This design comes from an exercise in tuning for small area and a short achievable clock period on the open sky130 flow, not from production work.
Where RTL was checked, it was by simulation tests only, not by an equivalence proof against the original.
The series may have gaps, and a smaller design here may also do less where the tests do not look.
Function not checked in runs 2 to 7: the RTL went through the layout flow alone.
No activity file was given, so power comes from the tool's default toggle rates.

==> flow/design.v <==
`timescale 1ns/100ps
module pipelined_divider (input                             clock,
                          input                             reset,
                          input                             input_valid,
                          input                       [5:0] input_tag,
                          input       [divisor_width - 1:0] divisor,
                          input      [dividend_width - 1:0] dividend,
                          output reg                        output_valid,
                          output reg                  [5:0] output_tag,
                          output reg [dividend_width - 1:0] quotient,
                          output reg [dividend_width - 1:0] remainder);
    parameter dividend_width = 32, divisor_width = 24, stages = dividend_width + 1;
    reg [dividend_width + divisor_width - 1:0] divisors   [0:stages];
    reg [dividend_width + divisor_width - 1:0] remainders [0:stages];
    reg [dividend_width - 1:0]                 quotients  [0:stages];
    reg neg_flags [0:stages];  
    reg stage_valid [0:stages];
    reg [5:0] stage_tag [0:stages];
    always @(posedge clock) begin
        if (dividend[dividend_width - 1] == 1'b1) begin
            neg_flags[0] <= 1'b1;
            remainders[0] <= {{divisor_width{1'b0}}, -dividend};
        end else begin
            neg_flags[0] <= 1'b0;
            remainders[0] <= {{divisor_width{1'b0}}, dividend};
        end
        divisors[0]   <= {divisor, {dividend_width{1'b0}}};
        quotients[0]  <= {dividend_width{1'b0}};
        stage_valid[0] <= reset ? 1'b0 : input_valid;
        stage_tag[0] <= input_tag;
    end
    genvar i;
    generate
        for (i = 0; i < stages; i = i + 1) begin
            always @(posedge clock) begin
                if (remainders[i] - divisors[i] <= remainders[i]) begin  
                    remainders[i + 1] <= remainders[i] - divisors[i];
                    quotients[i + 1] <= (quotients[i] << 1) | 1;
                end else begin  
                    remainders[i + 1] <= remainders[i];
                    quotients[i + 1] <= quotients[i] << 1;
                end
                divisors[i + 1] <= divisors[i] >> 1;
                neg_flags[i + 1] <= neg_flags[i];
                stage_valid[i + 1] <= reset ? 1'b0 : stage_valid[i];
                stage_tag[i + 1] <= stage_tag[i];
            end
        end
    endgenerate
    always @(posedge clock) begin
        if (neg_flags[stages]) begin
            quotient <= -quotients[stages];
            remainder <= -remainders[stages];  
        end else begin
            quotient <= quotients[stages];
            remainder <= remainders[stages];
        end
        output_valid <= reset ? 1'b0 : stage_valid[stages];
        output_tag <= stage_tag[stages];
    end
endmodule
==> flow/run.sh <==
#!/bin/bash
# synth_recipe.tcl (not shown) runs the flow's synth.tcl, then flattens the netlist and writes it again
# the make line also repeats each setting of config.mk as NAME=value (left out here)
make -C /OpenROAD-flow-scripts/flow DESIGN_CONFIG=/design/flow/config.mk WORK_HOME=/design/flow/orfs CLKGATE_MAP_FILE= SYNTH_SCRIPT=/design/flow/synth_recipe.tcl finish
==> flow/config.mk <==
export PLATFORM = sky130hd
export DESIGN_NAME = pipelined_divider
export DESIGN_NICKNAME = pipelined_divider
export VERILOG_FILES = /design/flow/design.v
export SDC_FILE = /design/flow/constraint.sdc
export NUM_CORES = 4
export LEC_CHECK = 0
export CAP_MARGIN = 20
export CORE_MARGIN = 2
export CORE_UTILIZATION = 40
export SLEW_MARGIN = 20
==> flow/constraint.sdc <==
create_clock -name core_clock -period 7.0 [get_ports {clock}]
set_input_delay 1.4000 -clock core_clock [delete_from_list [all_inputs] [get_ports {clock}]]
set_output_delay 1.4000 -clock core_clock [all_outputs]
set_load 0.01 [all_outputs]
==> results.json, run 1 <==
{
  "dp.cells": 22870,
  "instances_no_fill": 23630,
  "power.combinational.total_w": 0.0506,
  "synthMostInstantiatedCell": "dfxtp_1",
  "post_synth_most_frequent_cells": "3,519 x dfxtp_1, 2,111 x inv_1, 1,786 x ha_1",
  "timing.hold.worst_path_depth": 0,
  "initial_core_util_pct": 40.14,
  "timing.critical_path.required_ps": 7800,
  "intPower_w": 0.06113,
  "setup_total_negative_slack_ps": 0,
  "route.layer.met1.wl_um": 184000,
  "detail_route.wirelength_um": 398600,
  "timing_max_transition_violations_final": 0,
  "hold_path.startpoint": "quotients[32][2]$_DFF_P_",
  "yosys.cell_types.count": 117,
  "nMultiInputCombCells": 11530,
  "wl_met2_um": 185800,
  "numClockSinks": 3519,
  "cts_buffers": 373,
  "fin_worst_skew_ps": 53.57,
  "share_of_the_final_layout_cell_area_in_multi_input_gates_pct": 45.67,
  "synth_xor_area_share_pct": 6.387,
  "maxUsedRoutingLayer": "met5",
  "dp_worst_slack_ps": 297.7,
  "ios": 136,
  "run_status": "finished clean",
  "power.total_w": 0.1027,
  "drc": 0,
  "synth_seq_area_share_pct": 42.88
}
==> run 1: repair_timing <==
item                                    4_1_cts  5_1_grt
hold buffers                                  0        0
gates resized for setup                       0       40
endpoints found under the setup margin        0      418
==> run 1: placed cells by master (no fill, tap or decap), types with 141 or more instances in the layout <==
| master | n |
|---|---|
| xor2_1 | 439 |
| nand2b_1 | 203 |
| or3_1 | 160 |
| mux2i_1 | 210 |
| nand2_1 | 994 |
| nand3_1 | 264 |
| nor2b_1 | 263 |
| nand4_1 | 228 |
| mux2_2 | 415 |
| nor4_1 | 141 |
| inv_1 | 2111 |
| nor3_1 | 382 |
| o21a_1 | 176 |
| a21oi_1 | 1021 |
| o21ai_0 | 883 |
| a21o_1 | 508 |
| clkbuf_16 | 375 |
| xnor2_1 | 759 |
| dfxtp_1 | 3517 |
| nor2_1 | 1009 |
| ha_1 | 1786 |
==> run 1: flip-flops by register name, indices dropped and copies added, names as in the netlist <==
register and flops:
stage_valid 34, output_valid 1, divisors 792, output_tag 6, quotient 32, neg_flags 34
stage_tag 204, remainders 1856, quotients 528, remainder 32
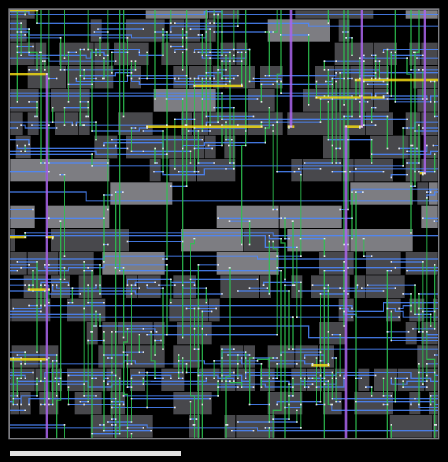
Figure 1: run 1, close-up of the layout.
Scale bar: 20 um. Window x 136 to 186, y 136 to 186 um. Cells in grey, sequential cells in the stronger grey; small squares are vias.
[blue] met1
[yellow] met3
[green] met2
[purple] met4
cells with their middle in the window: 166
sequential cells in the window: 14
most frequent: ha_1 (26), inv_1 (24), a21oi_1 (15)
netlist names of flops here include: `divisors` (7), `remainders` (7)

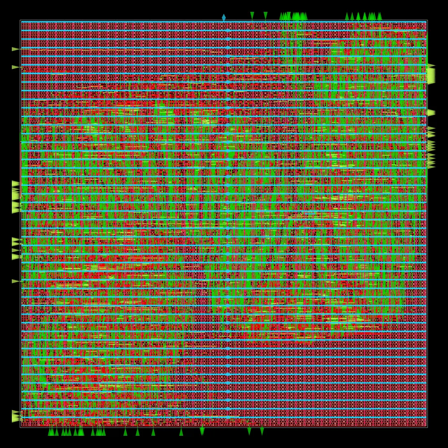
Figure 2: run 1, full-chip view from the flow's report step.
die boundary height: 644.9 um
total non-filler cell area in the finished layout: 186,300 sq um
area of the die: 415,800 sq um

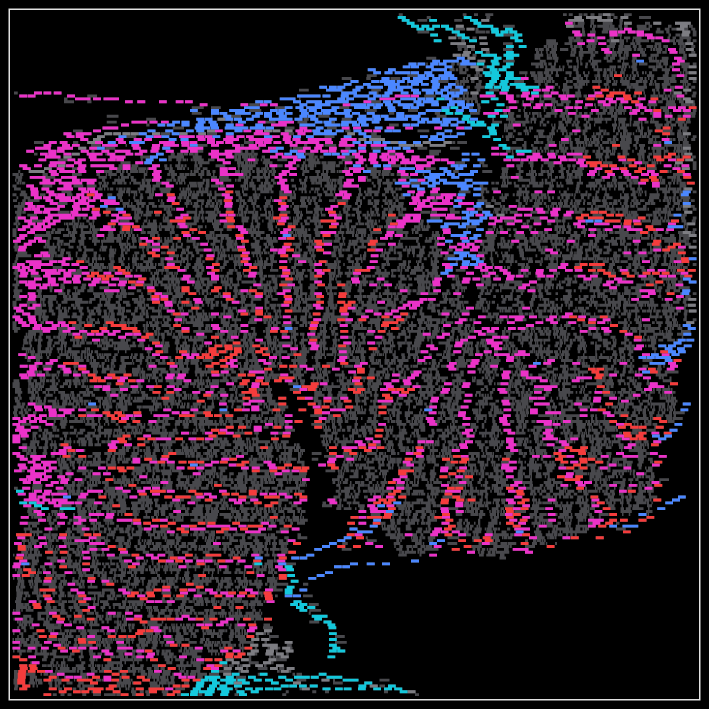
Figure 3: run 1, sequential cells coloured by netlist name.
Other sequential cells in the stronger grey, the rest of the logic in the fainter grey.
[blue] `quotients` | sequential cells: 528
[red] `divisors` | sequential cells: 792 | where: all over the die
[cyan] `stage_tag` | sequential cells: 204
[magenta] `remainders` | sequential cells: 1,856
not coloured: 139
Power Sequential: 0.0313 W
post-route core utilization: 45.52%
register area: 70,450 sq um
sequential share of cell area: 37.81%

--- run 2 (changed files replaced; the others as in run 1) ---
==> flow/design.v <==
`timescale 1ns/100ps
module pipelined_divider (input             clock,
                          input             reset,
                          input             input_valid,
                          input       [5:0] input_tag,
                          input      [23:0] divisor,
                          input      [31:0] dividend,
                          output reg        output_valid,
                          output reg  [5:0] output_tag,
                          output reg [31:0] quotient,
                          output reg [31:0] remainder);
    reg        v0;
    reg  [5:0] t0;
    reg [31:0] a0;
    reg [23:0] d0;
    reg        z0;
    wire       in_z = (divisor == 24'd0);
    always @(posedge clock) begin
        v0 <= reset ? 1'b0 : input_valid;
        t0 <= input_tag;
        a0 <= dividend;
        d0 <= {divisor[23:1], divisor[0] | in_z};
        z0 <= in_z;
    end
    wire        n0 = a0[31];
    wire [31:0] x0 = n0 ? -a0 : a0;
    wire [0:0] p1 = x0[31];
    wire [1:0] s1 = {1'b0, p1} - {1'b0, d0[0:0]};
    wire g1 = (d0[23:1] == 23'd0) & ~s1[1];
    wire [0:0] r1_c = g1 ? s1[0:0] : p1;
    wire [1:0] p2 = {r1_c, x0[30]};
    wire [2:0] s2 = {1'b0, p2} - {1'b0, d0[1:0]};
    wire g2 = (d0[23:2] == 22'd0) & ~s2[2];
    wire [1:0] r2_c = g2 ? s2[1:0] : p2;
    wire [2:0] p3 = {r2_c, x0[29]};
    wire [3:0] s3 = {1'b0, p3} - {1'b0, d0[2:0]};
    wire g3 = (d0[23:3] == 21'd0) & ~s3[3];
    wire [2:0] r3_c = g3 ? s3[2:0] : p3;
    wire [3:0] p4 = {r3_c, x0[28]};
    wire [4:0] s4 = {1'b0, p4} - {1'b0, d0[3:0]};
    wire g4 = (d0[23:4] == 20'd0) & ~s4[4];
    wire [3:0] r4_c = g4 ? s4[3:0] : p4;
    reg        v1, n1, z1;
    reg  [5:0] t1;
    reg [23:0] d1;
    reg [27:0] a1;
    reg [31:28] q1;
    reg [3:0] r1;
    always @(posedge clock) begin
        v1 <= reset ? 1'b0 : v0;
        t1 <= t0;
        n1 <= n0;
        z1 <= z0;
        d1 <= d0;
        a1 <= x0[27:0];
        q1 <= {g1, g2, g3, g4};
        r1 <= r4_c;
    end
    wire [4:0] p5 = {r1, a1[27]};
    wire [5:0] s5 = {1'b0, p5} - {1'b0, d1[4:0]};
    wire g5 = (d1[23:5] == 19'd0) & ~s5[5];
    wire [4:0] r5_c = g5 ? s5[4:0] : p5;
    wire [5:0] p6 = {r5_c, a1[26]};
    wire [6:0] s6 = {1'b0, p6} - {1'b0, d1[5:0]};
    wire g6 = (d1[23:6] == 18'd0) & ~s6[6];
    wire [5:0] r6_c = g6 ? s6[5:0] : p6;
    wire [6:0] p7 = {r6_c, a1[25]};
    wire [7:0] s7 = {1'b0, p7} - {1'b0, d1[6:0]};
    wire g7 = (d1[23:7] == 17'd0) & ~s7[7];
    wire [6:0] r7_c = g7 ? s7[6:0] : p7;
    reg        v2, n2, z2;
    reg  [5:0] t2;
    reg [23:0] d2;
    reg [24:0] a2;
    reg [31:25] q2;
    reg [6:0] r2;
    always @(posedge clock) begin
        v2 <= reset ? 1'b0 : v1;
        t2 <= t1;
        n2 <= n1;
        z2 <= z1;
        d2 <= d1;
        a2 <= a1[24:0];
        q2 <= {q1, g5, g6, g7};
        r2 <= r7_c;
    end
    wire [7:0] p8 = {r2, a2[24]};
    wire [8:0] s8 = {1'b0, p8} - {1'b0, d2[7:0]};
    wire g8 = (d2[23:8] == 16'd0) & ~s8[8];
    wire [7:0] r8_c = g8 ? s8[7:0] : p8;
    wire [8:0] p9 = {r8_c, a2[23]};
    wire [9:0] s9 = {1'b0, p9} - {1'b0, d2[8:0]};
    wire g9 = (d2[23:9] == 15'd0) & ~s9[9];
    wire [8:0] r9_c = g9 ? s9[8:0] : p9;
    wire [9:0] p10 = {r9_c, a2[22]};
    wire [10:0] s10 = {1'b0, p10} - {1'b0, d2[9:0]};
    wire g10 = (d2[23:10] == 14'd0) & ~s10[10];
    wire [9:0] r10_c = g10 ? s10[9:0] : p10;
    reg        v3, n3, z3;
    reg  [5:0] t3;
    reg [23:0] d3;
    reg [21:0] a3;
    reg [31:22] q3;
    reg [9:0] r3;
    always @(posedge clock) begin
        v3 <= reset ? 1'b0 : v2;
        t3 <= t2;
        n3 <= n2;
        z3 <= z2;
        d3 <= d2;
        a3 <= a2[21:0];
        q3 <= {q2, g8, g9, g10};
        r3 <= r10_c;
    end
    wire [10:0] p11 = {r3, a3[21]};
    wire [11:0] s11 = {1'b0, p11} - {1'b0, d3[10:0]};
    wire g11 = (d3[23:11] == 13'd0) & ~s11[11];
    wire [10:0] r11_c = g11 ? s11[10:0] : p11;
    wire [11:0] p12 = {r11_c, a3[20]};
    wire [12:0] s12 = {1'b0, p12} - {1'b0, d3[11:0]};
    wire g12 = (d3[23:12] == 12'd0) & ~s12[12];
    wire [11:0] r12_c = g12 ? s12[11:0] : p12;
    reg        v4, n4, z4;
    reg  [5:0] t4;
    reg [23:0] d4;
    reg [19:0] a4;
    reg [31:20] q4;
    reg [11:0] r4;
    always @(posedge clock) begin
        v4 <= reset ? 1'b0 : v3;
        t4 <= t3;
        n4 <= n3;
        z4 <= z3;
        d4 <= d3;
        a4 <= a3[19:0];
        q4 <= {q3, g11, g12};
        r4 <= r12_c;
    end
    wire [12:0] p13 = {r4, a4[19]};
    wire [13:0] s13 = {1'b0, p13} - {1'b0, d4[12:0]};
    wire g13 = (d4[23:13] == 11'd0) & ~s13[13];
    wire [12:0] r13_c = g13 ? s13[12:0] : p13;
    wire [13:0] p14 = {r13_c, a4[18]};
    wire [14:0] s14 = {1'b0, p14} - {1'b0, d4[13:0]};
    wire g14 = (d4[23:14] == 10'd0) & ~s14[14];
    wire [13:0] r14_c = g14 ? s14[13:0] : p14;
    reg        v5, n5, z5;
    reg  [5:0] t5;
    reg [23:0] d5;
    reg [17:0] a5;
    reg [31:18] q5;
    reg [13:0] r5;
    always @(posedge clock) begin
        v5 <= reset ? 1'b0 : v4;
        t5 <= t4;
        n5 <= n4;
        z5 <= z4;
        d5 <= d4;
        a5 <= a4[17:0];
        q5 <= {q4, g13, g14};
        r5 <= r14_c;
    end
    wire [14:0] p15 = {r5, a5[17]};
    wire [15:0] s15 = {1'b0, p15} - {1'b0, d5[14:0]};
    wire g15 = (d5[23:15] == 9'd0) & ~s15[15];
    wire [14:0] r15_c = g15 ? s15[14:0] : p15;
    wire [15:0] p16 = {r15_c, a5[16]};
    wire [16:0] s16 = {1'b0, p16} - {1'b0, d5[15:0]};
    wire g16 = (d5[23:16] == 8'd0) & ~s16[16];
    wire [15:0] r16_c = g16 ? s16[15:0] : p16;
    reg        v6, n6, z6;
    reg  [5:0] t6;
    reg [23:0] d6;
    reg [15:0] a6;
    reg [31:16] q6;
    reg [15:0] r6;
    always @(posedge clock) begin
        v6 <= reset ? 1'b0 : v5;
        t6 <= t5;
        n6 <= n5;
        z6 <= z5;
        d6 <= d5;
        a6 <= a5[15:0];
        q6 <= {q5, g15, g16};
        r6 <= r16_c;
    end
    wire [16:0] p17 = {r6, a6[15]};
    wire [17:0] s17 = {1'b0, p17} - {1'b0, d6[16:0]};
    wire g17 = (d6[23:17] == 7'd0) & ~s17[17];
    wire [16:0] r17_c = g17 ? s17[16:0] : p17;
    wire [17:0] p18 = {r17_c, a6[14]};
    wire [18:0] s18 = {1'b0, p18} - {1'b0, d6[17:0]};
    wire g18 = (d6[23:18] == 6'd0) & ~s18[18];
    wire [17:0] r18_c = g18 ? s18[17:0] : p18;
    reg        v7, n7, z7;
    reg  [5:0] t7;
    reg [23:0] d7;
    reg [13:0] a7;
    reg [31:14] q7;
    reg [17:0] r7;
    always @(posedge clock) begin
        v7 <= reset ? 1'b0 : v6;
        t7 <= t6;
        n7 <= n6;
        z7 <= z6;
        d7 <= d6;
        a7 <= a6[13:0];
        q7 <= {q6, g17, g18};
        r7 <= r18_c;
    end
    wire [18:0] p19 = {r7, a7[13]};
    wire [19:0] s19 = {1'b0, p19} - {1'b0, d7[18:0]};
    wire g19 = (d7[23:19] == 5'd0) & ~s19[19];
    wire [18:0] r19_c = g19 ? s19[18:0] : p19;
    wire [19:0] p20 = {r19_c, a7[12]};
    wire [20:0] s20 = {1'b0, p20} - {1'b0, d7[19:0]};
    wire g20 = (d7[23:20] == 4'd0) & ~s20[20];
    wire [19:0] r20_c = g20 ? s20[19:0] : p20;
    reg        v8, n8, z8;
    reg  [5:0] t8;
    reg [23:0] d8;
    reg [11:0] a8;
    reg [31:12] q8;
    reg [19:0] r8;
    always @(posedge clock) begin
        v8 <= reset ? 1'b0 : v7;
        t8 <= t7;
        n8 <= n7;
        z8 <= z7;
        d8 <= d7;
        a8 <= a7[11:0];
        q8 <= {q7, g19, g20};
        r8 <= r20_c;
    end
    wire [20:0] p21 = {r8, a8[11]};
    wire [21:0] s21 = {1'b0, p21} - {1'b0, d8[20:0]};
    wire g21 = (d8[23:21] == 3'd0) & ~s21[21];
    wire [20:0] r21_c = g21 ? s21[20:0] : p21;
    wire [21:0] p22 = {r21_c, a8[10]};
    wire [22:0] s22 = {1'b0, p22} - {1'b0, d8[21:0]};
    wire g22 = (d8[23:22] == 2'd0) & ~s22[22];
    wire [21:0] r22_c = g22 ? s22[21:0] : p22;
    reg        v9, n9, z9;
    reg  [5:0] t9;
    reg [23:0] d9;
    reg [9:0] a9;
    reg [31:10] q9;
    reg [21:0] r9;
    always @(posedge clock) begin
        v9 <= reset ? 1'b0 : v8;
        t9 <= t8;
        n9 <= n8;
        z9 <= z8;
        d9 <= d8;
        a9 <= a8[9:0];
        q9 <= {q8, g21, g22};
        r9 <= r22_c;
    end
    wire [22:0] p23 = {r9, a9[9]};
    wire [23:0] s23 = {1'b0, p23} - {1'b0, d9[22:0]};
    wire g23 = (d9[23:23] == 1'd0) & ~s23[23];
    wire [22:0] r23_c = g23 ? s23[22:0] : p23;
    wire [23:0] p24 = {r23_c, a9[8]};
    wire [24:0] s24 = {1'b0, p24} - {1'b0, d9[23:0]};
    wire g24 = 1'b1 & ~s24[24];
    wire [23:0] r24_c = g24 ? s24[23:0] : p24;
    reg        v10, n10, z10;
    reg  [5:0] t10;
    reg [23:0] d10;
    reg [7:0] a10;
    reg [31:8] q10;
    reg [23:0] r10;
    always @(posedge clock) begin
        v10 <= reset ? 1'b0 : v9;
        t10 <= t9;
        n10 <= n9;
        z10 <= z9;
        d10 <= d9;
        a10 <= a9[7:0];
        q10 <= {q9, g23, g24};
        r10 <= r24_c;
    end
    wire [24:0] p25 = {r10, a10[7]};
    wire [25:0] s25 = {1'b0, p25} - {2'b0, d10};
    wire g25 = ~s25[25];
    wire [23:0] r25_c = g25 ? s25[23:0] : p25[23:0];
    wire [24:0] p26 = {r25_c, a10[6]};
    wire [25:0] s26 = {1'b0, p26} - {2'b0, d10};
    wire g26 = ~s26[25];
    wire [23:0] r26_c = g26 ? s26[23:0] : p26[23:0];
    reg        v11, n11, z11;
    reg  [5:0] t11;
    reg [23:0] d11;
    reg [5:0] a11;
    reg [31:6] q11;
    reg [23:0] r11;
    always @(posedge clock) begin
        v11 <= reset ? 1'b0 : v10;
        t11 <= t10;
        n11 <= n10;
        z11 <= z10;
        d11 <= d10;
        a11 <= a10[5:0];
        q11 <= {q10, g25, g26};
        r11 <= r26_c;
    end
    wire [24:0] p27 = {r11, a11[5]};
    wire [25:0] s27 = {1'b0, p27} - {2'b0, d11};
    wire g27 = ~s27[25];
    wire [23:0] r27_c = g27 ? s27[23:0] : p27[23:0];
    wire [24:0] p28 = {r27_c, a11[4]};
    wire [25:0] s28 = {1'b0, p28} - {2'b0, d11};
    wire g28 = ~s28[25];
    wire [23:0] r28_c = g28 ? s28[23:0] : p28[23:0];
    reg        v12, n12, z12;
    reg  [5:0] t12;
    reg [23:0] d12;
    reg [3:0] a12;
    reg [31:4] q12;
    reg [23:0] r12;
    always @(posedge clock) begin
        v12 <= reset ? 1'b0 : v11;
        t12 <= t11;
        n12 <= n11;
        z12 <= z11;
        d12 <= d11;
        a12 <= a11[3:0];
        q12 <= {q11, g27, g28};
        r12 <= r28_c;
    end
    wire [24:0] p29 = {r12, a12[3]};
    wire [25:0] s29 = {1'b0, p29} - {2'b0, d12};
    wire g29 = ~s29[25];
    wire [23:0] r29_c = g29 ? s29[23:0] : p29[23:0];
    wire [24:0] p30 = {r29_c, a12[2]};
    wire [25:0] s30 = {1'b0, p30} - {2'b0, d12};
    wire g30 = ~s30[25];
    wire [23:0] r30_c = g30 ? s30[23:0] : p30[23:0];
    reg        v13, n13, z13;
    reg  [5:0] t13;
    reg [23:0] d13;
    reg [1:0] a13;
    reg [31:2] q13;
    reg [23:0] r13;
    always @(posedge clock) begin
        v13 <= reset ? 1'b0 : v12;
        t13 <= t12;
        n13 <= n12;
        z13 <= z12;
        d13 <= d12;
        a13 <= a12[1:0];
        q13 <= {q12, g29, g30};
        r13 <= r30_c;
    end
    wire [24:0] p31 = {r13, a13[1]};
    wire [25:0] s31 = {1'b0, p31} - {2'b0, d13};
    wire g31 = ~s31[25];
    wire [23:0] r31_c = g31 ? s31[23:0] : p31[23:0];
    wire [24:0] p32 = {r31_c, a13[0]};
    wire [25:0] s32 = {1'b0, p32} - {2'b0, d13};
    wire g32 = ~s32[25];
    wire [23:0] r32_c = g32 ? s32[23:0] : p32[23:0];
    wire [31:0] qf = {q13, g31, g32};
    wire [23:0] rf = r32_c;
    reg        v14, n14, z14;
    reg  [5:0] t14;
    reg [31:0] q14;
    reg [23:0] r14;
    always @(posedge clock) begin
        v14 <= reset ? 1'b0 : v13;
        t14 <= t13;
        n14 <= n13;
        z14 <= z13;
        q14 <= qf;
        r14 <= rf;
    end
    wire [31:0] qs = n14 ? -q14 : q14;
    wire [31:0] rs = n14 ? -{8'd0, r14} : {8'd0, r14};
    always @(posedge clock) begin
        output_valid <= reset ? 1'b0 : v14;
        output_tag <= t14;
        quotient <= z14 ? {{31{~n14}}, 1'b1} : qs;
        remainder <= z14 ? qs : rs;
    end
endmodule
==> flow/config.mk <==
export PLATFORM = sky130hd
export DESIGN_NAME = pipelined_divider
export DESIGN_NICKNAME = pipelined_divider
export VERILOG_FILES = /design/flow/design.v
export SDC_FILE = /design/flow/constraint.sdc
export NUM_CORES = 4
export LEC_CHECK = 0
export ABC_CLOCK_PERIOD_IN_PS = 3500
export CAP_MARGIN = 20
export CORE_MARGIN = 2
export CORE_UTILIZATION = 40
export SETUP_SLACK_MARGIN = 3.5
export SLEW_MARGIN = 20
==> run 2 against run 1 <==
Still clean. First-iteration DRC count down 72%. Via count down 65%. Die area fell by 66%. Flip-flop and latch count down 2255. Sequential power fell by 71%. Wire length shrank 65%. Critical path depth grew 8. Register-to-register slack improved by 400 ps. Sequential share of layout area decreased by 3.5 points.
==> results.json, run 2 <==
{
  "ys_top_cells_by_area": "dfxtp_1 46%, ha_1 11%, mux2_2 5.7%",
  "cts.hold.buffers_added": 0,
  "die_area_sq_um": 140400,
  "dp.cells": 7359,
  "final_cell_mix": "1,184 x dfxtp_1, 365 x buf_4, 358 x inv_1",
  "finalWorstPathRequiredPeriod_ps": 6116,
  "number_of_buffers_on_the_longest_clock_path": 3,
  "synthToLayoutAreaGrowth_pct": 34.98,
  "number_of_antenna_violations_at_the_first_check_in_global_routing": 5,
  "intPower_w": 0.02331,
  "power_leakage_nw": 31.97,
  "instances_no_fill": 8123,
  "clock_insertion_delay_at_the_later_pin_of_the_skew_report_ps": 780,
  "n_all_inverters": 411,
  "mappedNetlistArea_sq_um": 54980,
  "maximum_number_of_pins_on_one_net_before_global_route_repair": 77,
  "initial_core_util_pct": 40.13,
  "yosys.cell_types.count": 85,
  "share_of_the_final_layout_cell_area_in_multi_input_gates_pct": 44.70,
  "route.layer.met1.wl_um": 61380,
  "grt_pass1_vias": 40850,
  "fmax_ghz": 0.1635,
  "timing.critical_path.required_ps": 7660,
  "synth_seq_area_share_pct": 46.03,
  "fin_crit_sh_pct": 87.37,
  "ctsRootBufferMaster": "clkbuf_16",
  "timing_max_transition_violations_final": 0,
  "run_status": "finished clean",
  "rsz0062_at_grt": "yes",
  "power.total_w": 0.03624,
  "post_synth_most_frequent_cells": "1,264 x dfxtp_1, 494 x ha_1, 409 x inv_1",
  "final_common_cell": "dfxtp_1",
  "nNetsFinal": 6815,
  "nMultiInputCombCells": 3740,
  "ff_latch_area_sq_um": 25450,
  "critical_path.top_delay_family": "compound AO/OA/AOI/OAI gates",
  "cts_buffers": 135,
  "post_cts_resize_count": 665,
  "maxUsedRoutingLayer": "met4",
  "wl_met2_um": 68890,
  "post-route-cell-area_sq_um": 74210,
  "nWellTaps": 1794,
  "ant_nets": 0,
  "seq_cell_power_w": 0.00895,
  "numClockSinks": 1264,
  "power.combinational.total_w": 0.0199,
  "postCtsSetupBuffers": 352,
  "fin_worst_skew_ps": 53.53,
  "synthMostInstantiatedCell": "dfxtp_1",
  "yosysTopAreaCellShare_pct": 46.03,
  "global_route.usage.total_pct": 18.92,
  "setup_total_negative_slack_ps": 0,
  "postSynthAreaPerCell_sq_um": 10.00,
  "clock_power_share_pct": 20.5,
  "p_switching_w": 0.01293,
  "dp_worst_slack_ps": 224.3,
  "drc": 0
}
[run 2: cell count changes after synthesis, moves of 637 or more]
cell     before   now
a21oi_1    1028   381
nand2_1     995   313
dfxtp_1    3519  1264
ha_1       1786   494
inv_1      2111   409
nor2_1     1011   374
[run 2: worst paths after layout]
| path | from | slack (ps) | cells after the start | to |
|---|---|---|---|---|
| min reg2reg | q13[3]$_DFF_P_ | 300 | 0 | q14[3]$_DFF_P_ |
| min | q13[3]$_DFF_P_ | 300 | 0 | q14[3]$_DFF_P_ |
| max | a2[24]$_DFF_P_ | 880 | 36 | r3[1]$_DFF_P_ |
| max reg2reg | a2[24]$_DFF_P_ | 880 | 36 | r3[1]$_DFF_P_ |
[run 2: logic make-up (layout without fill, tap and decap cells)]
family | Yosys count | in the layout | synth area share (%)
flip-flops | 1264 | 1264 | 46.03
multiplexers | 310 | 310 | 6.300
buffers and inverters | 504 | 1325 | 3.493
adder cells (fa/ha/maj) | 525 | 525 | 12.37
XOR/XNOR | 436 | 436 | 6.946
AO/OA/AOI/OAI | 1261 | 1265 | 14.46
AND/OR/NAND/NOR | 1196 | 1204 | 10.41
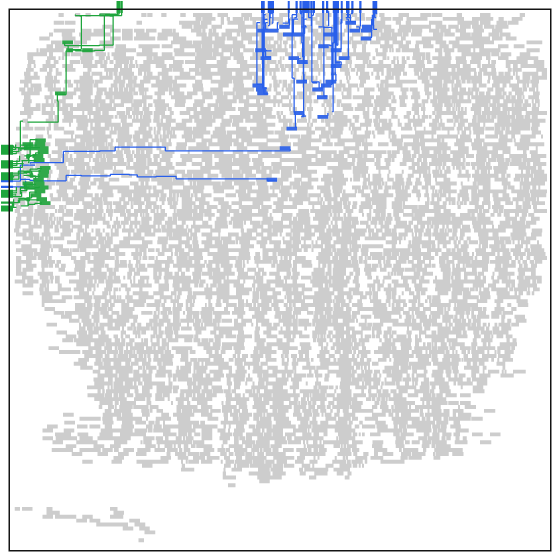
Figure 4: run 2, I/O nets highlighted.
[blue] `quotient` | bits: 32 | direction: output | edge: 30 top, 2 left | end cells: 32 | wire: 1,610 um
[green] `divisor` | bits: 24 | direction: input | edge: 21 left, 3 top | end cells: 30 | wire: 723 um
count of input and output buffers: 135
I/O pin cnt: 136

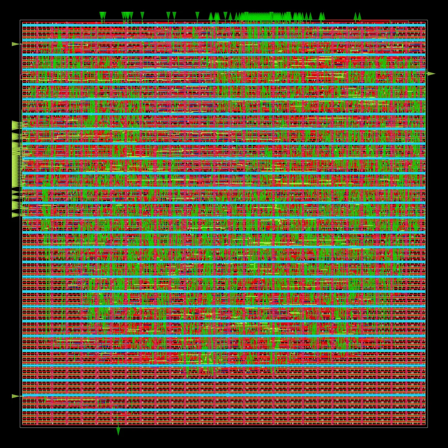
Figure 5: run 2, full-chip view from the flow's report step.
die boundary height: 374.7 um
floorplan die width: 374.7 um
post-route core utilization: 54.17%
Total Routed Length: 138,300 um

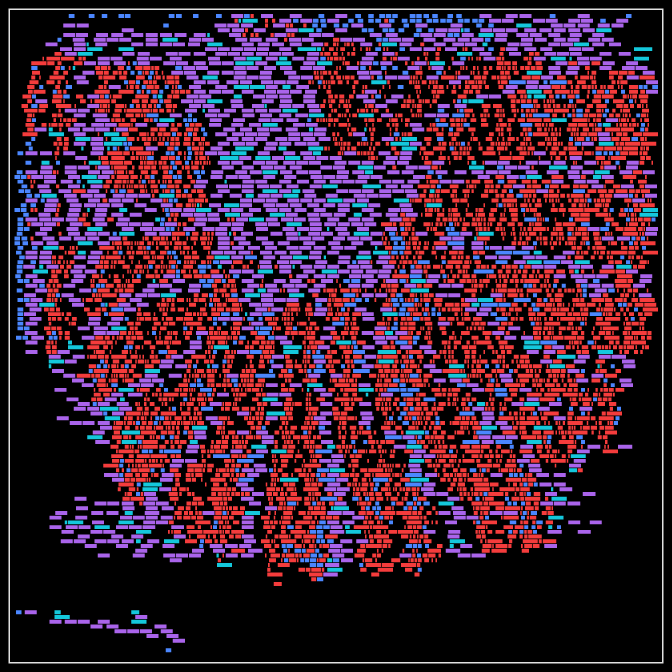
Figure 6: run 2, cell classes on the final placement.
[purple] flops | cells: 1,264 | share of their area: 35%
[red] all other logic | cells: 4,151 | share of their area: 48%
[blue] other buffers and delay cells | cells: 673 | share of their area: 9.6%
[cyan] clock drivers and dummy loads | cells: 241 | share of their area: 6.7%
sequential share of cell area: 34.30%
cell row count: 136

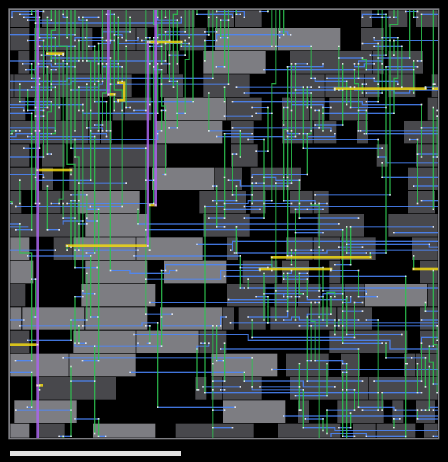
Figure 7: run 2, close-up of the layout.
Scale bar: 20 um. Window x 69 to 119, y 69 to 119 um. Cells in grey, sequential cells in the stronger grey; small squares are vias.
[blue] met1
[green] met2
[yellow] met3
[purple] met4
sequential cells in the window: 25
most frequent: dfxtp_1 (19), inv_1 (11), buf_4 (7)
netlist names of flops here include: `d6` (8), `r6` (8), `a5` (3)
cells with their middle in the window: 139

==> run 3: a larger rewrite; changed files in full <==
==> flow/design.v <==
`timescale 1ns/100ps
module pipelined_divider (input             clock,
                          input             reset,
                          input             input_valid,
                          input       [5:0] input_tag,
                          input      [23:0] divisor,
                          input      [31:0] dividend,
                          output reg        output_valid,
                          output reg  [5:0] output_tag,
                          output reg [31:0] quotient,
                          output reg [31:0] remainder);
    reg        v0;
    reg  [5:0] t0;
    reg [31:0] a0;
    reg [23:0] d0;
    reg        z0;
    wire       in_z = (divisor == 24'd0);
    always @(posedge clock) begin
        v0 <= reset ? 1'b0 : input_valid;
        t0 <= input_tag;
        a0 <= dividend;
        d0 <= {divisor[23:1], divisor[0] | in_z};
        z0 <= in_z;
    end
    wire        n0 = a0[31];
    wire [31:0] x0 = n0 ? -a0 : a0;
    wire [0:0] p1 = x0[31];
    wire [1:0] s1 = {1'b0, p1} - {1'b0, d0[0:0]};
    wire g1 = (d0[23:1] == 23'd0) & ~s1[1];
    wire [0:0] r1_c = g1 ? s1[0:0] : p1;
    reg        v1, n1, z1;
    reg  [5:0] t1;
    reg [23:0] d1;
    reg [30:0] a1;
    reg [31:31] q1;
    reg [0:0] r1;
    always @(posedge clock) begin
        v1 <= reset ? 1'b0 : v0;
        t1 <= t0;
        n1 <= n0;
        z1 <= z0;
        d1 <= d0;
        a1 <= x0[30:0];
        q1 <= {g1};
        r1 <= r1_c;
    end
    wire [1:0] p2 = {r1, a1[30]};
    wire [2:0] s2 = {1'b0, p2} - {1'b0, d1[1:0]};
    wire g2 = (d1[23:2] == 22'd0) & ~s2[2];
    wire [1:0] r2_c = g2 ? s2[1:0] : p2;
    reg        v2, n2, z2;
    reg  [5:0] t2;
    reg [23:0] d2;
    reg [29:0] a2;
    reg [31:30] q2;
    reg [1:0] r2;
    always @(posedge clock) begin
        v2 <= reset ? 1'b0 : v1;
        t2 <= t1;
        n2 <= n1;
        z2 <= z1;
        d2 <= d1;
        a2 <= a1[29:0];
        q2 <= {q1, g2};
        r2 <= r2_c;
    end
    wire [2:0] p3 = {r2, a2[29]};
    wire [3:0] s3 = {1'b0, p3} - {1'b0, d2[2:0]};
    wire g3 = (d2[23:3] == 21'd0) & ~s3[3];
    wire [2:0] r3_c = g3 ? s3[2:0] : p3;
    reg        v3, n3, z3;
    reg  [5:0] t3;
    reg [23:0] d3;
    reg [28:0] a3;
    reg [31:29] q3;
    reg [2:0] r3;
    always @(posedge clock) begin
        v3 <= reset ? 1'b0 : v2;
        t3 <= t2;
        n3 <= n2;
        z3 <= z2;
        d3 <= d2;
        a3 <= a2[28:0];
        q3 <= {q2, g3};
        r3 <= r3_c;
    end
    wire [3:0] p4 = {r3, a3[28]};
    wire [4:0] s4 = {1'b0, p4} - {1'b0, d3[3:0]};
    wire g4 = (d3[23:4] == 20'd0) & ~s4[4];
    wire [3:0] r4_c = g4 ? s4[3:0] : p4;
    reg        v4, n4, z4;
    reg  [5:0] t4;
    reg [23:0] d4;
    reg [27:0] a4;
    reg [31:28] q4;
    reg [3:0] r4;
    always @(posedge clock) begin
        v4 <= reset ? 1'b0 : v3;
        t4 <= t3;
        n4 <= n3;
        z4 <= z3;
        d4 <= d3;
        a4 <= a3[27:0];
        q4 <= {q3, g4};
        r4 <= r4_c;
    end
    wire [4:0] p5 = {r4, a4[27]};
    wire [5:0] s5 = {1'b0, p5} - {1'b0, d4[4:0]};
    wire g5 = (d4[23:5] == 19'd0) & ~s5[5];
    wire [4:0] r5_c = g5 ? s5[4:0] : p5;
    reg        v5, n5, z5;
    reg  [5:0] t5;
    reg [23:0] d5;
    reg [26:0] a5;
    reg [31:27] q5;
    reg [4:0] r5;
    always @(posedge clock) begin
        v5 <= reset ? 1'b0 : v4;
        t5 <= t4;
        n5 <= n4;
        z5 <= z4;
        d5 <= d4;
        a5 <= a4[26:0];
        q5 <= {q4, g5};
        r5 <= r5_c;
    end
    wire [5:0] p6 = {r5, a5[26]};
    wire [6:0] s6 = {1'b0, p6} - {1'b0, d5[5:0]};
    wire g6 = (d5[23:6] == 18'd0) & ~s6[6];
    wire [5:0] r6_c = g6 ? s6[5:0] : p6;
    reg        v6, n6, z6;
    reg  [5:0] t6;
    reg [23:0] d6;
    reg [25:0] a6;
    reg [31:26] q6;
    reg [5:0] r6;
    always @(posedge clock) begin
        v6 <= reset ? 1'b0 : v5;
        t6 <= t5;
        n6 <= n5;
        z6 <= z5;
        d6 <= d5;
        a6 <= a5[25:0];
        q6 <= {q5, g6};
        r6 <= r6_c;
    end
    wire [6:0] p7 = {r6, a6[25]};
    wire [7:0] s7 = {1'b0, p7} - {1'b0, d6[6:0]};
    wire g7 = (d6[23:7] == 17'd0) & ~s7[7];
    wire [6:0] r7_c = g7 ? s7[6:0] : p7;
    reg        v7, n7, z7;
    reg  [5:0] t7;
    reg [23:0] d7;
    reg [24:0] a7;
    reg [31:25] q7;
    reg [6:0] r7;
    always @(posedge clock) begin
        v7 <= reset ? 1'b0 : v6;
        t7 <= t6;
        n7 <= n6;
        z7 <= z6;
        d7 <= d6;
        a7 <= a6[24:0];
        q7 <= {q6, g7};
        r7 <= r7_c;
    end
    wire [7:0] p8 = {r7, a7[24]};
    wire [8:0] s8 = {1'b0, p8} - {1'b0, d7[7:0]};
    wire g8 = (d7[23:8] == 16'd0) & ~s8[8];
    wire [7:0] r8_c = g8 ? s8[7:0] : p8;
    reg        v8, n8, z8;
    reg  [5:0] t8;
    reg [23:0] d8;
    reg [23:0] a8;
    reg [31:24] q8;
    reg [7:0] r8;
    always @(posedge clock) begin
        v8 <= reset ? 1'b0 : v7;
        t8 <= t7;
        n8 <= n7;
        z8 <= z7;
        d8 <= d7;
        a8 <= a7[23:0];
        q8 <= {q7, g8};
        r8 <= r8_c;
    end
    wire [8:0] p9 = {r8, a8[23]};
    wire [9:0] s9 = {1'b0, p9} - {1'b0, d8[8:0]};
    wire g9 = (d8[23:9] == 15'd0) & ~s9[9];
    wire [8:0] r9_c = g9 ? s9[8:0] : p9;
    reg        v9, n9, z9;
    reg  [5:0] t9;
    reg [23:0] d9;
    reg [22:0] a9;
    reg [31:23] q9;
    reg [8:0] r9;
    always @(posedge clock) begin
        v9 <= reset ? 1'b0 : v8;
        t9 <= t8;
        n9 <= n8;
        z9 <= z8;
        d9 <= d8;
        a9 <= a8[22:0];
        q9 <= {q8, g9};
        r9 <= r9_c;
    end
    wire [9:0] p10 = {r9, a9[22]};
    wire [10:0] s10 = {1'b0, p10} - {1'b0, d9[9:0]};
    wire g10 = (d9[23:10] == 14'd0) & ~s10[10];
    wire [9:0] r10_c = g10 ? s10[9:0] : p10;
    reg        v10, n10, z10;
    reg  [5:0] t10;
    reg [23:0] d10;
    reg [21:0] a10;
    reg [31:22] q10;
    reg [9:0] r10;
    always @(posedge clock) begin
        v10 <= reset ? 1'b0 : v9;
        t10 <= t9;
        n10 <= n9;
        z10 <= z9;
        d10 <= d9;
        a10 <= a9[21:0];
        q10 <= {q9, g10};
        r10 <= r10_c;
    end
    wire [10:0] p11 = {r10, a10[21]};
    wire [11:0] s11 = {1'b0, p11} - {1'b0, d10[10:0]};
    wire g11 = (d10[23:11] == 13'd0) & ~s11[11];
    wire [10:0] r11_c = g11 ? s11[10:0] : p11;
    reg        v11, n11, z11;
    reg  [5:0] t11;
    reg [23:0] d11;
    reg [20:0] a11;
    reg [31:21] q11;
    reg [10:0] r11;
    always @(posedge clock) begin
        v11 <= reset ? 1'b0 : v10;
        t11 <= t10;
        n11 <= n10;
        z11 <= z10;
        d11 <= d10;
        a11 <= a10[20:0];
        q11 <= {q10, g11};
        r11 <= r11_c;
    end
    wire [11:0] p12 = {r11, a11[20]};
    wire [12:0] s12 = {1'b0, p12} - {1'b0, d11[11:0]};
    wire g12 = (d11[23:12] == 12'd0) & ~s12[12];
    wire [11:0] r12_c = g12 ? s12[11:0] : p12;
    reg        v12, n12, z12;
    reg  [5:0] t12;
    reg [23:0] d12;
    reg [19:0] a12;
    reg [31:20] q12;
    reg [11:0] r12;
    always @(posedge clock) begin
        v12 <= reset ? 1'b0 : v11;
        t12 <= t11;
        n12 <= n11;
        z12 <= z11;
        d12 <= d11;
        a12 <= a11[19:0];
        q12 <= {q11, g12};
        r12 <= r12_c;
    end
    wire [12:0] p13 = {r12, a12[19]};
    wire [13:0] s13 = {1'b0, p13} - {1'b0, d12[12:0]};
    wire g13 = (d12[23:13] == 11'd0) & ~s13[13];
    wire [12:0] r13_c = g13 ? s13[12:0] : p13;
    reg        v13, n13, z13;
    reg  [5:0] t13;
    reg [23:0] d13;
    reg [18:0] a13;
    reg [31:19] q13;
    reg [12:0] r13;
    always @(posedge clock) begin
        v13 <= reset ? 1'b0 : v12;
        t13 <= t12;
        n13 <= n12;
        z13 <= z12;
        d13 <= d12;
        a13 <= a12[18:0];
        q13 <= {q12, g13};
        r13 <= r13_c;
    end
    wire [13:0] p14 = {r13, a13[18]};
    wire [14:0] s14 = {1'b0, p14} - {1'b0, d13[13:0]};
    wire g14 = (d13[23:14] == 10'd0) & ~s14[14];
    wire [13:0] r14_c = g14 ? s14[13:0] : p14;
    reg        v14, n14, z14;
    reg  [5:0] t14;
    reg [23:0] d14;
    reg [17:0] a14;
    reg [31:18] q14;
    reg [13:0] r14;
    always @(posedge clock) begin
        v14 <= reset ? 1'b0 : v13;
        t14 <= t13;
        n14 <= n13;
        z14 <= z13;
        d14 <= d13;
        a14 <= a13[17:0];
        q14 <= {q13, g14};
        r14 <= r14_c;
    end
    wire [14:0] p15 = {r14, a14[17]};
    wire [15:0] s15 = {1'b0, p15} - {1'b0, d14[14:0]};
    wire g15 = (d14[23:15] == 9'd0) & ~s15[15];
    wire [14:0] r15_c = g15 ? s15[14:0] : p15;
    reg        v15, n15, z15;
    reg  [5:0] t15;
    reg [23:0] d15;
    reg [16:0] a15;
    reg [31:17] q15;
    reg [14:0] r15;
    always @(posedge clock) begin
        v15 <= reset ? 1'b0 : v14;
        t15 <= t14;
        n15 <= n14;
        z15 <= z14;
        d15 <= d14;
        a15 <= a14[16:0];
        q15 <= {q14, g15};
        r15 <= r15_c;
    end
    wire [15:0] p16 = {r15, a15[16]};
    wire [16:0] s16 = {1'b0, p16} - {1'b0, d15[15:0]};
    wire g16 = (d15[23:16] == 8'd0) & ~s16[16];
    wire [15:0] r16_c = g16 ? s16[15:0] : p16;
    reg        v16, n16, z16;
    reg  [5:0] t16;
    reg [23:0] d16;
    reg [15:0] a16;
    reg [31:16] q16;
    reg [15:0] r16;
    always @(posedge clock) begin
        v16 <= reset ? 1'b0 : v15;
        t16 <= t15;
        n16 <= n15;
        z16 <= z15;
        d16 <= d15;
        a16 <= a15[15:0];
        q16 <= {q15, g16};
        r16 <= r16_c;
    end
    wire [16:0] p17 = {r16, a16[15]};
    wire [17:0] s17 = {1'b0, p17} - {1'b0, d16[16:0]};
    wire g17 = (d16[23:17] == 7'd0) & ~s17[17];
    wire [16:0] r17_c = g17 ? s17[16:0] : p17;
    reg        v17, n17, z17;
    reg  [5:0] t17;
    reg [23:0] d17;
    reg [14:0] a17;
    reg [31:15] q17;
    reg [16:0] r17;
    always @(posedge clock) begin
        v17 <= reset ? 1'b0 : v16;
        t17 <= t16;
        n17 <= n16;
        z17 <= z16;
        d17 <= d16;
        a17 <= a16[14:0];
        q17 <= {q16, g17};
        r17 <= r17_c;
    end
    wire [17:0] p18 = {r17, a17[14]};
    wire [18:0] s18 = {1'b0, p18} - {1'b0, d17[17:0]};
    wire g18 = (d17[23:18] == 6'd0) & ~s18[18];
    wire [17:0] r18_c = g18 ? s18[17:0] : p18;
    reg        v18, n18, z18;
    reg  [5:0] t18;
    reg [23:0] d18;
    reg [13:0] a18;
    reg [31:14] q18;
    reg [17:0] r18;
    always @(posedge clock) begin
        v18 <= reset ? 1'b0 : v17;
        t18 <= t17;
        n18 <= n17;
        z18 <= z17;
        d18 <= d17;
        a18 <= a17[13:0];
        q18 <= {q17, g18};
        r18 <= r18_c;
    end
    wire [18:0] p19 = {r18, a18[13]};
    wire [19:0] s19 = {1'b0, p19} - {1'b0, d18[18:0]};
    wire g19 = (d18[23:19] == 5'd0) & ~s19[19];
    wire [18:0] r19_c = g19 ? s19[18:0] : p19;
    reg        v19, n19, z19;
    reg  [5:0] t19;
    reg [23:0] d19;
    reg [12:0] a19;
    reg [31:13] q19;
    reg [18:0] r19;
    always @(posedge clock) begin
        v19 <= reset ? 1'b0 : v18;
        t19 <= t18;
        n19 <= n18;
        z19 <= z18;
        d19 <= d18;
        a19 <= a18[12:0];
        q19 <= {q18, g19};
        r19 <= r19_c;
    end
    wire [19:0] p20 = {r19, a19[12]};
    wire [20:0] s20 = {1'b0, p20} - {1'b0, d19[19:0]};
    wire g20 = (d19[23:20] == 4'd0) & ~s20[20];
    wire [19:0] r20_c = g20 ? s20[19:0] : p20;
    reg        v20, n20, z20;
    reg  [5:0] t20;
    reg [23:0] d20;
    reg [11:0] a20;
    reg [31:12] q20;
    reg [19:0] r20;
    always @(posedge clock) begin
        v20 <= reset ? 1'b0 : v19;
        t20 <= t19;
        n20 <= n19;
        z20 <= z19;
        d20 <= d19;
        a20 <= a19[11:0];
        q20 <= {q19, g20};
        r20 <= r20_c;
    end
    wire [20:0] p21 = {r20, a20[11]};
    wire [21:0] s21 = {1'b0, p21} - {1'b0, d20[20:0]};
    wire g21 = (d20[23:21] == 3'd0) & ~s21[21];
    wire [20:0] r21_c = g21 ? s21[20:0] : p21;
    reg        v21, n21, z21;
    reg  [5:0] t21;
    reg [23:0] d21;
    reg [10:0] a21;
    reg [31:11] q21;
    reg [20:0] r21;
    always @(posedge clock) begin
        v21 <= reset ? 1'b0 : v20;
        t21 <= t20;
        n21 <= n20;
        z21 <= z20;
        d21 <= d20;
        a21 <= a20[10:0];
        q21 <= {q20, g21};
        r21 <= r21_c;
    end
    wire [21:0] p22 = {r21, a21[10]};
    wire [22:0] s22 = {1'b0, p22} - {1'b0, d21[21:0]};
    wire g22 = (d21[23:22] == 2'd0) & ~s22[22];
    wire [21:0] r22_c = g22 ? s22[21:0] : p22;
    reg        v22, n22, z22;
    reg  [5:0] t22;
    reg [23:0] d22;
    reg [9:0] a22;
    reg [31:10] q22;
    reg [21:0] r22;
    always @(posedge clock) begin
        v22 <= reset ? 1'b0 : v21;
        t22 <= t21;
        n22 <= n21;
        z22 <= z21;
        d22 <= d21;
        a22 <= a21[9:0];
        q22 <= {q21, g22};
        r22 <= r22_c;
    end
    wire [22:0] p23 = {r22, a22[9]};
    wire [23:0] s23 = {1'b0, p23} - {1'b0, d22[22:0]};
    wire g23 = (d22[23:23] == 1'd0) & ~s23[23];
    wire [22:0] r23_c = g23 ? s23[22:0] : p23;
    reg        v23, n23, z23;
    reg  [5:0] t23;
    reg [23:0] d23;
    reg [8:0] a23;
    reg [31:9] q23;
    reg [22:0] r23;
    always @(posedge clock) begin
        v23 <= reset ? 1'b0 : v22;
        t23 <= t22;
        n23 <= n22;
        z23 <= z22;
        d23 <= d22;
        a23 <= a22[8:0];
        q23 <= {q22, g23};
        r23 <= r23_c;
    end
    wire [23:0] p24 = {r23, a23[8]};
    wire [24:0] s24 = {1'b0, p24} - {1'b0, d23[23:0]};
    wire g24 = 1'b1 & ~s24[24];
    wire [23:0] r24_c = g24 ? s24[23:0] : p24;
    reg        v24, n24, z24;
    reg  [5:0] t24;
    reg [23:0] d24;
    reg [7:0] a24;
    reg [31:8] q24;
    reg [23:0] r24;
    always @(posedge clock) begin
        v24 <= reset ? 1'b0 : v23;
        t24 <= t23;
        n24 <= n23;
        z24 <= z23;
        d24 <= d23;
        a24 <= a23[7:0];
        q24 <= {q23, g24};
        r24 <= r24_c;
    end
    wire [24:0] p25 = {r24, a24[7]};
    wire [25:0] s25 = {1'b0, p25} - {2'b0, d24};
    wire g25 = ~s25[25];
    wire [23:0] r25_c = g25 ? s25[23:0] : p25[23:0];
    reg        v25, n25, z25;
    reg  [5:0] t25;
    reg [23:0] d25;
    reg [6:0] a25;
    reg [31:7] q25;
    reg [23:0] r25;
    always @(posedge clock) begin
        v25 <= reset ? 1'b0 : v24;
        t25 <= t24;
        n25 <= n24;
        z25 <= z24;
        d25 <= d24;
        a25 <= a24[6:0];
        q25 <= {q24, g25};
        r25 <= r25_c;
    end
    wire [24:0] p26 = {r25, a25[6]};
    wire [25:0] s26 = {1'b0, p26} - {2'b0, d25};
    wire g26 = ~s26[25];
    wire [23:0] r26_c = g26 ? s26[23:0] : p26[23:0];
    reg        v26, n26, z26;
    reg  [5:0] t26;
    reg [23:0] d26;
    reg [5:0] a26;
    reg [31:6] q26;
    reg [23:0] r26;
    always @(posedge clock) begin
        v26 <= reset ? 1'b0 : v25;
        t26 <= t25;
        n26 <= n25;
        z26 <= z25;
        d26 <= d25;
        a26 <= a25[5:0];
        q26 <= {q25, g26};
        r26 <= r26_c;
    end
    wire [24:0] p27 = {r26, a26[5]};
    wire [25:0] s27 = {1'b0, p27} - {2'b0, d26};
    wire g27 = ~s27[25];
    wire [23:0] r27_c = g27 ? s27[23:0] : p27[23:0];
    reg        v27, n27, z27;
    reg  [5:0] t27;
    reg [23:0] d27;
    reg [4:0] a27;
    reg [31:5] q27;
    reg [23:0] r27;
    always @(posedge clock) begin
        v27 <= reset ? 1'b0 : v26;
        t27 <= t26;
        n27 <= n26;
        z27 <= z26;
        d27 <= d26;
        a27 <= a26[4:0];
        q27 <= {q26, g27};
        r27 <= r27_c;
    end
    wire [24:0] p28 = {r27, a27[4]};
    wire [25:0] s28 = {1'b0, p28} - {2'b0, d27};
    wire g28 = ~s28[25];
    wire [23:0] r28_c = g28 ? s28[23:0] : p28[23:0];
    reg        v28, n28, z28;
    reg  [5:0] t28;
    reg [23:0] d28;
    reg [3:0] a28;
    reg [31:4] q28;
    reg [23:0] r28;
    always @(posedge clock) begin
        v28 <= reset ? 1'b0 : v27;
        t28 <= t27;
        n28 <= n27;
        z28 <= z27;
        d28 <= d27;
        a28 <= a27[3:0];
        q28 <= {q27, g28};
        r28 <= r28_c;
    end
    wire [24:0] p29 = {r28, a28[3]};
    wire [25:0] s29 = {1'b0, p29} - {2'b0, d28};
    wire g29 = ~s29[25];
    wire [23:0] r29_c = g29 ? s29[23:0] : p29[23:0];
    reg        v29, n29, z29;
    reg  [5:0] t29;
    reg [23:0] d29;
    reg [2:0] a29;
    reg [31:3] q29;
    reg [23:0] r29;
    always @(posedge clock) begin
        v29 <= reset ? 1'b0 : v28;
        t29 <= t28;
        n29 <= n28;
        z29 <= z28;
        d29 <= d28;
        a29 <= a28[2:0];
        q29 <= {q28, g29};
        r29 <= r29_c;
    end
    wire [24:0] p30 = {r29, a29[2]};
    wire [25:0] s30 = {1'b0, p30} - {2'b0, d29};
    wire g30 = ~s30[25];
    wire [23:0] r30_c = g30 ? s30[23:0] : p30[23:0];
    reg        v30, n30, z30;
    reg  [5:0] t30;
    reg [23:0] d30;
    reg [1:0] a30;
    reg [31:2] q30;
    reg [23:0] r30;
    always @(posedge clock) begin
        v30 <= reset ? 1'b0 : v29;
        t30 <= t29;
        n30 <= n29;
        z30 <= z29;
        d30 <= d29;
        a30 <= a29[1:0];
        q30 <= {q29, g30};
        r30 <= r30_c;
    end
    wire [24:0] p31 = {r30, a30[1]};
    wire [25:0] s31 = {1'b0, p31} - {2'b0, d30};
    wire g31 = ~s31[25];
    wire [23:0] r31_c = g31 ? s31[23:0] : p31[23:0];
    reg        v31, n31, z31;
    reg  [5:0] t31;
    reg [23:0] d31;
    reg [0:0] a31;
    reg [31:1] q31;
    reg [23:0] r31;
    always @(posedge clock) begin
        v31 <= reset ? 1'b0 : v30;
        t31 <= t30;
        n31 <= n30;
        z31 <= z30;
        d31 <= d30;
        a31 <= a30[0:0];
        q31 <= {q30, g31};
        r31 <= r31_c;
    end
    wire [24:0] p32 = {r31, a31[0]};
    wire [25:0] s32 = {1'b0, p32} - {2'b0, d31};
    wire g32 = ~s32[25];
    wire [23:0] r32_c = g32 ? s32[23:0] : p32[23:0];
    wire [31:0] qf = {q31, g32};
    wire [23:0] rf = r32_c;
    reg        v32, n32, z32;
    reg  [5:0] t32;
    reg [31:0] q32;
    reg [23:0] r32;
    always @(posedge clock) begin
        v32 <= reset ? 1'b0 : v31;
        t32 <= t31;
        n32 <= n31;
        z32 <= z31;
        q32 <= qf;
        r32 <= rf;
    end
    wire [31:0] qs = n32 ? -q32 : q32;
    wire [31:0] rs = n32 ? -{8'd0, r32} : {8'd0, r32};
    always @(posedge clock) begin
        output_valid <= reset ? 1'b0 : v32;
        output_tag <= t32;
        quotient <= z32 ? {{31{~n32}}, 1'b1} : qs;
        remainder <= z32 ? qs : rs;
    end
endmodule
==> flow/config.mk <==
export PLATFORM = sky130hd
export DESIGN_NAME = pipelined_divider
export DESIGN_NICKNAME = pipelined_divider
export VERILOG_FILES = /design/flow/design.v
export SDC_FILE = /design/flow/constraint.sdc
export NUM_CORES = 4
export LEC_CHECK = 0
export ABC_CLOCK_PERIOD_IN_PS = 2500
export CAP_MARGIN = 20
export CORE_MARGIN = 2
export CORE_UTILIZATION = 40
export SETUP_SLACK_MARGIN = 4.5
export SLEW_MARGIN = 20
==> run 3 against run 2 <==
Die area up 54%. Global-route usage is 3.4 points lower. Sequential power rose by 100%. Worst setup slack improved by 2500 ps. Combinational power is 25% lower. Largest power group is now registers. Clock power up 100%.
==> results.json, run 3 <==
{
  "p_switching_w": 0.01414,
  "share_of_the_final_layout_cell_area_in_multi_input_gates_pct": 31.32,
  "clock_insertion_delay_at_the_later_pin_of_the_skew_report_ps": 940,
  "worstReg2RegEnd": "r22[0]$_DFF_P_",
  "initial_core_util_pct": 40.17,
  "intPower_w": 0.03403,
  "final_common_cell": "dfxtp_1",
  "timing.critical_path.fanout_max": 2,
  "yosys-mux-area-fraction_pct": 3.222,
  "ios": 136,
  "fin_worst_skew_ps": 96.99,
  "postSynthAreaPerCell_sq_um": 11.51,
  "clock_power_share_pct": 30.9,
  "n_all_inverters": 648,
  "run_status": "finished clean",
  "post_dp_cell_area_sq_um": 91070,
  "power.total_w": 0.04817,
  "cts.hold.buffers_added": 0,
  "synthAdderAreaFrac_pct": 7.999,
  "rsz0062_at_grt": "yes",
  "global_route.usage.total_pct": 15.56,
  "nMultiInputCombCells": 3960,
  "nNetsFinal": 8856,
  "route.layer.met1.wl_um": 69570,
  "worst-r2r-cell-count": 31,
  "dp.cells": 10250,
  "fmax_ghz": 0.2800,
  "final_cell_mix": "2,525 x dfxtp_1, 584 x inv_1, 388 x ha_1",
  "yosysTopAreaCellShare_pct": 63.17,
  "number_of_antenna_violations_at_the_first_check_in_global_routing": 5,
  "ctsRootBufferMaster": "clkbuf_16",
  "synthToLayoutAreaGrowth_pct": 32.33,
  "synth_xor_area_share_pct": 4.481,
  "nWellTaps": 2821,
  "maximum_number_of_pins_on_one_net_before_global_route_repair": 95,
  "timing_max_transition_violations_final": 0,
  "mappedNetlistArea_sq_um": 85030,
  "cts_buffers": 285,
  "setup.reg_to_reg.worst_slack_ps": 3430,
  "power_leakage_nw": 48.91,
  "timing.critical_path.required_ps": 7840,
  "seq_cell_power_w": 0.0183,
  "ys_top_cells_by_area": "dfxtp_1 63%, ha_1 7.3%, inv_1 2.9%",
  "synth_top_family_by_area": "compound AO/OA/AOI/OAI gates",
  "cp.depth": 31,
  "num_antenna_cells": 3,
  "dp_worst_slack_ps": 3399,
  "number_of_buffers_on_the_longest_clock_path": 4,
  "fin_crit_sh_pct": 51.02,
  "numClockSinks": 2683,
  "reg2reg_from": "a21[10]$_DFF_P_",
  "grt_pass1_vias": 55300,
  "yosys.cell_types.count": 80,
  "finalWorstPathRequiredPeriod_ps": 3571,
  "timing.critical_path.from": "a21[10]$_DFF_P_",
  "die_boundary_height_um": 465.1
}
[run 3: cell types whose count changed after synthesis, moves of 23 or more]
cell,previous run,this run
o21ai_0,299,370
inv_1,409,648
a21o_1,122,153
clkbuf_1,64,90
o21a_1,89,66
nand2_1,313,392
nor2b_1,89,113
dfxtp_1,1264,2683
nor4_1,36,77
xnor2_1,288,260
mux2_2,278,212
xor2_1,148,175
[run 3: repair_timing]
item                       in CTS  in global routing
gates cloned                   83                  2
buffers inserted              340                119
gates resized for setup      1440                568
pin swaps                     435                352
setup endpoints to repair     603                602
[run 3: worst min-delay path by stage]
stage / startpoint / cells after the start / slack [ps] / endpoint
3_3_place_gp: n1$_DFF_P_ / 0 / 310 / n2$_DFF_P_
5_1_grt: a2[0]$_DFF_P_ / 0 / 290 / a3[0]$_DFF_P_
2_1_floorplan: a12[18]$_DFF_P_ / 0 / 310 / a13[18]$_DFF_P_
4_1_cts: q12[26]$_DFF_P_ / 0 / 280 / q13[26]$_DFF_P_
6_report: a2[0]$_DFF_P_ / 0 / 280 / a3[0]$_DFF_P_
3_5_place_dp: n31$_DFF_P_ / 0 / 310 / n32$_DFF_P_
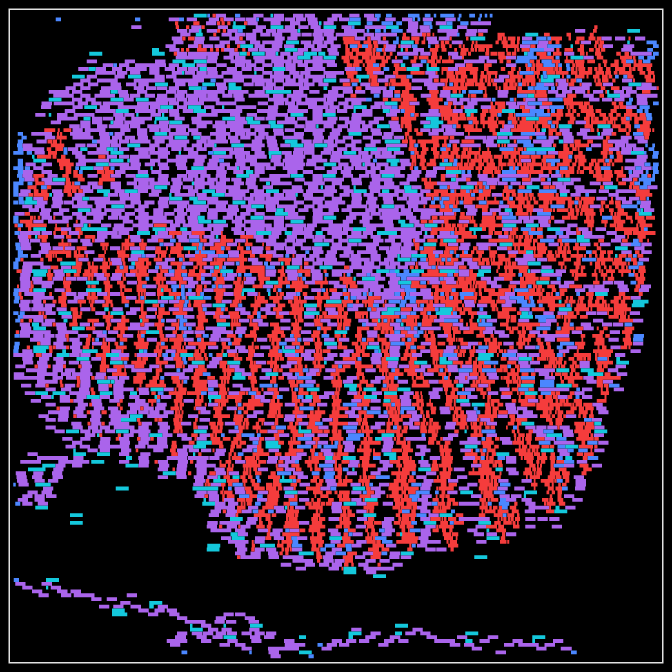
Figure 8: run 3, cell classes on the final placement.
[blue] other buffers and delay cells | cells: 688 | share of their area: 7.3%
[cyan] clock drivers and dummy loads | cells: 486 | share of their area: 8.6%
[red] all other logic | cells: 4,608 | share of their area: 35%
[purple] flops | cells: 2,683 | share of their area: 49%
total non-filler cell area in the finished layout: 112,500 sq um
cell row count: 169
sequential share of cell area: 47.94%
post-route core utilization: 53.16%
area of the placeable core: 211,700 sq um

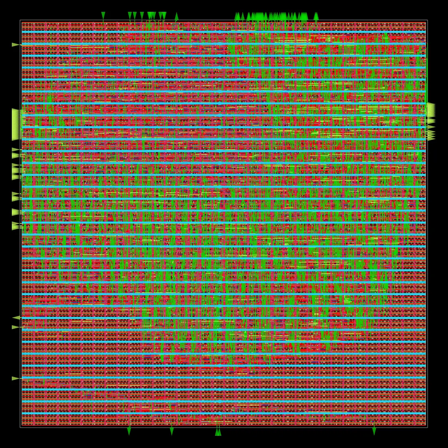
Figure 9: run 3, full-chip view from the flow's report step.
area of the die: 216,300 sq um
non-filler cells in the finished layout: 11,290
Total Routed Length: 174,800 um

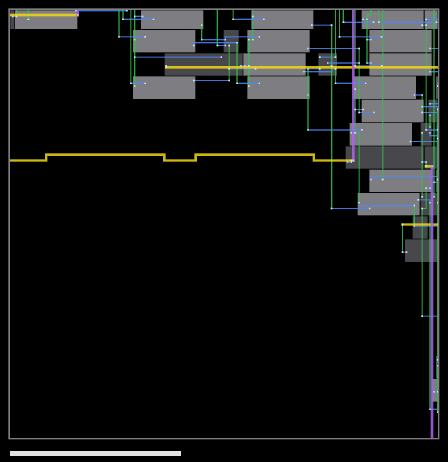
Figure 10: run 3, close-up of the layout.
Scale bar: 20 um. Window x 91 to 141, y 91 to 141 um. Cells in grey, sequential cells in the stronger grey; small squares are vias.
[yellow] met3
[green] met2
[purple] met4
[blue] met1
most frequent: dfxtp_1 (16), nor4_1 (3), clkbuf_16 (2)
netlist names of flops here include: `d12` (8), `d11` (4), `d10` (3)
sequential cells in the window: 16
cells with their middle in the window: 24

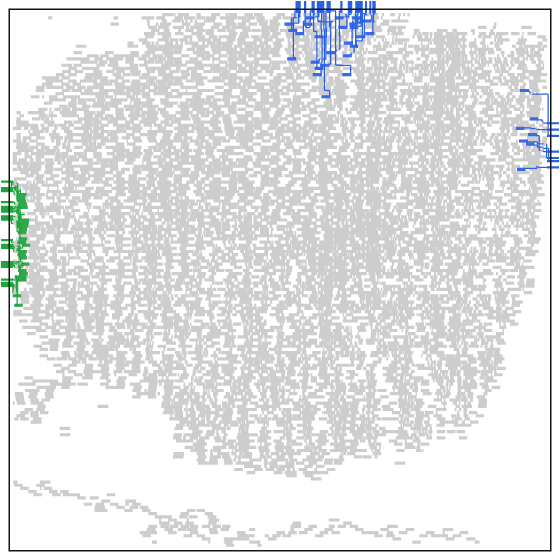
Figure 11: run 3, I/O nets highlighted.
[green] `divisor` | bits: 24 | direction: input | edge: left | end cells: 30 | wire: 431 um
[blue] `quotient` | bits: 32 | direction: output | edge: 25 top, 7 right | end cells: 32 | wire: 1,020 um

--- run 4 (changed files replaced; the others as in run 3) ---
==> flow/design.v <==
`timescale 1ns/100ps
module pipelined_divider (input             clock,
                          input             reset,
                          input             input_valid,
                          input       [5:0] input_tag,
                          input      [23:0] divisor,
                          input      [31:0] dividend,
                          output reg        output_valid,
                          output reg  [5:0] output_tag,
                          output reg [31:0] quotient,
                          output reg [31:0] remainder);
    reg        v0;
    reg  [5:0] t0;
    reg [31:0] a0;
    reg [23:0] d0;
    reg        z0;
    reg        n0;
    wire       in_z = (divisor == 24'd0);
    always @(posedge clock) begin
        v0 <= reset ? 1'b0 : input_valid;
        t0 <= input_tag;
        a0 <= dividend ^ {32{dividend[31]}};   
        d0 <= {divisor[23:1], divisor[0] | in_z};
        z0 <= in_z;
        n0 <= dividend[31];
    end
    wire [31:0] x0 = a0;
    wire [25:0] d3_0 = {2'd0, d0} + {1'd0, d0, 1'b0};
    wire [0:0] p1 = x0[31];
    wire [1:0] s1 = {1'b0, p1} - {1'b0, d0[0:0]};
    wire g1 = (d0[23:1] == 23'd0) & ~s1[1];
    wire [0:0] r1_c = g1 ? s1[0:0] : p1;
    wire [1:0] p2 = {r1_c, x0[30]};
    wire [2:0] s2 = {1'b0, p2} - {1'b0, d0[1:0]};
    wire g2 = (d0[23:2] == 22'd0) & ~s2[2];
    wire [1:0] r2_c = g2 ? s2[1:0] : p2;
    reg        v1, n1, z1;
    reg  [5:0] t1;
    reg [23:0] d1;
    reg [25:0] d3_1;
    reg [29:0] a1;
    reg [31:30] q1;
    reg [1:0] r1;
    always @(posedge clock) begin
        v1 <= reset ? 1'b0 : v0;
        t1 <= t0;
        n1 <= n0;
        z1 <= z0;
        d1 <= d0;
        d3_1 <= d3_0;
        a1 <= x0[29:0];
        q1 <= {g1, g2};
        r1 <= r2_c;
    end
    wire [3:0] x4 = {r1, a1[29], a1[28]};
    wire [26:0] s4_1 = {23'd0, x4} - {3'd0, d1};
    wire [26:0] s4_2 = {23'd0, x4} - {2'd0, d1, 1'b0};
    wire [26:0] s4_3 = {23'd0, x4} - {1'd0, d3_1};
    wire c4_1 = ~s4_1[26], c4_2 = ~s4_2[26], c4_3 = ~s4_3[26];
    wire [3:0] r4_c = c4_2 ? (c4_3 ? s4_3[3:0] : s4_2[3:0]) : (c4_1 ? s4_1[3:0] : x4[3:0]);
    reg        v2, n2, z2;
    reg  [5:0] t2;
    reg [23:0] d2;
    reg [25:0] d3_2;
    reg [27:0] a2;
    reg [31:28] q2;
    reg [3:0] r2;
    always @(posedge clock) begin
        v2 <= reset ? 1'b0 : v1;
        t2 <= t1;
        n2 <= n1;
        z2 <= z1;
        d2 <= d1;
        d3_2 <= d3_1;
        a2 <= a1[27:0];
        q2 <= {q1, c4_2, (c4_2 ? c4_3 : c4_1)};
        r2 <= r4_c;
    end
    wire [5:0] x6 = {r2, a2[27], a2[26]};
    wire [26:0] s6_1 = {21'd0, x6} - {3'd0, d2};
    wire [26:0] s6_2 = {21'd0, x6} - {2'd0, d2, 1'b0};
    wire [26:0] s6_3 = {21'd0, x6} - {1'd0, d3_2};
    wire c6_1 = ~s6_1[26], c6_2 = ~s6_2[26], c6_3 = ~s6_3[26];
    wire [5:0] r6_c = c6_2 ? (c6_3 ? s6_3[5:0] : s6_2[5:0]) : (c6_1 ? s6_1[5:0] : x6[5:0]);
    reg        v3, n3, z3;
    reg  [5:0] t3;
    reg [23:0] d3;
    reg [25:0] d3_3;
    reg [25:0] a3;
    reg [31:26] q3;
    reg [5:0] r3;
    always @(posedge clock) begin
        v3 <= reset ? 1'b0 : v2;
        t3 <= t2;
        n3 <= n2;
        z3 <= z2;
        d3 <= d2;
        d3_3 <= d3_2;
        a3 <= a2[25:0];
        q3 <= {q2, c6_2, (c6_2 ? c6_3 : c6_1)};
        r3 <= r6_c;
    end
    wire [7:0] x8 = {r3, a3[25], a3[24]};
    wire [26:0] s8_1 = {19'd0, x8} - {3'd0, d3};
    wire [26:0] s8_2 = {19'd0, x8} - {2'd0, d3, 1'b0};
    wire [26:0] s8_3 = {19'd0, x8} - {1'd0, d3_3};
    wire c8_1 = ~s8_1[26], c8_2 = ~s8_2[26], c8_3 = ~s8_3[26];
    wire [7:0] r8_c = c8_2 ? (c8_3 ? s8_3[7:0] : s8_2[7:0]) : (c8_1 ? s8_1[7:0] : x8[7:0]);
    reg        v4, n4, z4;
    reg  [5:0] t4;
    reg [23:0] d4;
    reg [25:0] d3_4;
    reg [23:0] a4;
    reg [31:24] q4;
    reg [7:0] r4;
    always @(posedge clock) begin
        v4 <= reset ? 1'b0 : v3;
        t4 <= t3;
        n4 <= n3;
        z4 <= z3;
        d4 <= d3;
        d3_4 <= d3_3;
        a4 <= a3[23:0];
        q4 <= {q3, c8_2, (c8_2 ? c8_3 : c8_1)};
        r4 <= r8_c;
    end
    wire [9:0] x10 = {r4, a4[23], a4[22]};
    wire [26:0] s10_1 = {17'd0, x10} - {3'd0, d4};
    wire [26:0] s10_2 = {17'd0, x10} - {2'd0, d4, 1'b0};
    wire [26:0] s10_3 = {17'd0, x10} - {1'd0, d3_4};
    wire c10_1 = ~s10_1[26], c10_2 = ~s10_2[26], c10_3 = ~s10_3[26];
    wire [9:0] r10_c = c10_2 ? (c10_3 ? s10_3[9:0] : s10_2[9:0]) : (c10_1 ? s10_1[9:0] : x10[9:0]);
    reg        v5, n5, z5;
    reg  [5:0] t5;
    reg [23:0] d5;
    reg [25:0] d3_5;
    reg [21:0] a5;
    reg [31:22] q5;
    reg [9:0] r5;
    always @(posedge clock) begin
        v5 <= reset ? 1'b0 : v4;
        t5 <= t4;
        n5 <= n4;
        z5 <= z4;
        d5 <= d4;
        d3_5 <= d3_4;
        a5 <= a4[21:0];
        q5 <= {q4, c10_2, (c10_2 ? c10_3 : c10_1)};
        r5 <= r10_c;
    end
    wire [11:0] x12 = {r5, a5[21], a5[20]};
    wire [26:0] s12_1 = {15'd0, x12} - {3'd0, d5};
    wire [26:0] s12_2 = {15'd0, x12} - {2'd0, d5, 1'b0};
    wire [26:0] s12_3 = {15'd0, x12} - {1'd0, d3_5};
    wire c12_1 = ~s12_1[26], c12_2 = ~s12_2[26], c12_3 = ~s12_3[26];
    wire [11:0] r12_c = c12_2 ? (c12_3 ? s12_3[11:0] : s12_2[11:0]) : (c12_1 ? s12_1[11:0] : x12[11:0]);
    reg        v6, n6, z6;
    reg  [5:0] t6;
    reg [23:0] d6;
    reg [25:0] d3_6;
    reg [19:0] a6;
    reg [31:20] q6;
    reg [11:0] r6;
    always @(posedge clock) begin
        v6 <= reset ? 1'b0 : v5;
        t6 <= t5;
        n6 <= n5;
        z6 <= z5;
        d6 <= d5;
        d3_6 <= d3_5;
        a6 <= a5[19:0];
        q6 <= {q5, c12_2, (c12_2 ? c12_3 : c12_1)};
        r6 <= r12_c;
    end
    wire [13:0] x14 = {r6, a6[19], a6[18]};
    wire [26:0] s14_1 = {13'd0, x14} - {3'd0, d6};
    wire [26:0] s14_2 = {13'd0, x14} - {2'd0, d6, 1'b0};
    wire [26:0] s14_3 = {13'd0, x14} - {1'd0, d3_6};
    wire c14_1 = ~s14_1[26], c14_2 = ~s14_2[26], c14_3 = ~s14_3[26];
    wire [13:0] r14_c = c14_2 ? (c14_3 ? s14_3[13:0] : s14_2[13:0]) : (c14_1 ? s14_1[13:0] : x14[13:0]);
    reg        v7, n7, z7;
    reg  [5:0] t7;
    reg [23:0] d7;
    reg [25:0] d3_7;
    reg [17:0] a7;
    reg [31:18] q7;
    reg [13:0] r7;
    always @(posedge clock) begin
        v7 <= reset ? 1'b0 : v6;
        t7 <= t6;
        n7 <= n6;
        z7 <= z6;
        d7 <= d6;
        d3_7 <= d3_6;
        a7 <= a6[17:0];
        q7 <= {q6, c14_2, (c14_2 ? c14_3 : c14_1)};
        r7 <= r14_c;
    end
    wire [15:0] x16 = {r7, a7[17], a7[16]};
    wire [26:0] s16_1 = {11'd0, x16} - {3'd0, d7};
    wire [26:0] s16_2 = {11'd0, x16} - {2'd0, d7, 1'b0};
    wire [26:0] s16_3 = {11'd0, x16} - {1'd0, d3_7};
    wire c16_1 = ~s16_1[26], c16_2 = ~s16_2[26], c16_3 = ~s16_3[26];
    wire [15:0] r16_c = c16_2 ? (c16_3 ? s16_3[15:0] : s16_2[15:0]) : (c16_1 ? s16_1[15:0] : x16[15:0]);
    reg        v8, n8, z8;
    reg  [5:0] t8;
    reg [23:0] d8;
    reg [25:0] d3_8;
    reg [15:0] a8;
    reg [31:16] q8;
    reg [15:0] r8;
    always @(posedge clock) begin
        v8 <= reset ? 1'b0 : v7;
        t8 <= t7;
        n8 <= n7;
        z8 <= z7;
        d8 <= d7;
        d3_8 <= d3_7;
        a8 <= a7[15:0];
        q8 <= {q7, c16_2, (c16_2 ? c16_3 : c16_1)};
        r8 <= r16_c;
    end
    wire [17:0] x18 = {r8, a8[15], a8[14]};
    wire [26:0] s18_1 = {9'd0, x18} - {3'd0, d8};
    wire [26:0] s18_2 = {9'd0, x18} - {2'd0, d8, 1'b0};
    wire [26:0] s18_3 = {9'd0, x18} - {1'd0, d3_8};
    wire c18_1 = ~s18_1[26], c18_2 = ~s18_2[26], c18_3 = ~s18_3[26];
    wire [17:0] r18_c = c18_2 ? (c18_3 ? s18_3[17:0] : s18_2[17:0]) : (c18_1 ? s18_1[17:0] : x18[17:0]);
    reg        v9, n9, z9;
    reg  [5:0] t9;
    reg [23:0] d9;
    reg [25:0] d3_9;
    reg [13:0] a9;
    reg [31:14] q9;
    reg [17:0] r9;
    always @(posedge clock) begin
        v9 <= reset ? 1'b0 : v8;
        t9 <= t8;
        n9 <= n8;
        z9 <= z8;
        d9 <= d8;
        d3_9 <= d3_8;
        a9 <= a8[13:0];
        q9 <= {q8, c18_2, (c18_2 ? c18_3 : c18_1)};
        r9 <= r18_c;
    end
    wire [19:0] x20 = {r9, a9[13], a9[12]};
    wire [26:0] s20_1 = {7'd0, x20} - {3'd0, d9};
    wire [26:0] s20_2 = {7'd0, x20} - {2'd0, d9, 1'b0};
    wire [26:0] s20_3 = {7'd0, x20} - {1'd0, d3_9};
    wire c20_1 = ~s20_1[26], c20_2 = ~s20_2[26], c20_3 = ~s20_3[26];
    wire [19:0] r20_c = c20_2 ? (c20_3 ? s20_3[19:0] : s20_2[19:0]) : (c20_1 ? s20_1[19:0] : x20[19:0]);
    reg        v10, n10, z10;
    reg  [5:0] t10;
    reg [23:0] d10;
    reg [25:0] d3_10;
    reg [11:0] a10;
    reg [31:12] q10;
    reg [19:0] r10;
    always @(posedge clock) begin
        v10 <= reset ? 1'b0 : v9;
        t10 <= t9;
        n10 <= n9;
        z10 <= z9;
        d10 <= d9;
        d3_10 <= d3_9;
        a10 <= a9[11:0];
        q10 <= {q9, c20_2, (c20_2 ? c20_3 : c20_1)};
        r10 <= r20_c;
    end
    wire [21:0] x22 = {r10, a10[11], a10[10]};
    wire [26:0] s22_1 = {5'd0, x22} - {3'd0, d10};
    wire [26:0] s22_2 = {5'd0, x22} - {2'd0, d10, 1'b0};
    wire [26:0] s22_3 = {5'd0, x22} - {1'd0, d3_10};
    wire c22_1 = ~s22_1[26], c22_2 = ~s22_2[26], c22_3 = ~s22_3[26];
    wire [21:0] r22_c = c22_2 ? (c22_3 ? s22_3[21:0] : s22_2[21:0]) : (c22_1 ? s22_1[21:0] : x22[21:0]);
    reg        v11, n11, z11;
    reg  [5:0] t11;
    reg [23:0] d11;
    reg [25:0] d3_11;
    reg [9:0] a11;
    reg [31:10] q11;
    reg [21:0] r11;
    always @(posedge clock) begin
        v11 <= reset ? 1'b0 : v10;
        t11 <= t10;
        n11 <= n10;
        z11 <= z10;
        d11 <= d10;
        d3_11 <= d3_10;
        a11 <= a10[9:0];
        q11 <= {q10, c22_2, (c22_2 ? c22_3 : c22_1)};
        r11 <= r22_c;
    end
    wire [23:0] x24 = {r11, a11[9], a11[8]};
    wire [26:0] s24_1 = {3'd0, x24} - {3'd0, d11};
    wire [26:0] s24_2 = {3'd0, x24} - {2'd0, d11, 1'b0};
    wire [26:0] s24_3 = {3'd0, x24} - {1'd0, d3_11};
    wire c24_1 = ~s24_1[26], c24_2 = ~s24_2[26], c24_3 = ~s24_3[26];
    wire [23:0] r24_c = c24_2 ? (c24_3 ? s24_3[23:0] : s24_2[23:0]) : (c24_1 ? s24_1[23:0] : x24[23:0]);
    reg        v12, n12, z12;
    reg  [5:0] t12;
    reg [23:0] d12;
    reg [25:0] d3_12;
    reg [7:0] a12;
    reg [31:8] q12;
    reg [23:0] r12;
    always @(posedge clock) begin
        v12 <= reset ? 1'b0 : v11;
        t12 <= t11;
        n12 <= n11;
        z12 <= z11;
        d12 <= d11;
        d3_12 <= d3_11;
        a12 <= a11[7:0];
        q12 <= {q11, c24_2, (c24_2 ? c24_3 : c24_1)};
        r12 <= r24_c;
    end
    wire [25:0] x26 = {r12, a12[7], a12[6]};
    wire [26:0] s26_1 = {1'd0, x26} - {3'd0, d12};
    wire [26:0] s26_2 = {1'd0, x26} - {2'd0, d12, 1'b0};
    wire [26:0] s26_3 = {1'd0, x26} - {1'd0, d3_12};
    wire c26_1 = ~s26_1[26], c26_2 = ~s26_2[26], c26_3 = ~s26_3[26];
    wire [23:0] r26_c = c26_2 ? (c26_3 ? s26_3[23:0] : s26_2[23:0]) : (c26_1 ? s26_1[23:0] : x26[23:0]);
    reg        v13, n13, z13;
    reg  [5:0] t13;
    reg [23:0] d13;
    reg [25:0] d3_13;
    reg [5:0] a13;
    reg [31:6] q13;
    reg [23:0] r13;
    always @(posedge clock) begin
        v13 <= reset ? 1'b0 : v12;
        t13 <= t12;
        n13 <= n12;
        z13 <= z12;
        d13 <= d12;
        d3_13 <= d3_12;
        a13 <= a12[5:0];
        q13 <= {q12, c26_2, (c26_2 ? c26_3 : c26_1)};
        r13 <= r26_c;
    end
    wire [25:0] x28 = {r13, a13[5], a13[4]};
    wire [26:0] s28_1 = {1'd0, x28} - {3'd0, d13};
    wire [26:0] s28_2 = {1'd0, x28} - {2'd0, d13, 1'b0};
    wire [26:0] s28_3 = {1'd0, x28} - {1'd0, d3_13};
    wire c28_1 = ~s28_1[26], c28_2 = ~s28_2[26], c28_3 = ~s28_3[26];
    wire [23:0] r28_c = c28_2 ? (c28_3 ? s28_3[23:0] : s28_2[23:0]) : (c28_1 ? s28_1[23:0] : x28[23:0]);
    reg        v14, n14, z14;
    reg  [5:0] t14;
    reg [23:0] d14;
    reg [25:0] d3_14;
    reg [3:0] a14;
    reg [31:4] q14;
    reg [23:0] r14;
    always @(posedge clock) begin
        v14 <= reset ? 1'b0 : v13;
        t14 <= t13;
        n14 <= n13;
        z14 <= z13;
        d14 <= d13;
        d3_14 <= d3_13;
        a14 <= a13[3:0];
        q14 <= {q13, c28_2, (c28_2 ? c28_3 : c28_1)};
        r14 <= r28_c;
    end
    wire [25:0] x30 = {r14, a14[3], a14[2]};
    wire [26:0] s30_1 = {1'd0, x30} - {3'd0, d14};
    wire [26:0] s30_2 = {1'd0, x30} - {2'd0, d14, 1'b0};
    wire [26:0] s30_3 = {1'd0, x30} - {1'd0, d3_14};
    wire c30_1 = ~s30_1[26], c30_2 = ~s30_2[26], c30_3 = ~s30_3[26];
    wire [23:0] r30_c = c30_2 ? (c30_3 ? s30_3[23:0] : s30_2[23:0]) : (c30_1 ? s30_1[23:0] : x30[23:0]);
    reg        v15, n15, z15;
    reg  [5:0] t15;
    reg [23:0] d15;
    reg [25:0] d3_15;
    reg [1:0] a15;
    reg [31:2] q15;
    reg [23:0] r15;
    always @(posedge clock) begin
        v15 <= reset ? 1'b0 : v14;
        t15 <= t14;
        n15 <= n14;
        z15 <= z14;
        d15 <= d14;
        d3_15 <= d3_14;
        a15 <= a14[1:0];
        q15 <= {q14, c30_2, (c30_2 ? c30_3 : c30_1)};
        r15 <= r30_c;
    end
    wire [25:0] x32 = {r15, a15[1], a15[0]};
    wire [26:0] s32_1 = {1'd0, x32} - {3'd0, d15};
    wire [26:0] s32_2 = {1'd0, x32} - {2'd0, d15, 1'b0};
    wire [26:0] s32_3 = {1'd0, x32} - {1'd0, d3_15};
    wire c32_1 = ~s32_1[26], c32_2 = ~s32_2[26], c32_3 = ~s32_3[26];
    wire [23:0] r32_c = c32_2 ? (c32_3 ? s32_3[23:0] : s32_2[23:0]) : (c32_1 ? s32_1[23:0] : x32[23:0]);
    wire [31:0] qf = {q15, c32_2, (c32_2 ? c32_3 : c32_1)};
    wire [23:0] rf = r32_c;
    reg        v16, n16, z16;
    reg  [5:0] t16;
    reg [31:0] q16;
    reg [23:0] r16;
    reg [23:0] d16;
    always @(posedge clock) begin
        d16 <= d15;
        v16 <= reset ? 1'b0 : v15;
        t16 <= t15;
        n16 <= n15;
        z16 <= z15;
        q16 <= qf;
        r16 <= rf;
    end
    wire        ex = ({1'b0, r16} + 25'd1) == {1'b0, d16};
    wire [31:0] qs = n16 ? ~q16 + {31'd0, ~ex} : q16;
    wire [31:0] rs = n16 ? (ex ? 32'd0 : ~{8'd0, r16}) : {8'd0, r16};
    always @(posedge clock) begin
        output_valid <= reset ? 1'b0 : v16;
        output_tag <= t16;
        quotient <= z16 ? {{31{~n16}}, 1'b1} : qs;
        remainder <= z16 ? qs : rs;
    end
endmodule
==> flow/config.mk <==
export PLATFORM = sky130hd
export DESIGN_NAME = pipelined_divider
export DESIGN_NICKNAME = pipelined_divider
export VERILOG_FILES = /design/flow/design.v
export SDC_FILE = /design/flow/constraint.sdc
export NUM_CORES = 4
export LEC_CHECK = 0
export ABC_CLOCK_PERIOD_IN_PS = 3000
export CAP_MARGIN = 20
export CORE_MARGIN = 2
export CORE_UTILIZATION = 40
export SETUP_SLACK_MARGIN = 3.0
export SLEW_MARGIN = 20
==> run 4 against run 3 <==
Wire length grew 21%. Die area shrank 3.1%. Sequential share of layout area is 9.6 points lower. Fmax fell by 14%. Non-clock buffer count is 471 lower. Synthesized cell count rose by 17%. Utilization decreased by 7.1 points. Critical path depth down 10. Combinational power increased by 5%. Worst hold slack improved by 21 ps. Register-to-register slack worse by 570 ps.
==> results.json, run 4 <==
{
  "synth_seq_area_share_pct": 43.80,
  "biggestRegsByFlops": "q16: 32 flops, quotient: 32 flops, remainder: 32 flops",
  "global_route.usage.total_pct": 19.54,
  "power.total_w": 0.03927,
  "rsz0062_at_grt": "yes",
  "setup_total_negative_slack_ps": 0,
  "dp.cells": 11310,
  "drc": 0,
  "fmax_ghz": 0.2417,
  "mappedNetlistArea_sq_um": 82370,
  "ys_top_cells_by_area": "dfxtp_1 44%, ha_1 12%, a21oi_1 3.8%",
  "ant_nets": 0,
  "post_synth_most_frequent_cells": "1,802 x dfxtp_1, 783 x ha_1, 698 x inv_1",
  "synthMostInstantiatedCell": "dfxtp_1",
  "number_of_buffers_on_the_longest_clock_path": 3,
  "post_cts_resize_count": 45,
  "postCtsSetupBuffers": 24,
  "yosysTopAreaCellShare_pct": 43.80,
  "ctsRootBufferMaster": "clkbuf_16",
  "timing.critical_path.from": "r16[4]$_DFF_P_",
  "maximum_number_of_pins_on_one_net_before_global_route_repair": 75,
  "ios": 136,
  "grt_pass1_vias": 59950,
  "instances_no_fill": 11690,
  "final_cell_mix": "1,789 x dfxtp_1, 780 x ha_1, 697 x inv_1",
  "timing.hold.worst_endpoint": "a7[13]$_DFF_P_",
  "power_leakage_nw": 41.80,
  "port_buffers": 135,
  "synthToLayoutAreaGrowth_pct": 14.41,
  "setup.reg_to_reg.worst_slack_ps": 2860,
  "route.layer.met1.wl_um": 91310,
  "run_status": "finished clean",
  "num_antenna_cells": 0,
  "number_of_antenna_violations_at_the_first_check_in_global_routing": 1,
  "worst-r2r-cell-count": 21,
  "maxUsedRoutingLayer": "met4",
  "finalWorstPathRequiredPeriod_ps": 4138,
  "reg2reg_from": "r16[4]$_DFF_P_",
  "chipWidth_um": 457.8,
  "final_common_cell": "dfxtp_1",
  "nNetsFinal": 9741,
  "timing.hold.worst_path_depth": 0,
  "fin_worst_skew_ps": 50.35,
  "yosys.cell_types.count": 105,
  "clock_insertion_delay_at_the_later_pin_of_the_skew_report_ps": 830,
  "fin_crit_sh_pct": 59.11,
  "post_dp_cell_area_sq_um": 86890,
  "timing_max_transition_violations_final": 0,
  "timing.critical_path.required_ps": 7710,
  "timing.critical_path.fanout_max": 6
}
[run 4: changes by cell type after synthesis, sizes merged, moves of 156 or more]
cell    before   now
ha         494   783
a211oi      33   189
mux2i       33   239
a21oi      363   626
dfxtp     2683  1802
mux2       212    39
nor2       377   598
[run 4: logic make-up (layout without fill, tap and decap cells)]
| group | count (synthesis) | in the layout | synth area share [%] |
|---|---|---|---|
| mux | 278 | 278 | 3.438 |
| other cells | 1 | 1 | 0.004553 |
| flops | 1802 | 1802 | 43.80 |
| simple gates | 2043 | 2043 | 12.22 |
| buf+inv | 868 | 1257 | 4.059 |
| compound gates | 2225 | 2227 | 17.49 |
| fa+ha+maj | 830 | 830 | 13.04 |
| xor+xnor | 560 | 560 | 5.955 |
[run 4: area by class of cell]
cell class              instances  area [sq um]
multi-input cells            5939         43450
repair buffers                217          2061
well taps                    2688          3363
flip-flops and latches       1802         36120
clock buffers                 243          5219
fillers                     19300        110300
inverters                     702          2645
clock inverters                95          1384
[run 4: report_power, final]
| group | internal, W | switching [W] | leakage (nW) |
|---|---|---|---|
| sequential | 0.0118 | 0.00151 | 15.1 |
| combinational | 0.00685 | 0.00876 | 23.5 |
| clock | 0.00619 | 0.00420 | 3.22 |
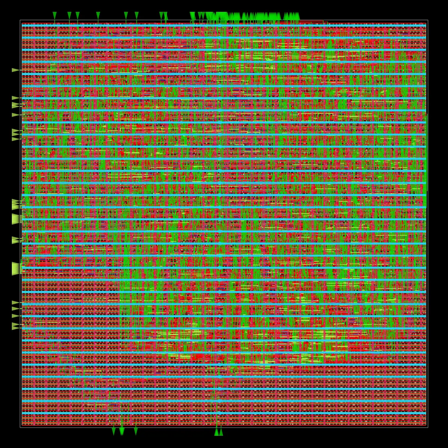
Figure 12: run 4, full-chip view from the flow's report step.
total non-filler cell area in the finished layout: 94,240 sq um
area of the die: 209,600 sq um
Total Routed Length: 212,100 um
cell row count: 166
die boundary height: 457.8 um

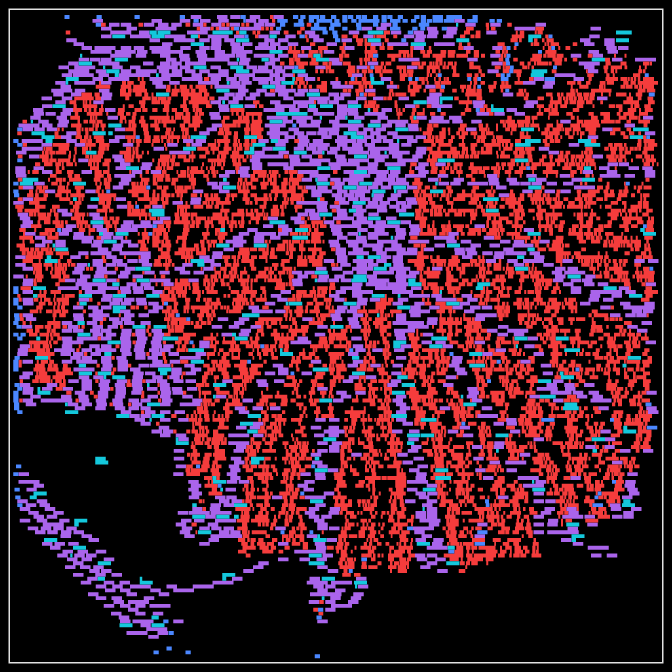
Figure 13: run 4, cell classes on the final placement.
[purple] flops | cells: 1,802 | share of their area: 40%
[red] all other logic | cells: 6,641 | share of their area: 51%
[blue] other buffers and delay cells | cells: 217 | share of their area: 2.3%
[cyan] clock drivers and dummy loads | cells: 338 | share of their area: 7.3%
post-route core utilization: 46.06%
sequential share of cell area: 38.33%

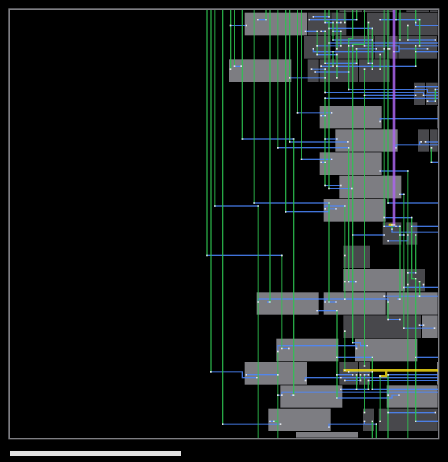
Figure 14: run 4, close-up of the layout.
Scale bar: 20 um. Window x 89 to 139, y 89 to 139 um. Cells in grey, sequential cells in the stronger grey; small squares are vias.
[blue] met1
[yellow] met3
[green] met2
[purple] met4
sequential cells in the window: 17
cells with their middle in the window: 40
netlist names of flops here include: `d3_8` (7), `d8` (6), `d3_9` (2)
most frequent: dfxtp_1 (17)

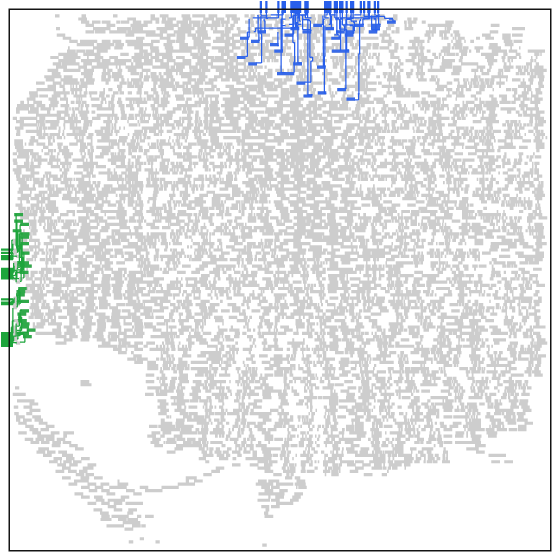
Figure 15: run 4, I/O nets highlighted.
[green] `divisor` | bits: 24 | direction: input | edge: left | end cells: 30 | wire: 628 um
[blue] `quotient` | bits: 32 | direction: output | edge: top | end cells: 32 | wire: 1,350 um

==> run 5: changes to the inputs <==
--- a/flow/config.mk
+++ b/flow/config.mk
@@ -9,5 +9,5 @@
 export CAP_MARGIN = 20
 export CORE_MARGIN = 2
 export CORE_UTILIZATION = 40
-export SETUP_SLACK_MARGIN = 3.0
+export SETUP_SLACK_MARGIN = 3.6
 export SLEW_MARGIN = 20
==> run 5 against run 4 <==
Synthesized area stayed put. Via count is 4.0% higher. Sequential power hardly changed. Still clean. Largest cell class unchanged. Global-route usage is 1.2 points higher. Critical path depth is 1 higher. Non-clock buffer count is 241 higher. Power is 8.0% higher. Worst hold slack worse by 19 ps.
==> results.json, run 5 <==
{
  "run_status": "finished clean",
  "clock_power_share_pct": 25.1,
  "synth_top_family_by_area": "compound AO/OA/AOI/OAI gates",
  "multi_input_area_sq_um": 45830,
  "setup.reg_to_reg.worst_slack_ps": 2840,
  "p_clk_w": 0.0106,
  "final_common_cell": "dfxtp_1",
  "rsz0062_at_grt": "yes",
  "reg2reg_from": "r16[0]$_DFF_P_",
  "numClockSinks": 1802,
  "worstReg2RegEnd": "remainder[28]$_DFF_P_",
  "timing.critical_path.required_ps": 7720,
  "synthToLayoutAreaGrowth_pct": 20.89,
  "synth_compound_area_share_pct": 17.49,
  "power.combinational.total_w": 0.0185,
  "ff_latch_area_sq_um": 36200,
  "p_comb_share_pct": 43.6,
  "final_cell_mix": "1,744 x dfxtp_1, 749 x ha_1, 682 x inv_1",
  "post_synth_most_frequent_cells": "1,802 x dfxtp_1, 783 x ha_1, 698 x inv_1",
  "ios": 136,
  "numSequentialCells": 1802,
  "power.total_w": 0.04240,
  "num-clock-buffers": 247,
  "critical_path.top_delay_family": "simple AND/OR/NAND/NOR gates",
  "yosysTopAreaCellShare_pct": 43.80,
  "clock_insertion_delay_at_the_later_pin_of_the_skew_report_ps": 840,
  "post_cts_resize_count": 358,
  "number_of_buffers_on_the_longest_clock_path": 3,
  "timing.critical_path.from": "r16[0]$_DFF_P_",
  "timing.hold.worst_path_depth": 0,
  "grt_pass1_vias": 61470,
  "cts.hold.buffers_added": 0,
  "synthMostInstantiatedCell": "dfxtp_1",
  "mappedNetlistArea_sq_um": 82370,
  "ctsRootBufferMaster": "clkbuf_16",
  "seq_power_share_pct": 31.4,
  "cp.depth": 22,
  "nMultiInputCombCells": 5947
}
-- run 5: worst min-delay path by stage --
stage	endpoint	slack, ps
2_1_floorplan	a10[0]$_DFF_P_	310
3_3_place_gp	output_tag[1]$_DFF_P_	310
3_5_place_dp	a10[1]$_DFF_P_	310
4_1_cts	a7[13]$_DFF_P_	290
5_1_grt	a7[13]$_DFF_P_	300
6_report	a7[13]$_DFF_P_	290
-- run 5: metal layers --
| metal | vias up | GRT usage (%) | routed length [um] |
|---|---|---|---|
| li1 | 31440 | - | - |
| met1 | 30610 | 25.29 | 99150 |
| met2 | 1464 | 37.05 | 115100 |
| met3 | 463 | 2.722 | 9802 |
| met4 | 4 | 7.687 | 8904 |
| met5 | - | 0 | 27 |
-- run 5: metrics by stage --
| step | hold slack (ps) | instances | area (sq um) | worst slack (ps) |
|---|---|---|---|---|
| global route | 295.5 | 11950 | 99570 | 2698 |
| floorplan | 309.6 | 8607 | 82490 | 2900 |
| global placement | 309.5 | 11300 | 86900 | 2292 |
| detailed placement | 312.1 | 11300 | 86930 | 2273 |
| finish | 285.7 | 11950 | 99580 | 2838 |
| CTS | 291.1 | 11770 | 96440 | 2864 |
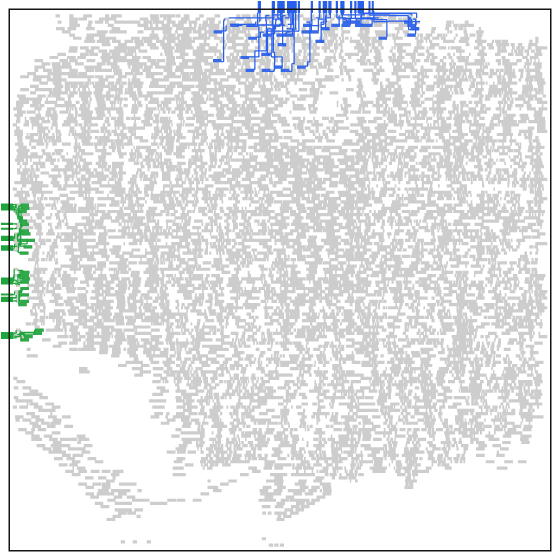
Figure 16: run 5, I/O nets highlighted.
[blue] `quotient` | bits: 32 | direction: output | edge: top | end cells: 32 | wire: 1,320 um
[green] `divisor` | bits: 24 | direction: input | edge: left | end cells: 30 | wire: 396 um

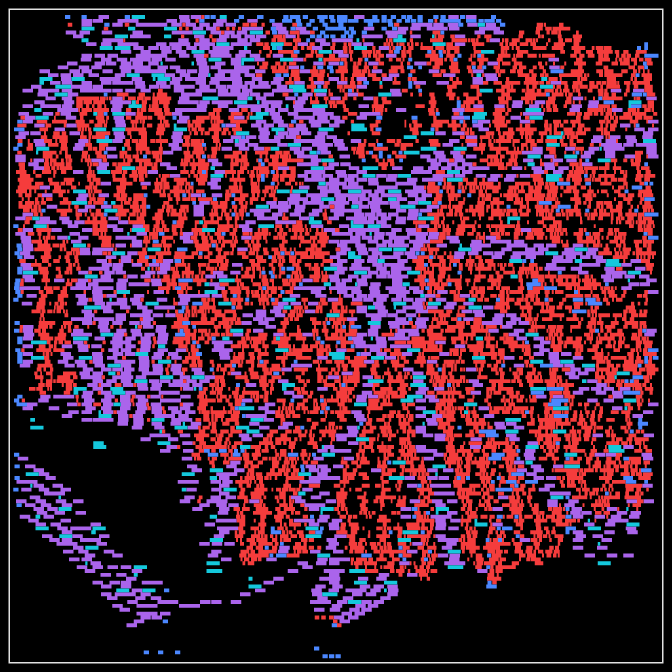
Figure 17: run 5, cell classes on the final placement.
[purple] flops | cells: 1,802 | share of their area: 38%
[cyan] clock drivers and dummy loads | cells: 344 | share of their area: 7.1%
[blue] other buffers and delay cells | cells: 458 | share of their area: 4.9%
[red] all other logic | cells: 6,649 | share of their area: 50%
area of the placeable core: 204,600 sq um
total non-filler cell area in the finished layout: 99,580 sq um
post-route core utilization: 48.67%
sequential share of cell area: 36.35%

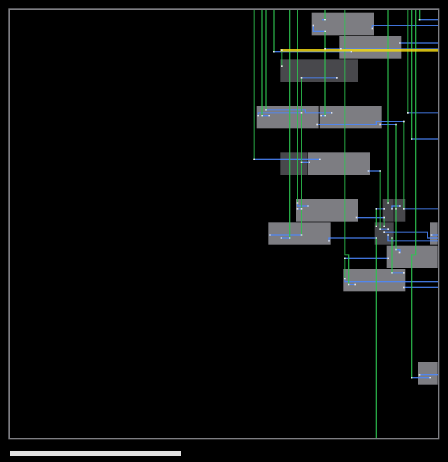
Figure 18: run 5, close-up of the layout.
Scale bar: 20 um. Window x 89 to 139, y 89 to 139 um. Cells in grey, sequential cells in the stronger grey; small squares are vias.
[yellow] met3
[blue] met1
[green] met2
cells with their middle in the window: 14
sequential cells in the window: 9
netlist names of flops here include: `d8` (6), `d3_8` (2)
most frequent: dfxtp_1 (9)

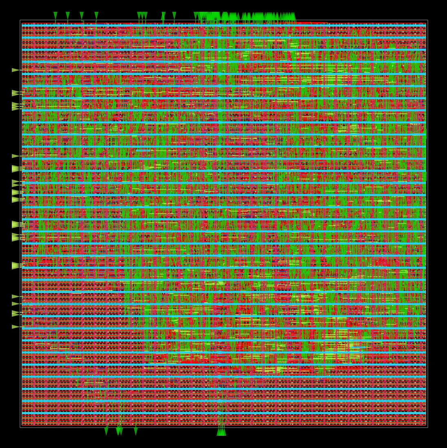
Figure 19: run 5, full-chip view from the flow's report step.
non-filler cells in the finished layout: 11,950
Total Routed Length: 233,000 um
floorplan die width: 457.8 um

==> run 6: changes to the inputs <==
--- a/flow/design.v
+++ b/flow/design.v
@@ -25,7 +25,6 @@
         n0 <= dividend[31];
     end
     wire [31:0] x0 = a0;
-    wire [25:0] d3_0 = {2'd0, d0} + {1'd0, d0, 1'b0};
     wire [0:0] p1 = x0[31];
     wire [1:0] s1 = {1'b0, p1} - {1'b0, d0[0:0]};
     wire g1 = (d0[23:1] == 23'd0) & ~s1[1];
@@ -47,16 +46,19 @@
         n1 <= n0;
         z1 <= z0;
         d1 <= d0;
-        d3_1 <= d3_0;
+        d3_1 <= {2'd0, d0} + {1'd0, d0, 1'b0};
         a1 <= x0[29:0];
         q1 <= {g1, g2};
         r1 <= r2_c;
     end
     wire [3:0] x4 = {r1, a1[29], a1[28]};
-    wire [26:0] s4_1 = {23'd0, x4} - {3'd0, d1};
-    wire [26:0] s4_2 = {23'd0, x4} - {2'd0, d1, 1'b0};
-    wire [26:0] s4_3 = {23'd0, x4} - {1'd0, d3_1};
-    wire c4_1 = ~s4_1[26], c4_2 = ~s4_2[26], c4_3 = ~s4_3[26];
+    wire [3:0] dl4 = d1[3:0];
+    wire hz4 = (d1[23:4] == 20'd0);
+    wire [5:0] dl4_3 = {2'd0, dl4} + {1'd0, dl4, 1'b0};
+    wire [6:0] s4_1 = {3'd0, x4} - {3'd0, dl4};
+    wire [6:0] s4_2 = {3'd0, x4} - {2'd0, dl4, 1'b0};
+    wire [6:0] s4_3 = {3'd0, x4} - {1'd0, dl4_3};
+    wire c4_1 = hz4 & ~s4_1[6], c4_2 = hz4 & ~s4_2[6], c4_3 = hz4 & ~s4_3[6];
     wire [3:0] r4_c = c4_2 ? (c4_3 ? s4_3[3:0] : s4_2[3:0]) : (c4_1 ? s4_1[3:0] : x4[3:0]);
     reg        v2, n2, z2;
     reg  [5:0] t2;
@@ -77,10 +79,13 @@
         r2 <= r4_c;
     end
     wire [5:0] x6 = {r2, a2[27], a2[26]};
-    wire [26:0] s6_1 = {21'd0, x6} - {3'd0, d2};
-    wire [26:0] s6_2 = {21'd0, x6} - {2'd0, d2, 1'b0};
-    wire [26:0] s6_3 = {21'd0, x6} - {1'd0, d3_2};
-    wire c6_1 = ~s6_1[26], c6_2 = ~s6_2[26], c6_3 = ~s6_3[26];
+    wire [5:0] dl6 = d2[5:0];
+    wire hz6 = (d2[23:6] == 18'd0);
+    wire [7:0] dl6_3 = {2'd0, dl6} + {1'd0, dl6, 1'b0};
+    wire [8:0] s6_1 = {3'd0, x6} - {3'd0, dl6};
+    wire [8:0] s6_2 = {3'd0, x6} - {2'd0, dl6, 1'b0};
+    wire [8:0] s6_3 = {3'd0, x6} - {1'd0, dl6_3};
+    wire c6_1 = hz6 & ~s6_1[8], c6_2 = hz6 & ~s6_2[8], c6_3 = hz6 & ~s6_3[8];
     wire [5:0] r6_c = c6_2 ? (c6_3 ? s6_3[5:0] : s6_2[5:0]) : (c6_1 ? s6_1[5:0] : x6[5:0]);
     reg        v3, n3, z3;
     reg  [5:0] t3;
@@ -101,10 +106,13 @@
         r3 <= r6_c;
     end
     wire [7:0] x8 = {r3, a3[25], a3[24]};
-    wire [26:0] s8_1 = {19'd0, x8} - {3'd0, d3};
-    wire [26:0] s8_2 = {19'd0, x8} - {2'd0, d3, 1'b0};
-    wire [26:0] s8_3 = {19'd0, x8} - {1'd0, d3_3};
-    wire c8_1 = ~s8_1[26], c8_2 = ~s8_2[26], c8_3 = ~s8_3[26];
+    wire [7:0] dl8 = d3[7:0];
+    wire hz8 = (d3[23:8] == 16'd0);
+    wire [9:0] dl8_3 = {2'd0, dl8} + {1'd0, dl8, 1'b0};
+    wire [10:0] s8_1 = {3'd0, x8} - {3'd0, dl8};
+    wire [10:0] s8_2 = {3'd0, x8} - {2'd0, dl8, 1'b0};
+    wire [10:0] s8_3 = {3'd0, x8} - {1'd0, dl8_3};
+    wire c8_1 = hz8 & ~s8_1[10], c8_2 = hz8 & ~s8_2[10], c8_3 = hz8 & ~s8_3[10];
     wire [7:0] r8_c = c8_2 ? (c8_3 ? s8_3[7:0] : s8_2[7:0]) : (c8_1 ? s8_1[7:0] : x8[7:0]);
     reg        v4, n4, z4;
     reg  [5:0] t4;
@@ -125,10 +133,13 @@
         r4 <= r8_c;
     end
     wire [9:0] x10 = {r4, a4[23], a4[22]};
-    wire [26:0] s10_1 = {17'd0, x10} - {3'd0, d4};
-    wire [26:0] s10_2 = {17'd0, x10} - {2'd0, d4, 1'b0};
-    wire [26:0] s10_3 = {17'd0, x10} - {1'd0, d3_4};
-    wire c10_1 = ~s10_1[26], c10_2 = ~s10_2[26], c10_3 = ~s10_3[26];
+    wire [9:0] dl10 = d4[9:0];
+    wire hz10 = (d4[23:10] == 14'd0);
+    wire [11:0] dl10_3 = {2'd0, dl10} + {1'd0, dl10, 1'b0};
+    wire [12:0] s10_1 = {3'd0, x10} - {3'd0, dl10};
+    wire [12:0] s10_2 = {3'd0, x10} - {2'd0, dl10, 1'b0};
+    wire [12:0] s10_3 = {3'd0, x10} - {1'd0, dl10_3};
+    wire c10_1 = hz10 & ~s10_1[12], c10_2 = hz10 & ~s10_2[12], c10_3 = hz10 & ~s10_3[12];
     wire [9:0] r10_c = c10_2 ? (c10_3 ? s10_3[9:0] : s10_2[9:0]) : (c10_1 ? s10_1[9:0] : x10[9:0]);
     reg        v5, n5, z5;
     reg  [5:0] t5;
@@ -149,10 +160,13 @@
         r5 <= r10_c;
     end
     wire [11:0] x12 = {r5, a5[21], a5[20]};
-    wire [26:0] s12_1 = {15'd0, x12} - {3'd0, d5};
-    wire [26:0] s12_2 = {15'd0, x12} - {2'd0, d5, 1'b0};
-    wire [26:0] s12_3 = {15'd0, x12} - {1'd0, d3_5};
-    wire c12_1 = ~s12_1[26], c12_2 = ~s12_2[26], c12_3 = ~s12_3[26];
+    wire [11:0] dl12 = d5[11:0];
+    wire hz12 = (d5[23:12] == 12'd0);
+    wire [13:0] dl12_3 = {2'd0, dl12} + {1'd0, dl12, 1'b0};
+    wire [14:0] s12_1 = {3'd0, x12} - {3'd0, dl12};
+    wire [14:0] s12_2 = {3'd0, x12} - {2'd0, dl12, 1'b0};
+    wire [14:0] s12_3 = {3'd0, x12} - {1'd0, dl12_3};
+    wire c12_1 = hz12 & ~s12_1[14], c12_2 = hz12 & ~s12_2[14], c12_3 = hz12 & ~s12_3[14];
     wire [11:0] r12_c = c12_2 ? (c12_3 ? s12_3[11:0] : s12_2[11:0]) : (c12_1 ? s12_1[11:0] : x12[11:0]);
     reg        v6, n6, z6;
     reg  [5:0] t6;
@@ -411,12 +425,14 @@
         r16 <= rf;
     end
     wire        ex = ({1'b0, r16} + 25'd1) == {1'b0, d16};
-    wire [31:0] qs = n16 ? ~q16 + {31'd0, ~ex} : q16;
+    wire [31:0] qn = -q16;
+    wire [31:0] qs = n16 ? (ex ? ~q16 : qn) : q16;
     wire [31:0] rs = n16 ? (ex ? 32'd0 : ~{8'd0, r16}) : {8'd0, r16};
+    wire [31:0] qa = q16 ^ {32{n16}};   
     always @(posedge clock) begin
         output_valid <= reset ? 1'b0 : v16;
         output_tag <= t16;
         quotient <= z16 ? {{31{~n16}}, 1'b1} : qs;
-        remainder <= z16 ? qs : rs;
+        remainder <= z16 ? qa : rs;
     end
 endmodule
==> run 6 against run 5 <==
The layout now fails its checks (capacitance limit, slew limit). Die area is 0.26% higher. Clock skew is 0.85 ps lower. Synthesized area is 0.26% higher. Power is 0.56% lower. Cell count is 1.1% lower.
==> results.json, run 6 <==
{
  "checkFailReasons": "capacitance limit, slew limit",
  "wl_met2_um": 109800,
  "top_usage_layer": "met2",
  "fillCellCount": 18670,
  "number_of_buffers_on_the_longest_clock_path": 3,
  "grtUsageMet3_pct": 2.793,
  "maximum_number_of_pins_on_one_net_before_global_route_repair": 79,
  "synth_compound_area_share_pct": 17.14,
  "timing.max_cap.violations": 1,
  "drc": 0,
  "grt_pass1_vias": 62090,
  "timing_max_transition_violations_final": 8,
  "yosys-mux-area-fraction_pct": 4.013,
  "finalWorstPathRequiredPeriod_ps": 3491,
  "global_route.usage.total_pct": 20.25,
  "layout.buffer.nonclock.area_share_pct": 4.350,
  "largest_class": "multi-input combinational cells",
  "reg2reg_from": "a11[8]$_DFF_P_",
  "chipWidth_um": 458.4,
  "clock_insertion_delay_at_the_later_pin_of_the_skew_report_ps": 840,
  "ctsRootBufferMaster": "clkbuf_16",
  "grt_util_met2_pct": 35.78,
  "initial_core_util_pct": 40.29,
  "power_leakage_nw": 43.43,
  "die_area_sq_um": 210100,
  "timing.critical_path.from": "a11[8]$_DFF_P_",
  "fin_crit_sh_pct": 49.87,
  "signal_buffers": 411,
  "ios": 136,
  "dp_worst_slack_ps": 2623,
  "yosys.cell_types.count": 95,
  "n_all_inverters": 748,
  "run_status": "failed layout checks"
}
## run 6: cell count changes after synthesis, sizes merged, moves of 25 or more
cell	change
fa	+30
nand2b	-28
nor2	-31
inv	+44
nor2b	-27
mux2i	+49
or3	-25
o21ai	-30
o211ai	+31
## run 6: cell families after synthesis
family / count (synthesis)
buffers and inverters: 912
AND/OR/NAND/NOR: 1864
XOR/XNOR: 576
multiplexers: 326
flip-flops: 1802
adder cells (fa/ha/maj): 871
AO/OA/AOI/OAI: 2174
other: 1
## run 6: worst reg2reg max path: cells and delay by family, from the launching register on
kind / cells / cell delay (ps)
flip-flops: 1 / 310
AND/OR/NAND/NOR: 3 / 850
buffers and inverters: 3 / 230
adder cells (fa/ha/maj): 2 / 560
AO/OA/AOI/OAI: 7 / 1480
## run 6: power by group
group	internal (W)	leakage [nW]	switching [W]	total (W)
clock	0.00618	3.19	0.00425	0.0104
combinational	0.00835	25.1	0.0101	0.0185
sequential	0.0118	15.1	0.00152	0.0133
## run 6: repair_timing
action,in CTS,in global routing
pin swaps,131,164
setup buffers,137,77
setup endpoints to repair,323,316
cloned,30,19
resized for setup,392,368
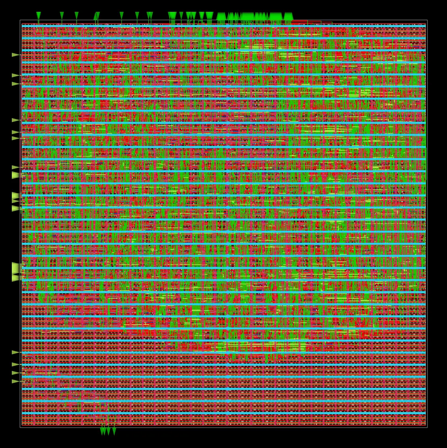
Figure 20: run 6, full-chip view from the flow's report step.
post-route core utilization: 48.46%
non-filler cells in the finished layout: 11,820

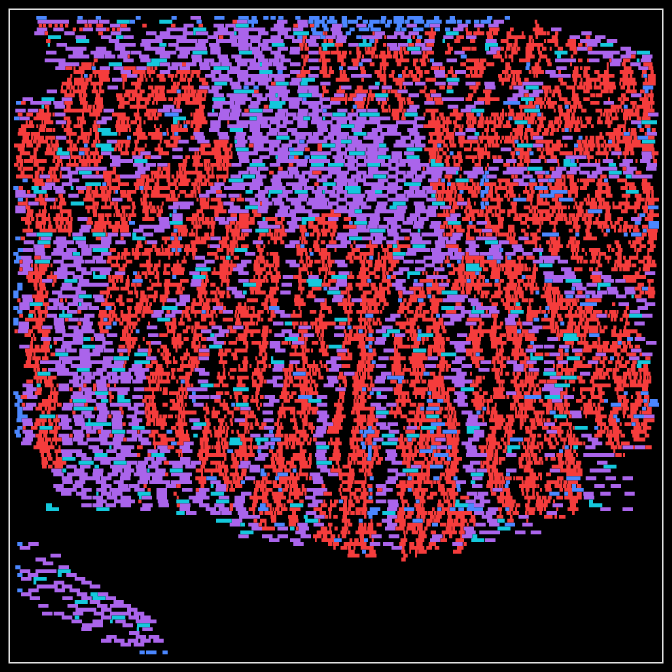
Figure 21: run 6, cell classes on the final placement.
[blue] other buffers and delay cells | cells: 411 | share of their area: 4.5%
[purple] flops | cells: 1,802 | share of their area: 38%
[cyan] clock drivers and dummy loads | cells: 338 | share of their area: 6.9%
[red] all other logic | cells: 6,581 | share of their area: 51%
sequential share of cell area: 36.43%
total non-filler cell area in the finished layout: 99,350 sq um

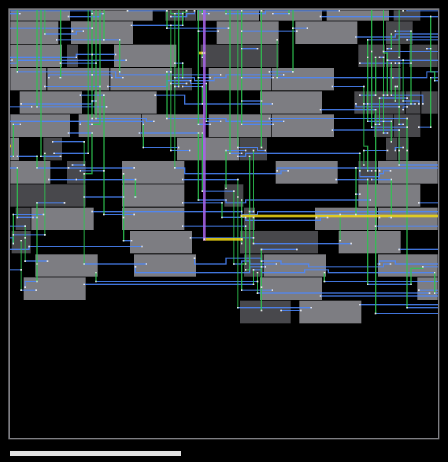
Figure 22: run 6, close-up of the layout.
Scale bar: 20 um. Window x 90 to 140, y 90 to 140 um. Cells in grey, sequential cells in the stronger grey; small squares are vias.
[purple] met4
[blue] met1
[yellow] met3
[green] met2
netlist names of flops here include: `d3_7` (11), `d3_8` (8), `d8` (7)
most frequent: dfxtp_1 (39), nor4_1 (6), clkbuf_16 (3)
sequential cells in the window: 39
cells with their middle in the window: 66

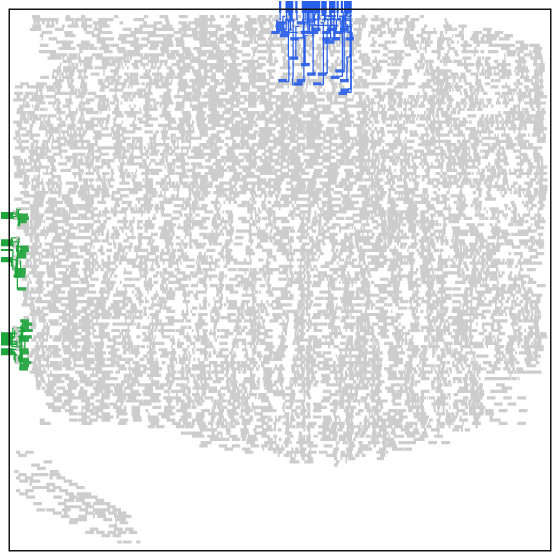
Figure 23: run 6, I/O nets highlighted.
[green] `divisor` | bits: 24 | direction: input | edge: left | end cells: 30 | wire: 499 um
[blue] `quotient` | bits: 32 | direction: output | edge: top | end cells: 32 | wire: 1,300 um

==> run 7: changes to the inputs <==
--- a/flow/config.mk
+++ b/flow/config.mk
@@ -5,6 +5,7 @@
 export SDC_FILE = /design/flow/constraint.sdc
 export NUM_CORES = 4
 export LEC_CHECK = 0
+export ABC_AREA = 1
 export ABC_CLOCK_PERIOD_IN_PS = 3000
 export CAP_MARGIN = 20
 export CORE_MARGIN = 2
==> run 7 against run 6 <==
The run now finishes clean. Clock skew grew 15 ps. Die area grew 7.5%. Register-to-register slack gained 170 ps. Global-route usage grew 7.1 points. Cell area grew 1.6%. Largest cell class unchanged. Flip-flop and latch count is the same. Largest power group unchanged. Utilization shrank 2.6 points. Clock-buffer cell count grew 2.
==> results.json, run 7 <==
{
  "drc": 0,
  "ys_top_cells_by_area": "dfxtp_1 41%, ha_1 11%, nand2_1 9.3%",
  "finalWorstPathRequiredPeriod_ps": 3349,
  "clock_insertion_delay_at_the_later_pin_of_the_skew_report_ps": 890,
  "fmax_ghz": 0.2986,
  "postSynthAreaPerCell_sq_um": 7.938,
  "cts.hold.buffers_added": 0,
  "yosysTopAreaCellShare_pct": 40.61,
  "grt_pass1_vias": 73820,
  "post_synth_most_frequent_cells": "2,200 x nand2_1, 1,802 x dfxtp_1, 1,411 x inv_1",
  "nNetsFinal": 12380,
  "final_common_cell": "nand2_1",
  "chipWidth_um": 475.3,
  "ctsRootBufferMaster": "clkbuf_16",
  "global_route.usage.total_pct": 27.38,
  "final_cell_mix": "2,191 x nand2_1, 1,762 x dfxtp_1, 1,393 x inv_1",
  "setup_total_negative_slack_ps": 0,
  "die_boundary_height_um": 475.3,
  "die_area_sq_um": 225900,
  "fin_worst_skew_ps": 68.32,
  "cp.depth": 1,
  "synthToLayoutAreaGrowth_pct": 13.65,
  "reg2reg_from": "d14[6]$_DFF_P_",
  "port_buffers": 135,
  "synthMostInstantiatedCell": "nand2_1",
  "timing.critical_path.fanout_max": 1,
  "worst-r2r-cell-count": 13,
  "hold_path.startpoint": "a1[11]$_DFF_P_",
  "cts_buffers": 193,
  "worstReg2RegEnd": "r15[19]$_DFF_P_",
  "yosys.cell_types.count": 68,
  "numClockSinks": 1802,
  "initial_core_util_pct": 40.35,
  "postCtsSetupBuffers": 0,
  "run_status": "finished clean",
  "ant_nets": 0,
  "timing.max_cap.violations": 0,
  "maximum_number_of_pins_on_one_net_before_global_route_repair": 63,
  "timing.hold.worst_path_depth": 0,
  "ios": 136,
  "critical_path.top_delay_family": "buffers and inverters",
  "number_of_antenna_violations_at_the_first_check_in_global_routing": 26,
  "synth_seq_area_share_pct": 40.61,
  "setup_ws_ps": 3651,
  "critPathCapture": "quotient[8]"
}
run 7: final cells by class:
class | count | area [sq um]
inverter | 1426 | 5434
timing repair buffer | 193 | 1851
multi-input combinational | 7814 | 46900
timing repair inverter | 13 | 95.09
antenna | 15 | 37.54
clock inverter | 122 | 1531
sequential | 1802 | 36140
tap | 2958 | 3701
clock buffer | 238 | 5270
fill | 21900 | 119200
run 7: routing by layer:
layer / track usage, % / vias to the layer above / part of all wire, %
li1: - / 37720 / -
met1: 36.81 / 36040 / 45
met2: 43.59 / 2543 / 44
met3: 3.794 / 581 / 6.0
met4: 12.22 / 4 / 4.8
met5: 0 / - / 0.0088
run 7: cells by family (layout without fill, tap and decap cells):
logic type / after synthesis / after routing / synth area share (%)
compound gates: 2294 / 2294 / 14.52
xor+xnor: 563 / 563 / 5.551
fa+ha+maj: 871 / 871 / 12.92
buf+inv: 1576 / 1992 / 6.758
flops: 1802 / 1802 / 40.61
mux: 14 / 14 / 0.1577
other cells: 1 / 16 / 0.004221
simple gates: 4071 / 4071 / 19.48
run 7: report_power, final:
part	internal (W)	total, W	switching [W]
clock	0.00611	0.0107	0.00459
sequential	0.0118	0.0140	0.00217
combinational	0.00654	0.0190	0.0124
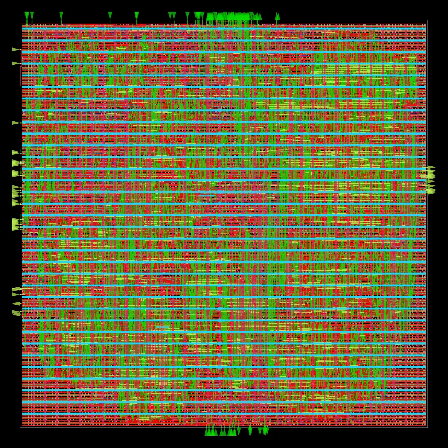
Figure 24: run 7, full-chip view from the flow's report step.
post-route core utilization: 45.86%
cell row count: 172
non-filler cells in the finished layout: 14,580

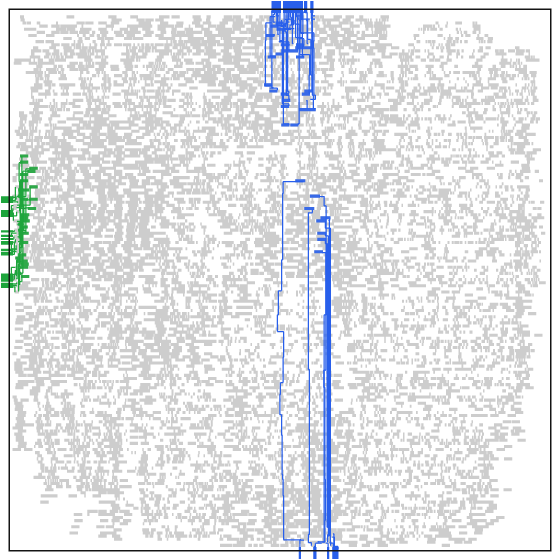
Figure 25: run 7, I/O nets highlighted.
[green] `divisor` | bits: 24 | direction: input | edge: left | end cells: 30 | wire: 900 um
[blue] `quotient` | bits: 32 | direction: output | edge: 24 top, 8 bottom | end cells: 32 | wire: 3,880 um

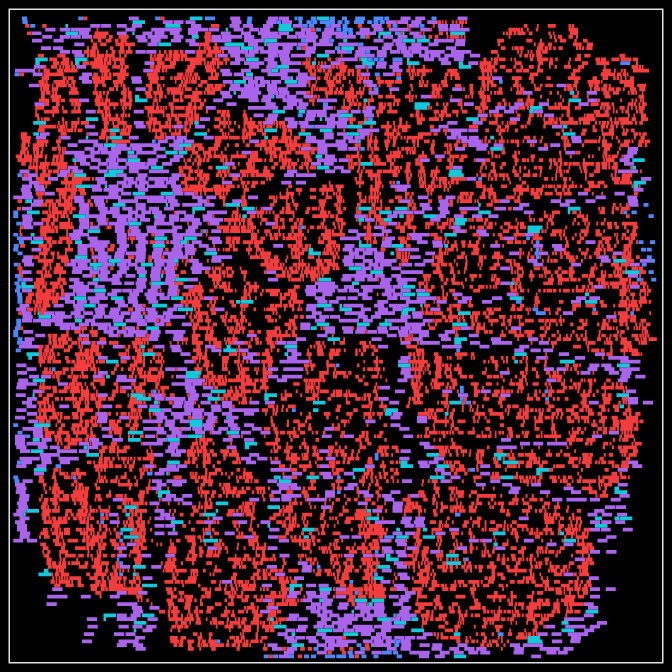
Figure 26: run 7, cell classes on the final placement.
[cyan] clock drivers and dummy loads | cells: 360 | share of their area: 7.0%
[purple] flops | cells: 1,802 | share of their area: 37%
[blue] other buffers and delay cells | cells: 193 | share of their area: 1.9%
[red] all other logic | cells: 9,253 | share of their area: 54%
total non-filler cell area in the finished layout: 101,000 sq um
sequential share of cell area: 35.80%
area of the placeable core: 220,200 sq um

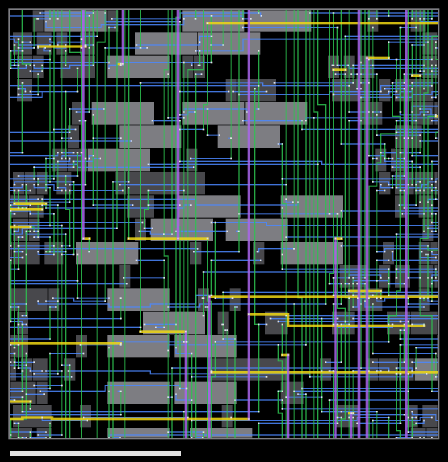
Figure 27: run 7, close-up of the layout.
Scale bar: 20 um. Window x 94 to 144, y 94 to 144 um. Cells in grey, sequential cells in the stronger grey; small squares are vias.
[yellow] met3
[purple] met4
[green] met2
[blue] met1
most frequent: inv_1 (24), dfxtp_1 (24), nand2_1 (17)
cells with their middle in the window: 120
sequential cells in the window: 24
netlist names of flops here include: `d10` (8), `r10` (6), `d3_10` (5)

-- re-timing with driven ports --
The flow's constraints put no driver on any port. The routed layouts listed below were extracted and timed again, unchanged, in two steps. Step 1, drivers: a clkbuf_16 drives clock and a buf_2 each remaining input, both assumed. Step 2, shift: input delay + t, output delay - t, t = (earliest + latest rising clock arrival at the registers) / 2. This alone moves slack from input paths to output paths. Three values: ideal, step 1, step 2; two values: the first two.
run | t, ns | slack for setup (ns) | latest minus earliest clock arrival (ns) | cell pins on the clock port's net
run 1 | 1.038 | 0.486 / 0.486 / 0.486 | 0.065 / 0.065 | 1
run 2 | 0.830 | 0.884 / 0.884 / 0.884 | 0.059 / 0.059 | 1
run 3 | 0.973 | 3.429 / 3.429 / 3.429 | 0.103 / 0.104 | 1
run 4 | 0.893 | 2.862 / 2.862 / 2.862 | 0.051 / 0.051 | 1
run 5 | 0.898 | 2.838 / 2.838 / 2.838 | 0.069 / 0.070 | 1
run 6 | 0.891 | 3.509 / 3.509 / 3.509 | 0.057 / 0.057 | 1
run 7 | 0.948 | 3.651 / 3.560 / 3.684 | 0.072 / 0.071 | 1
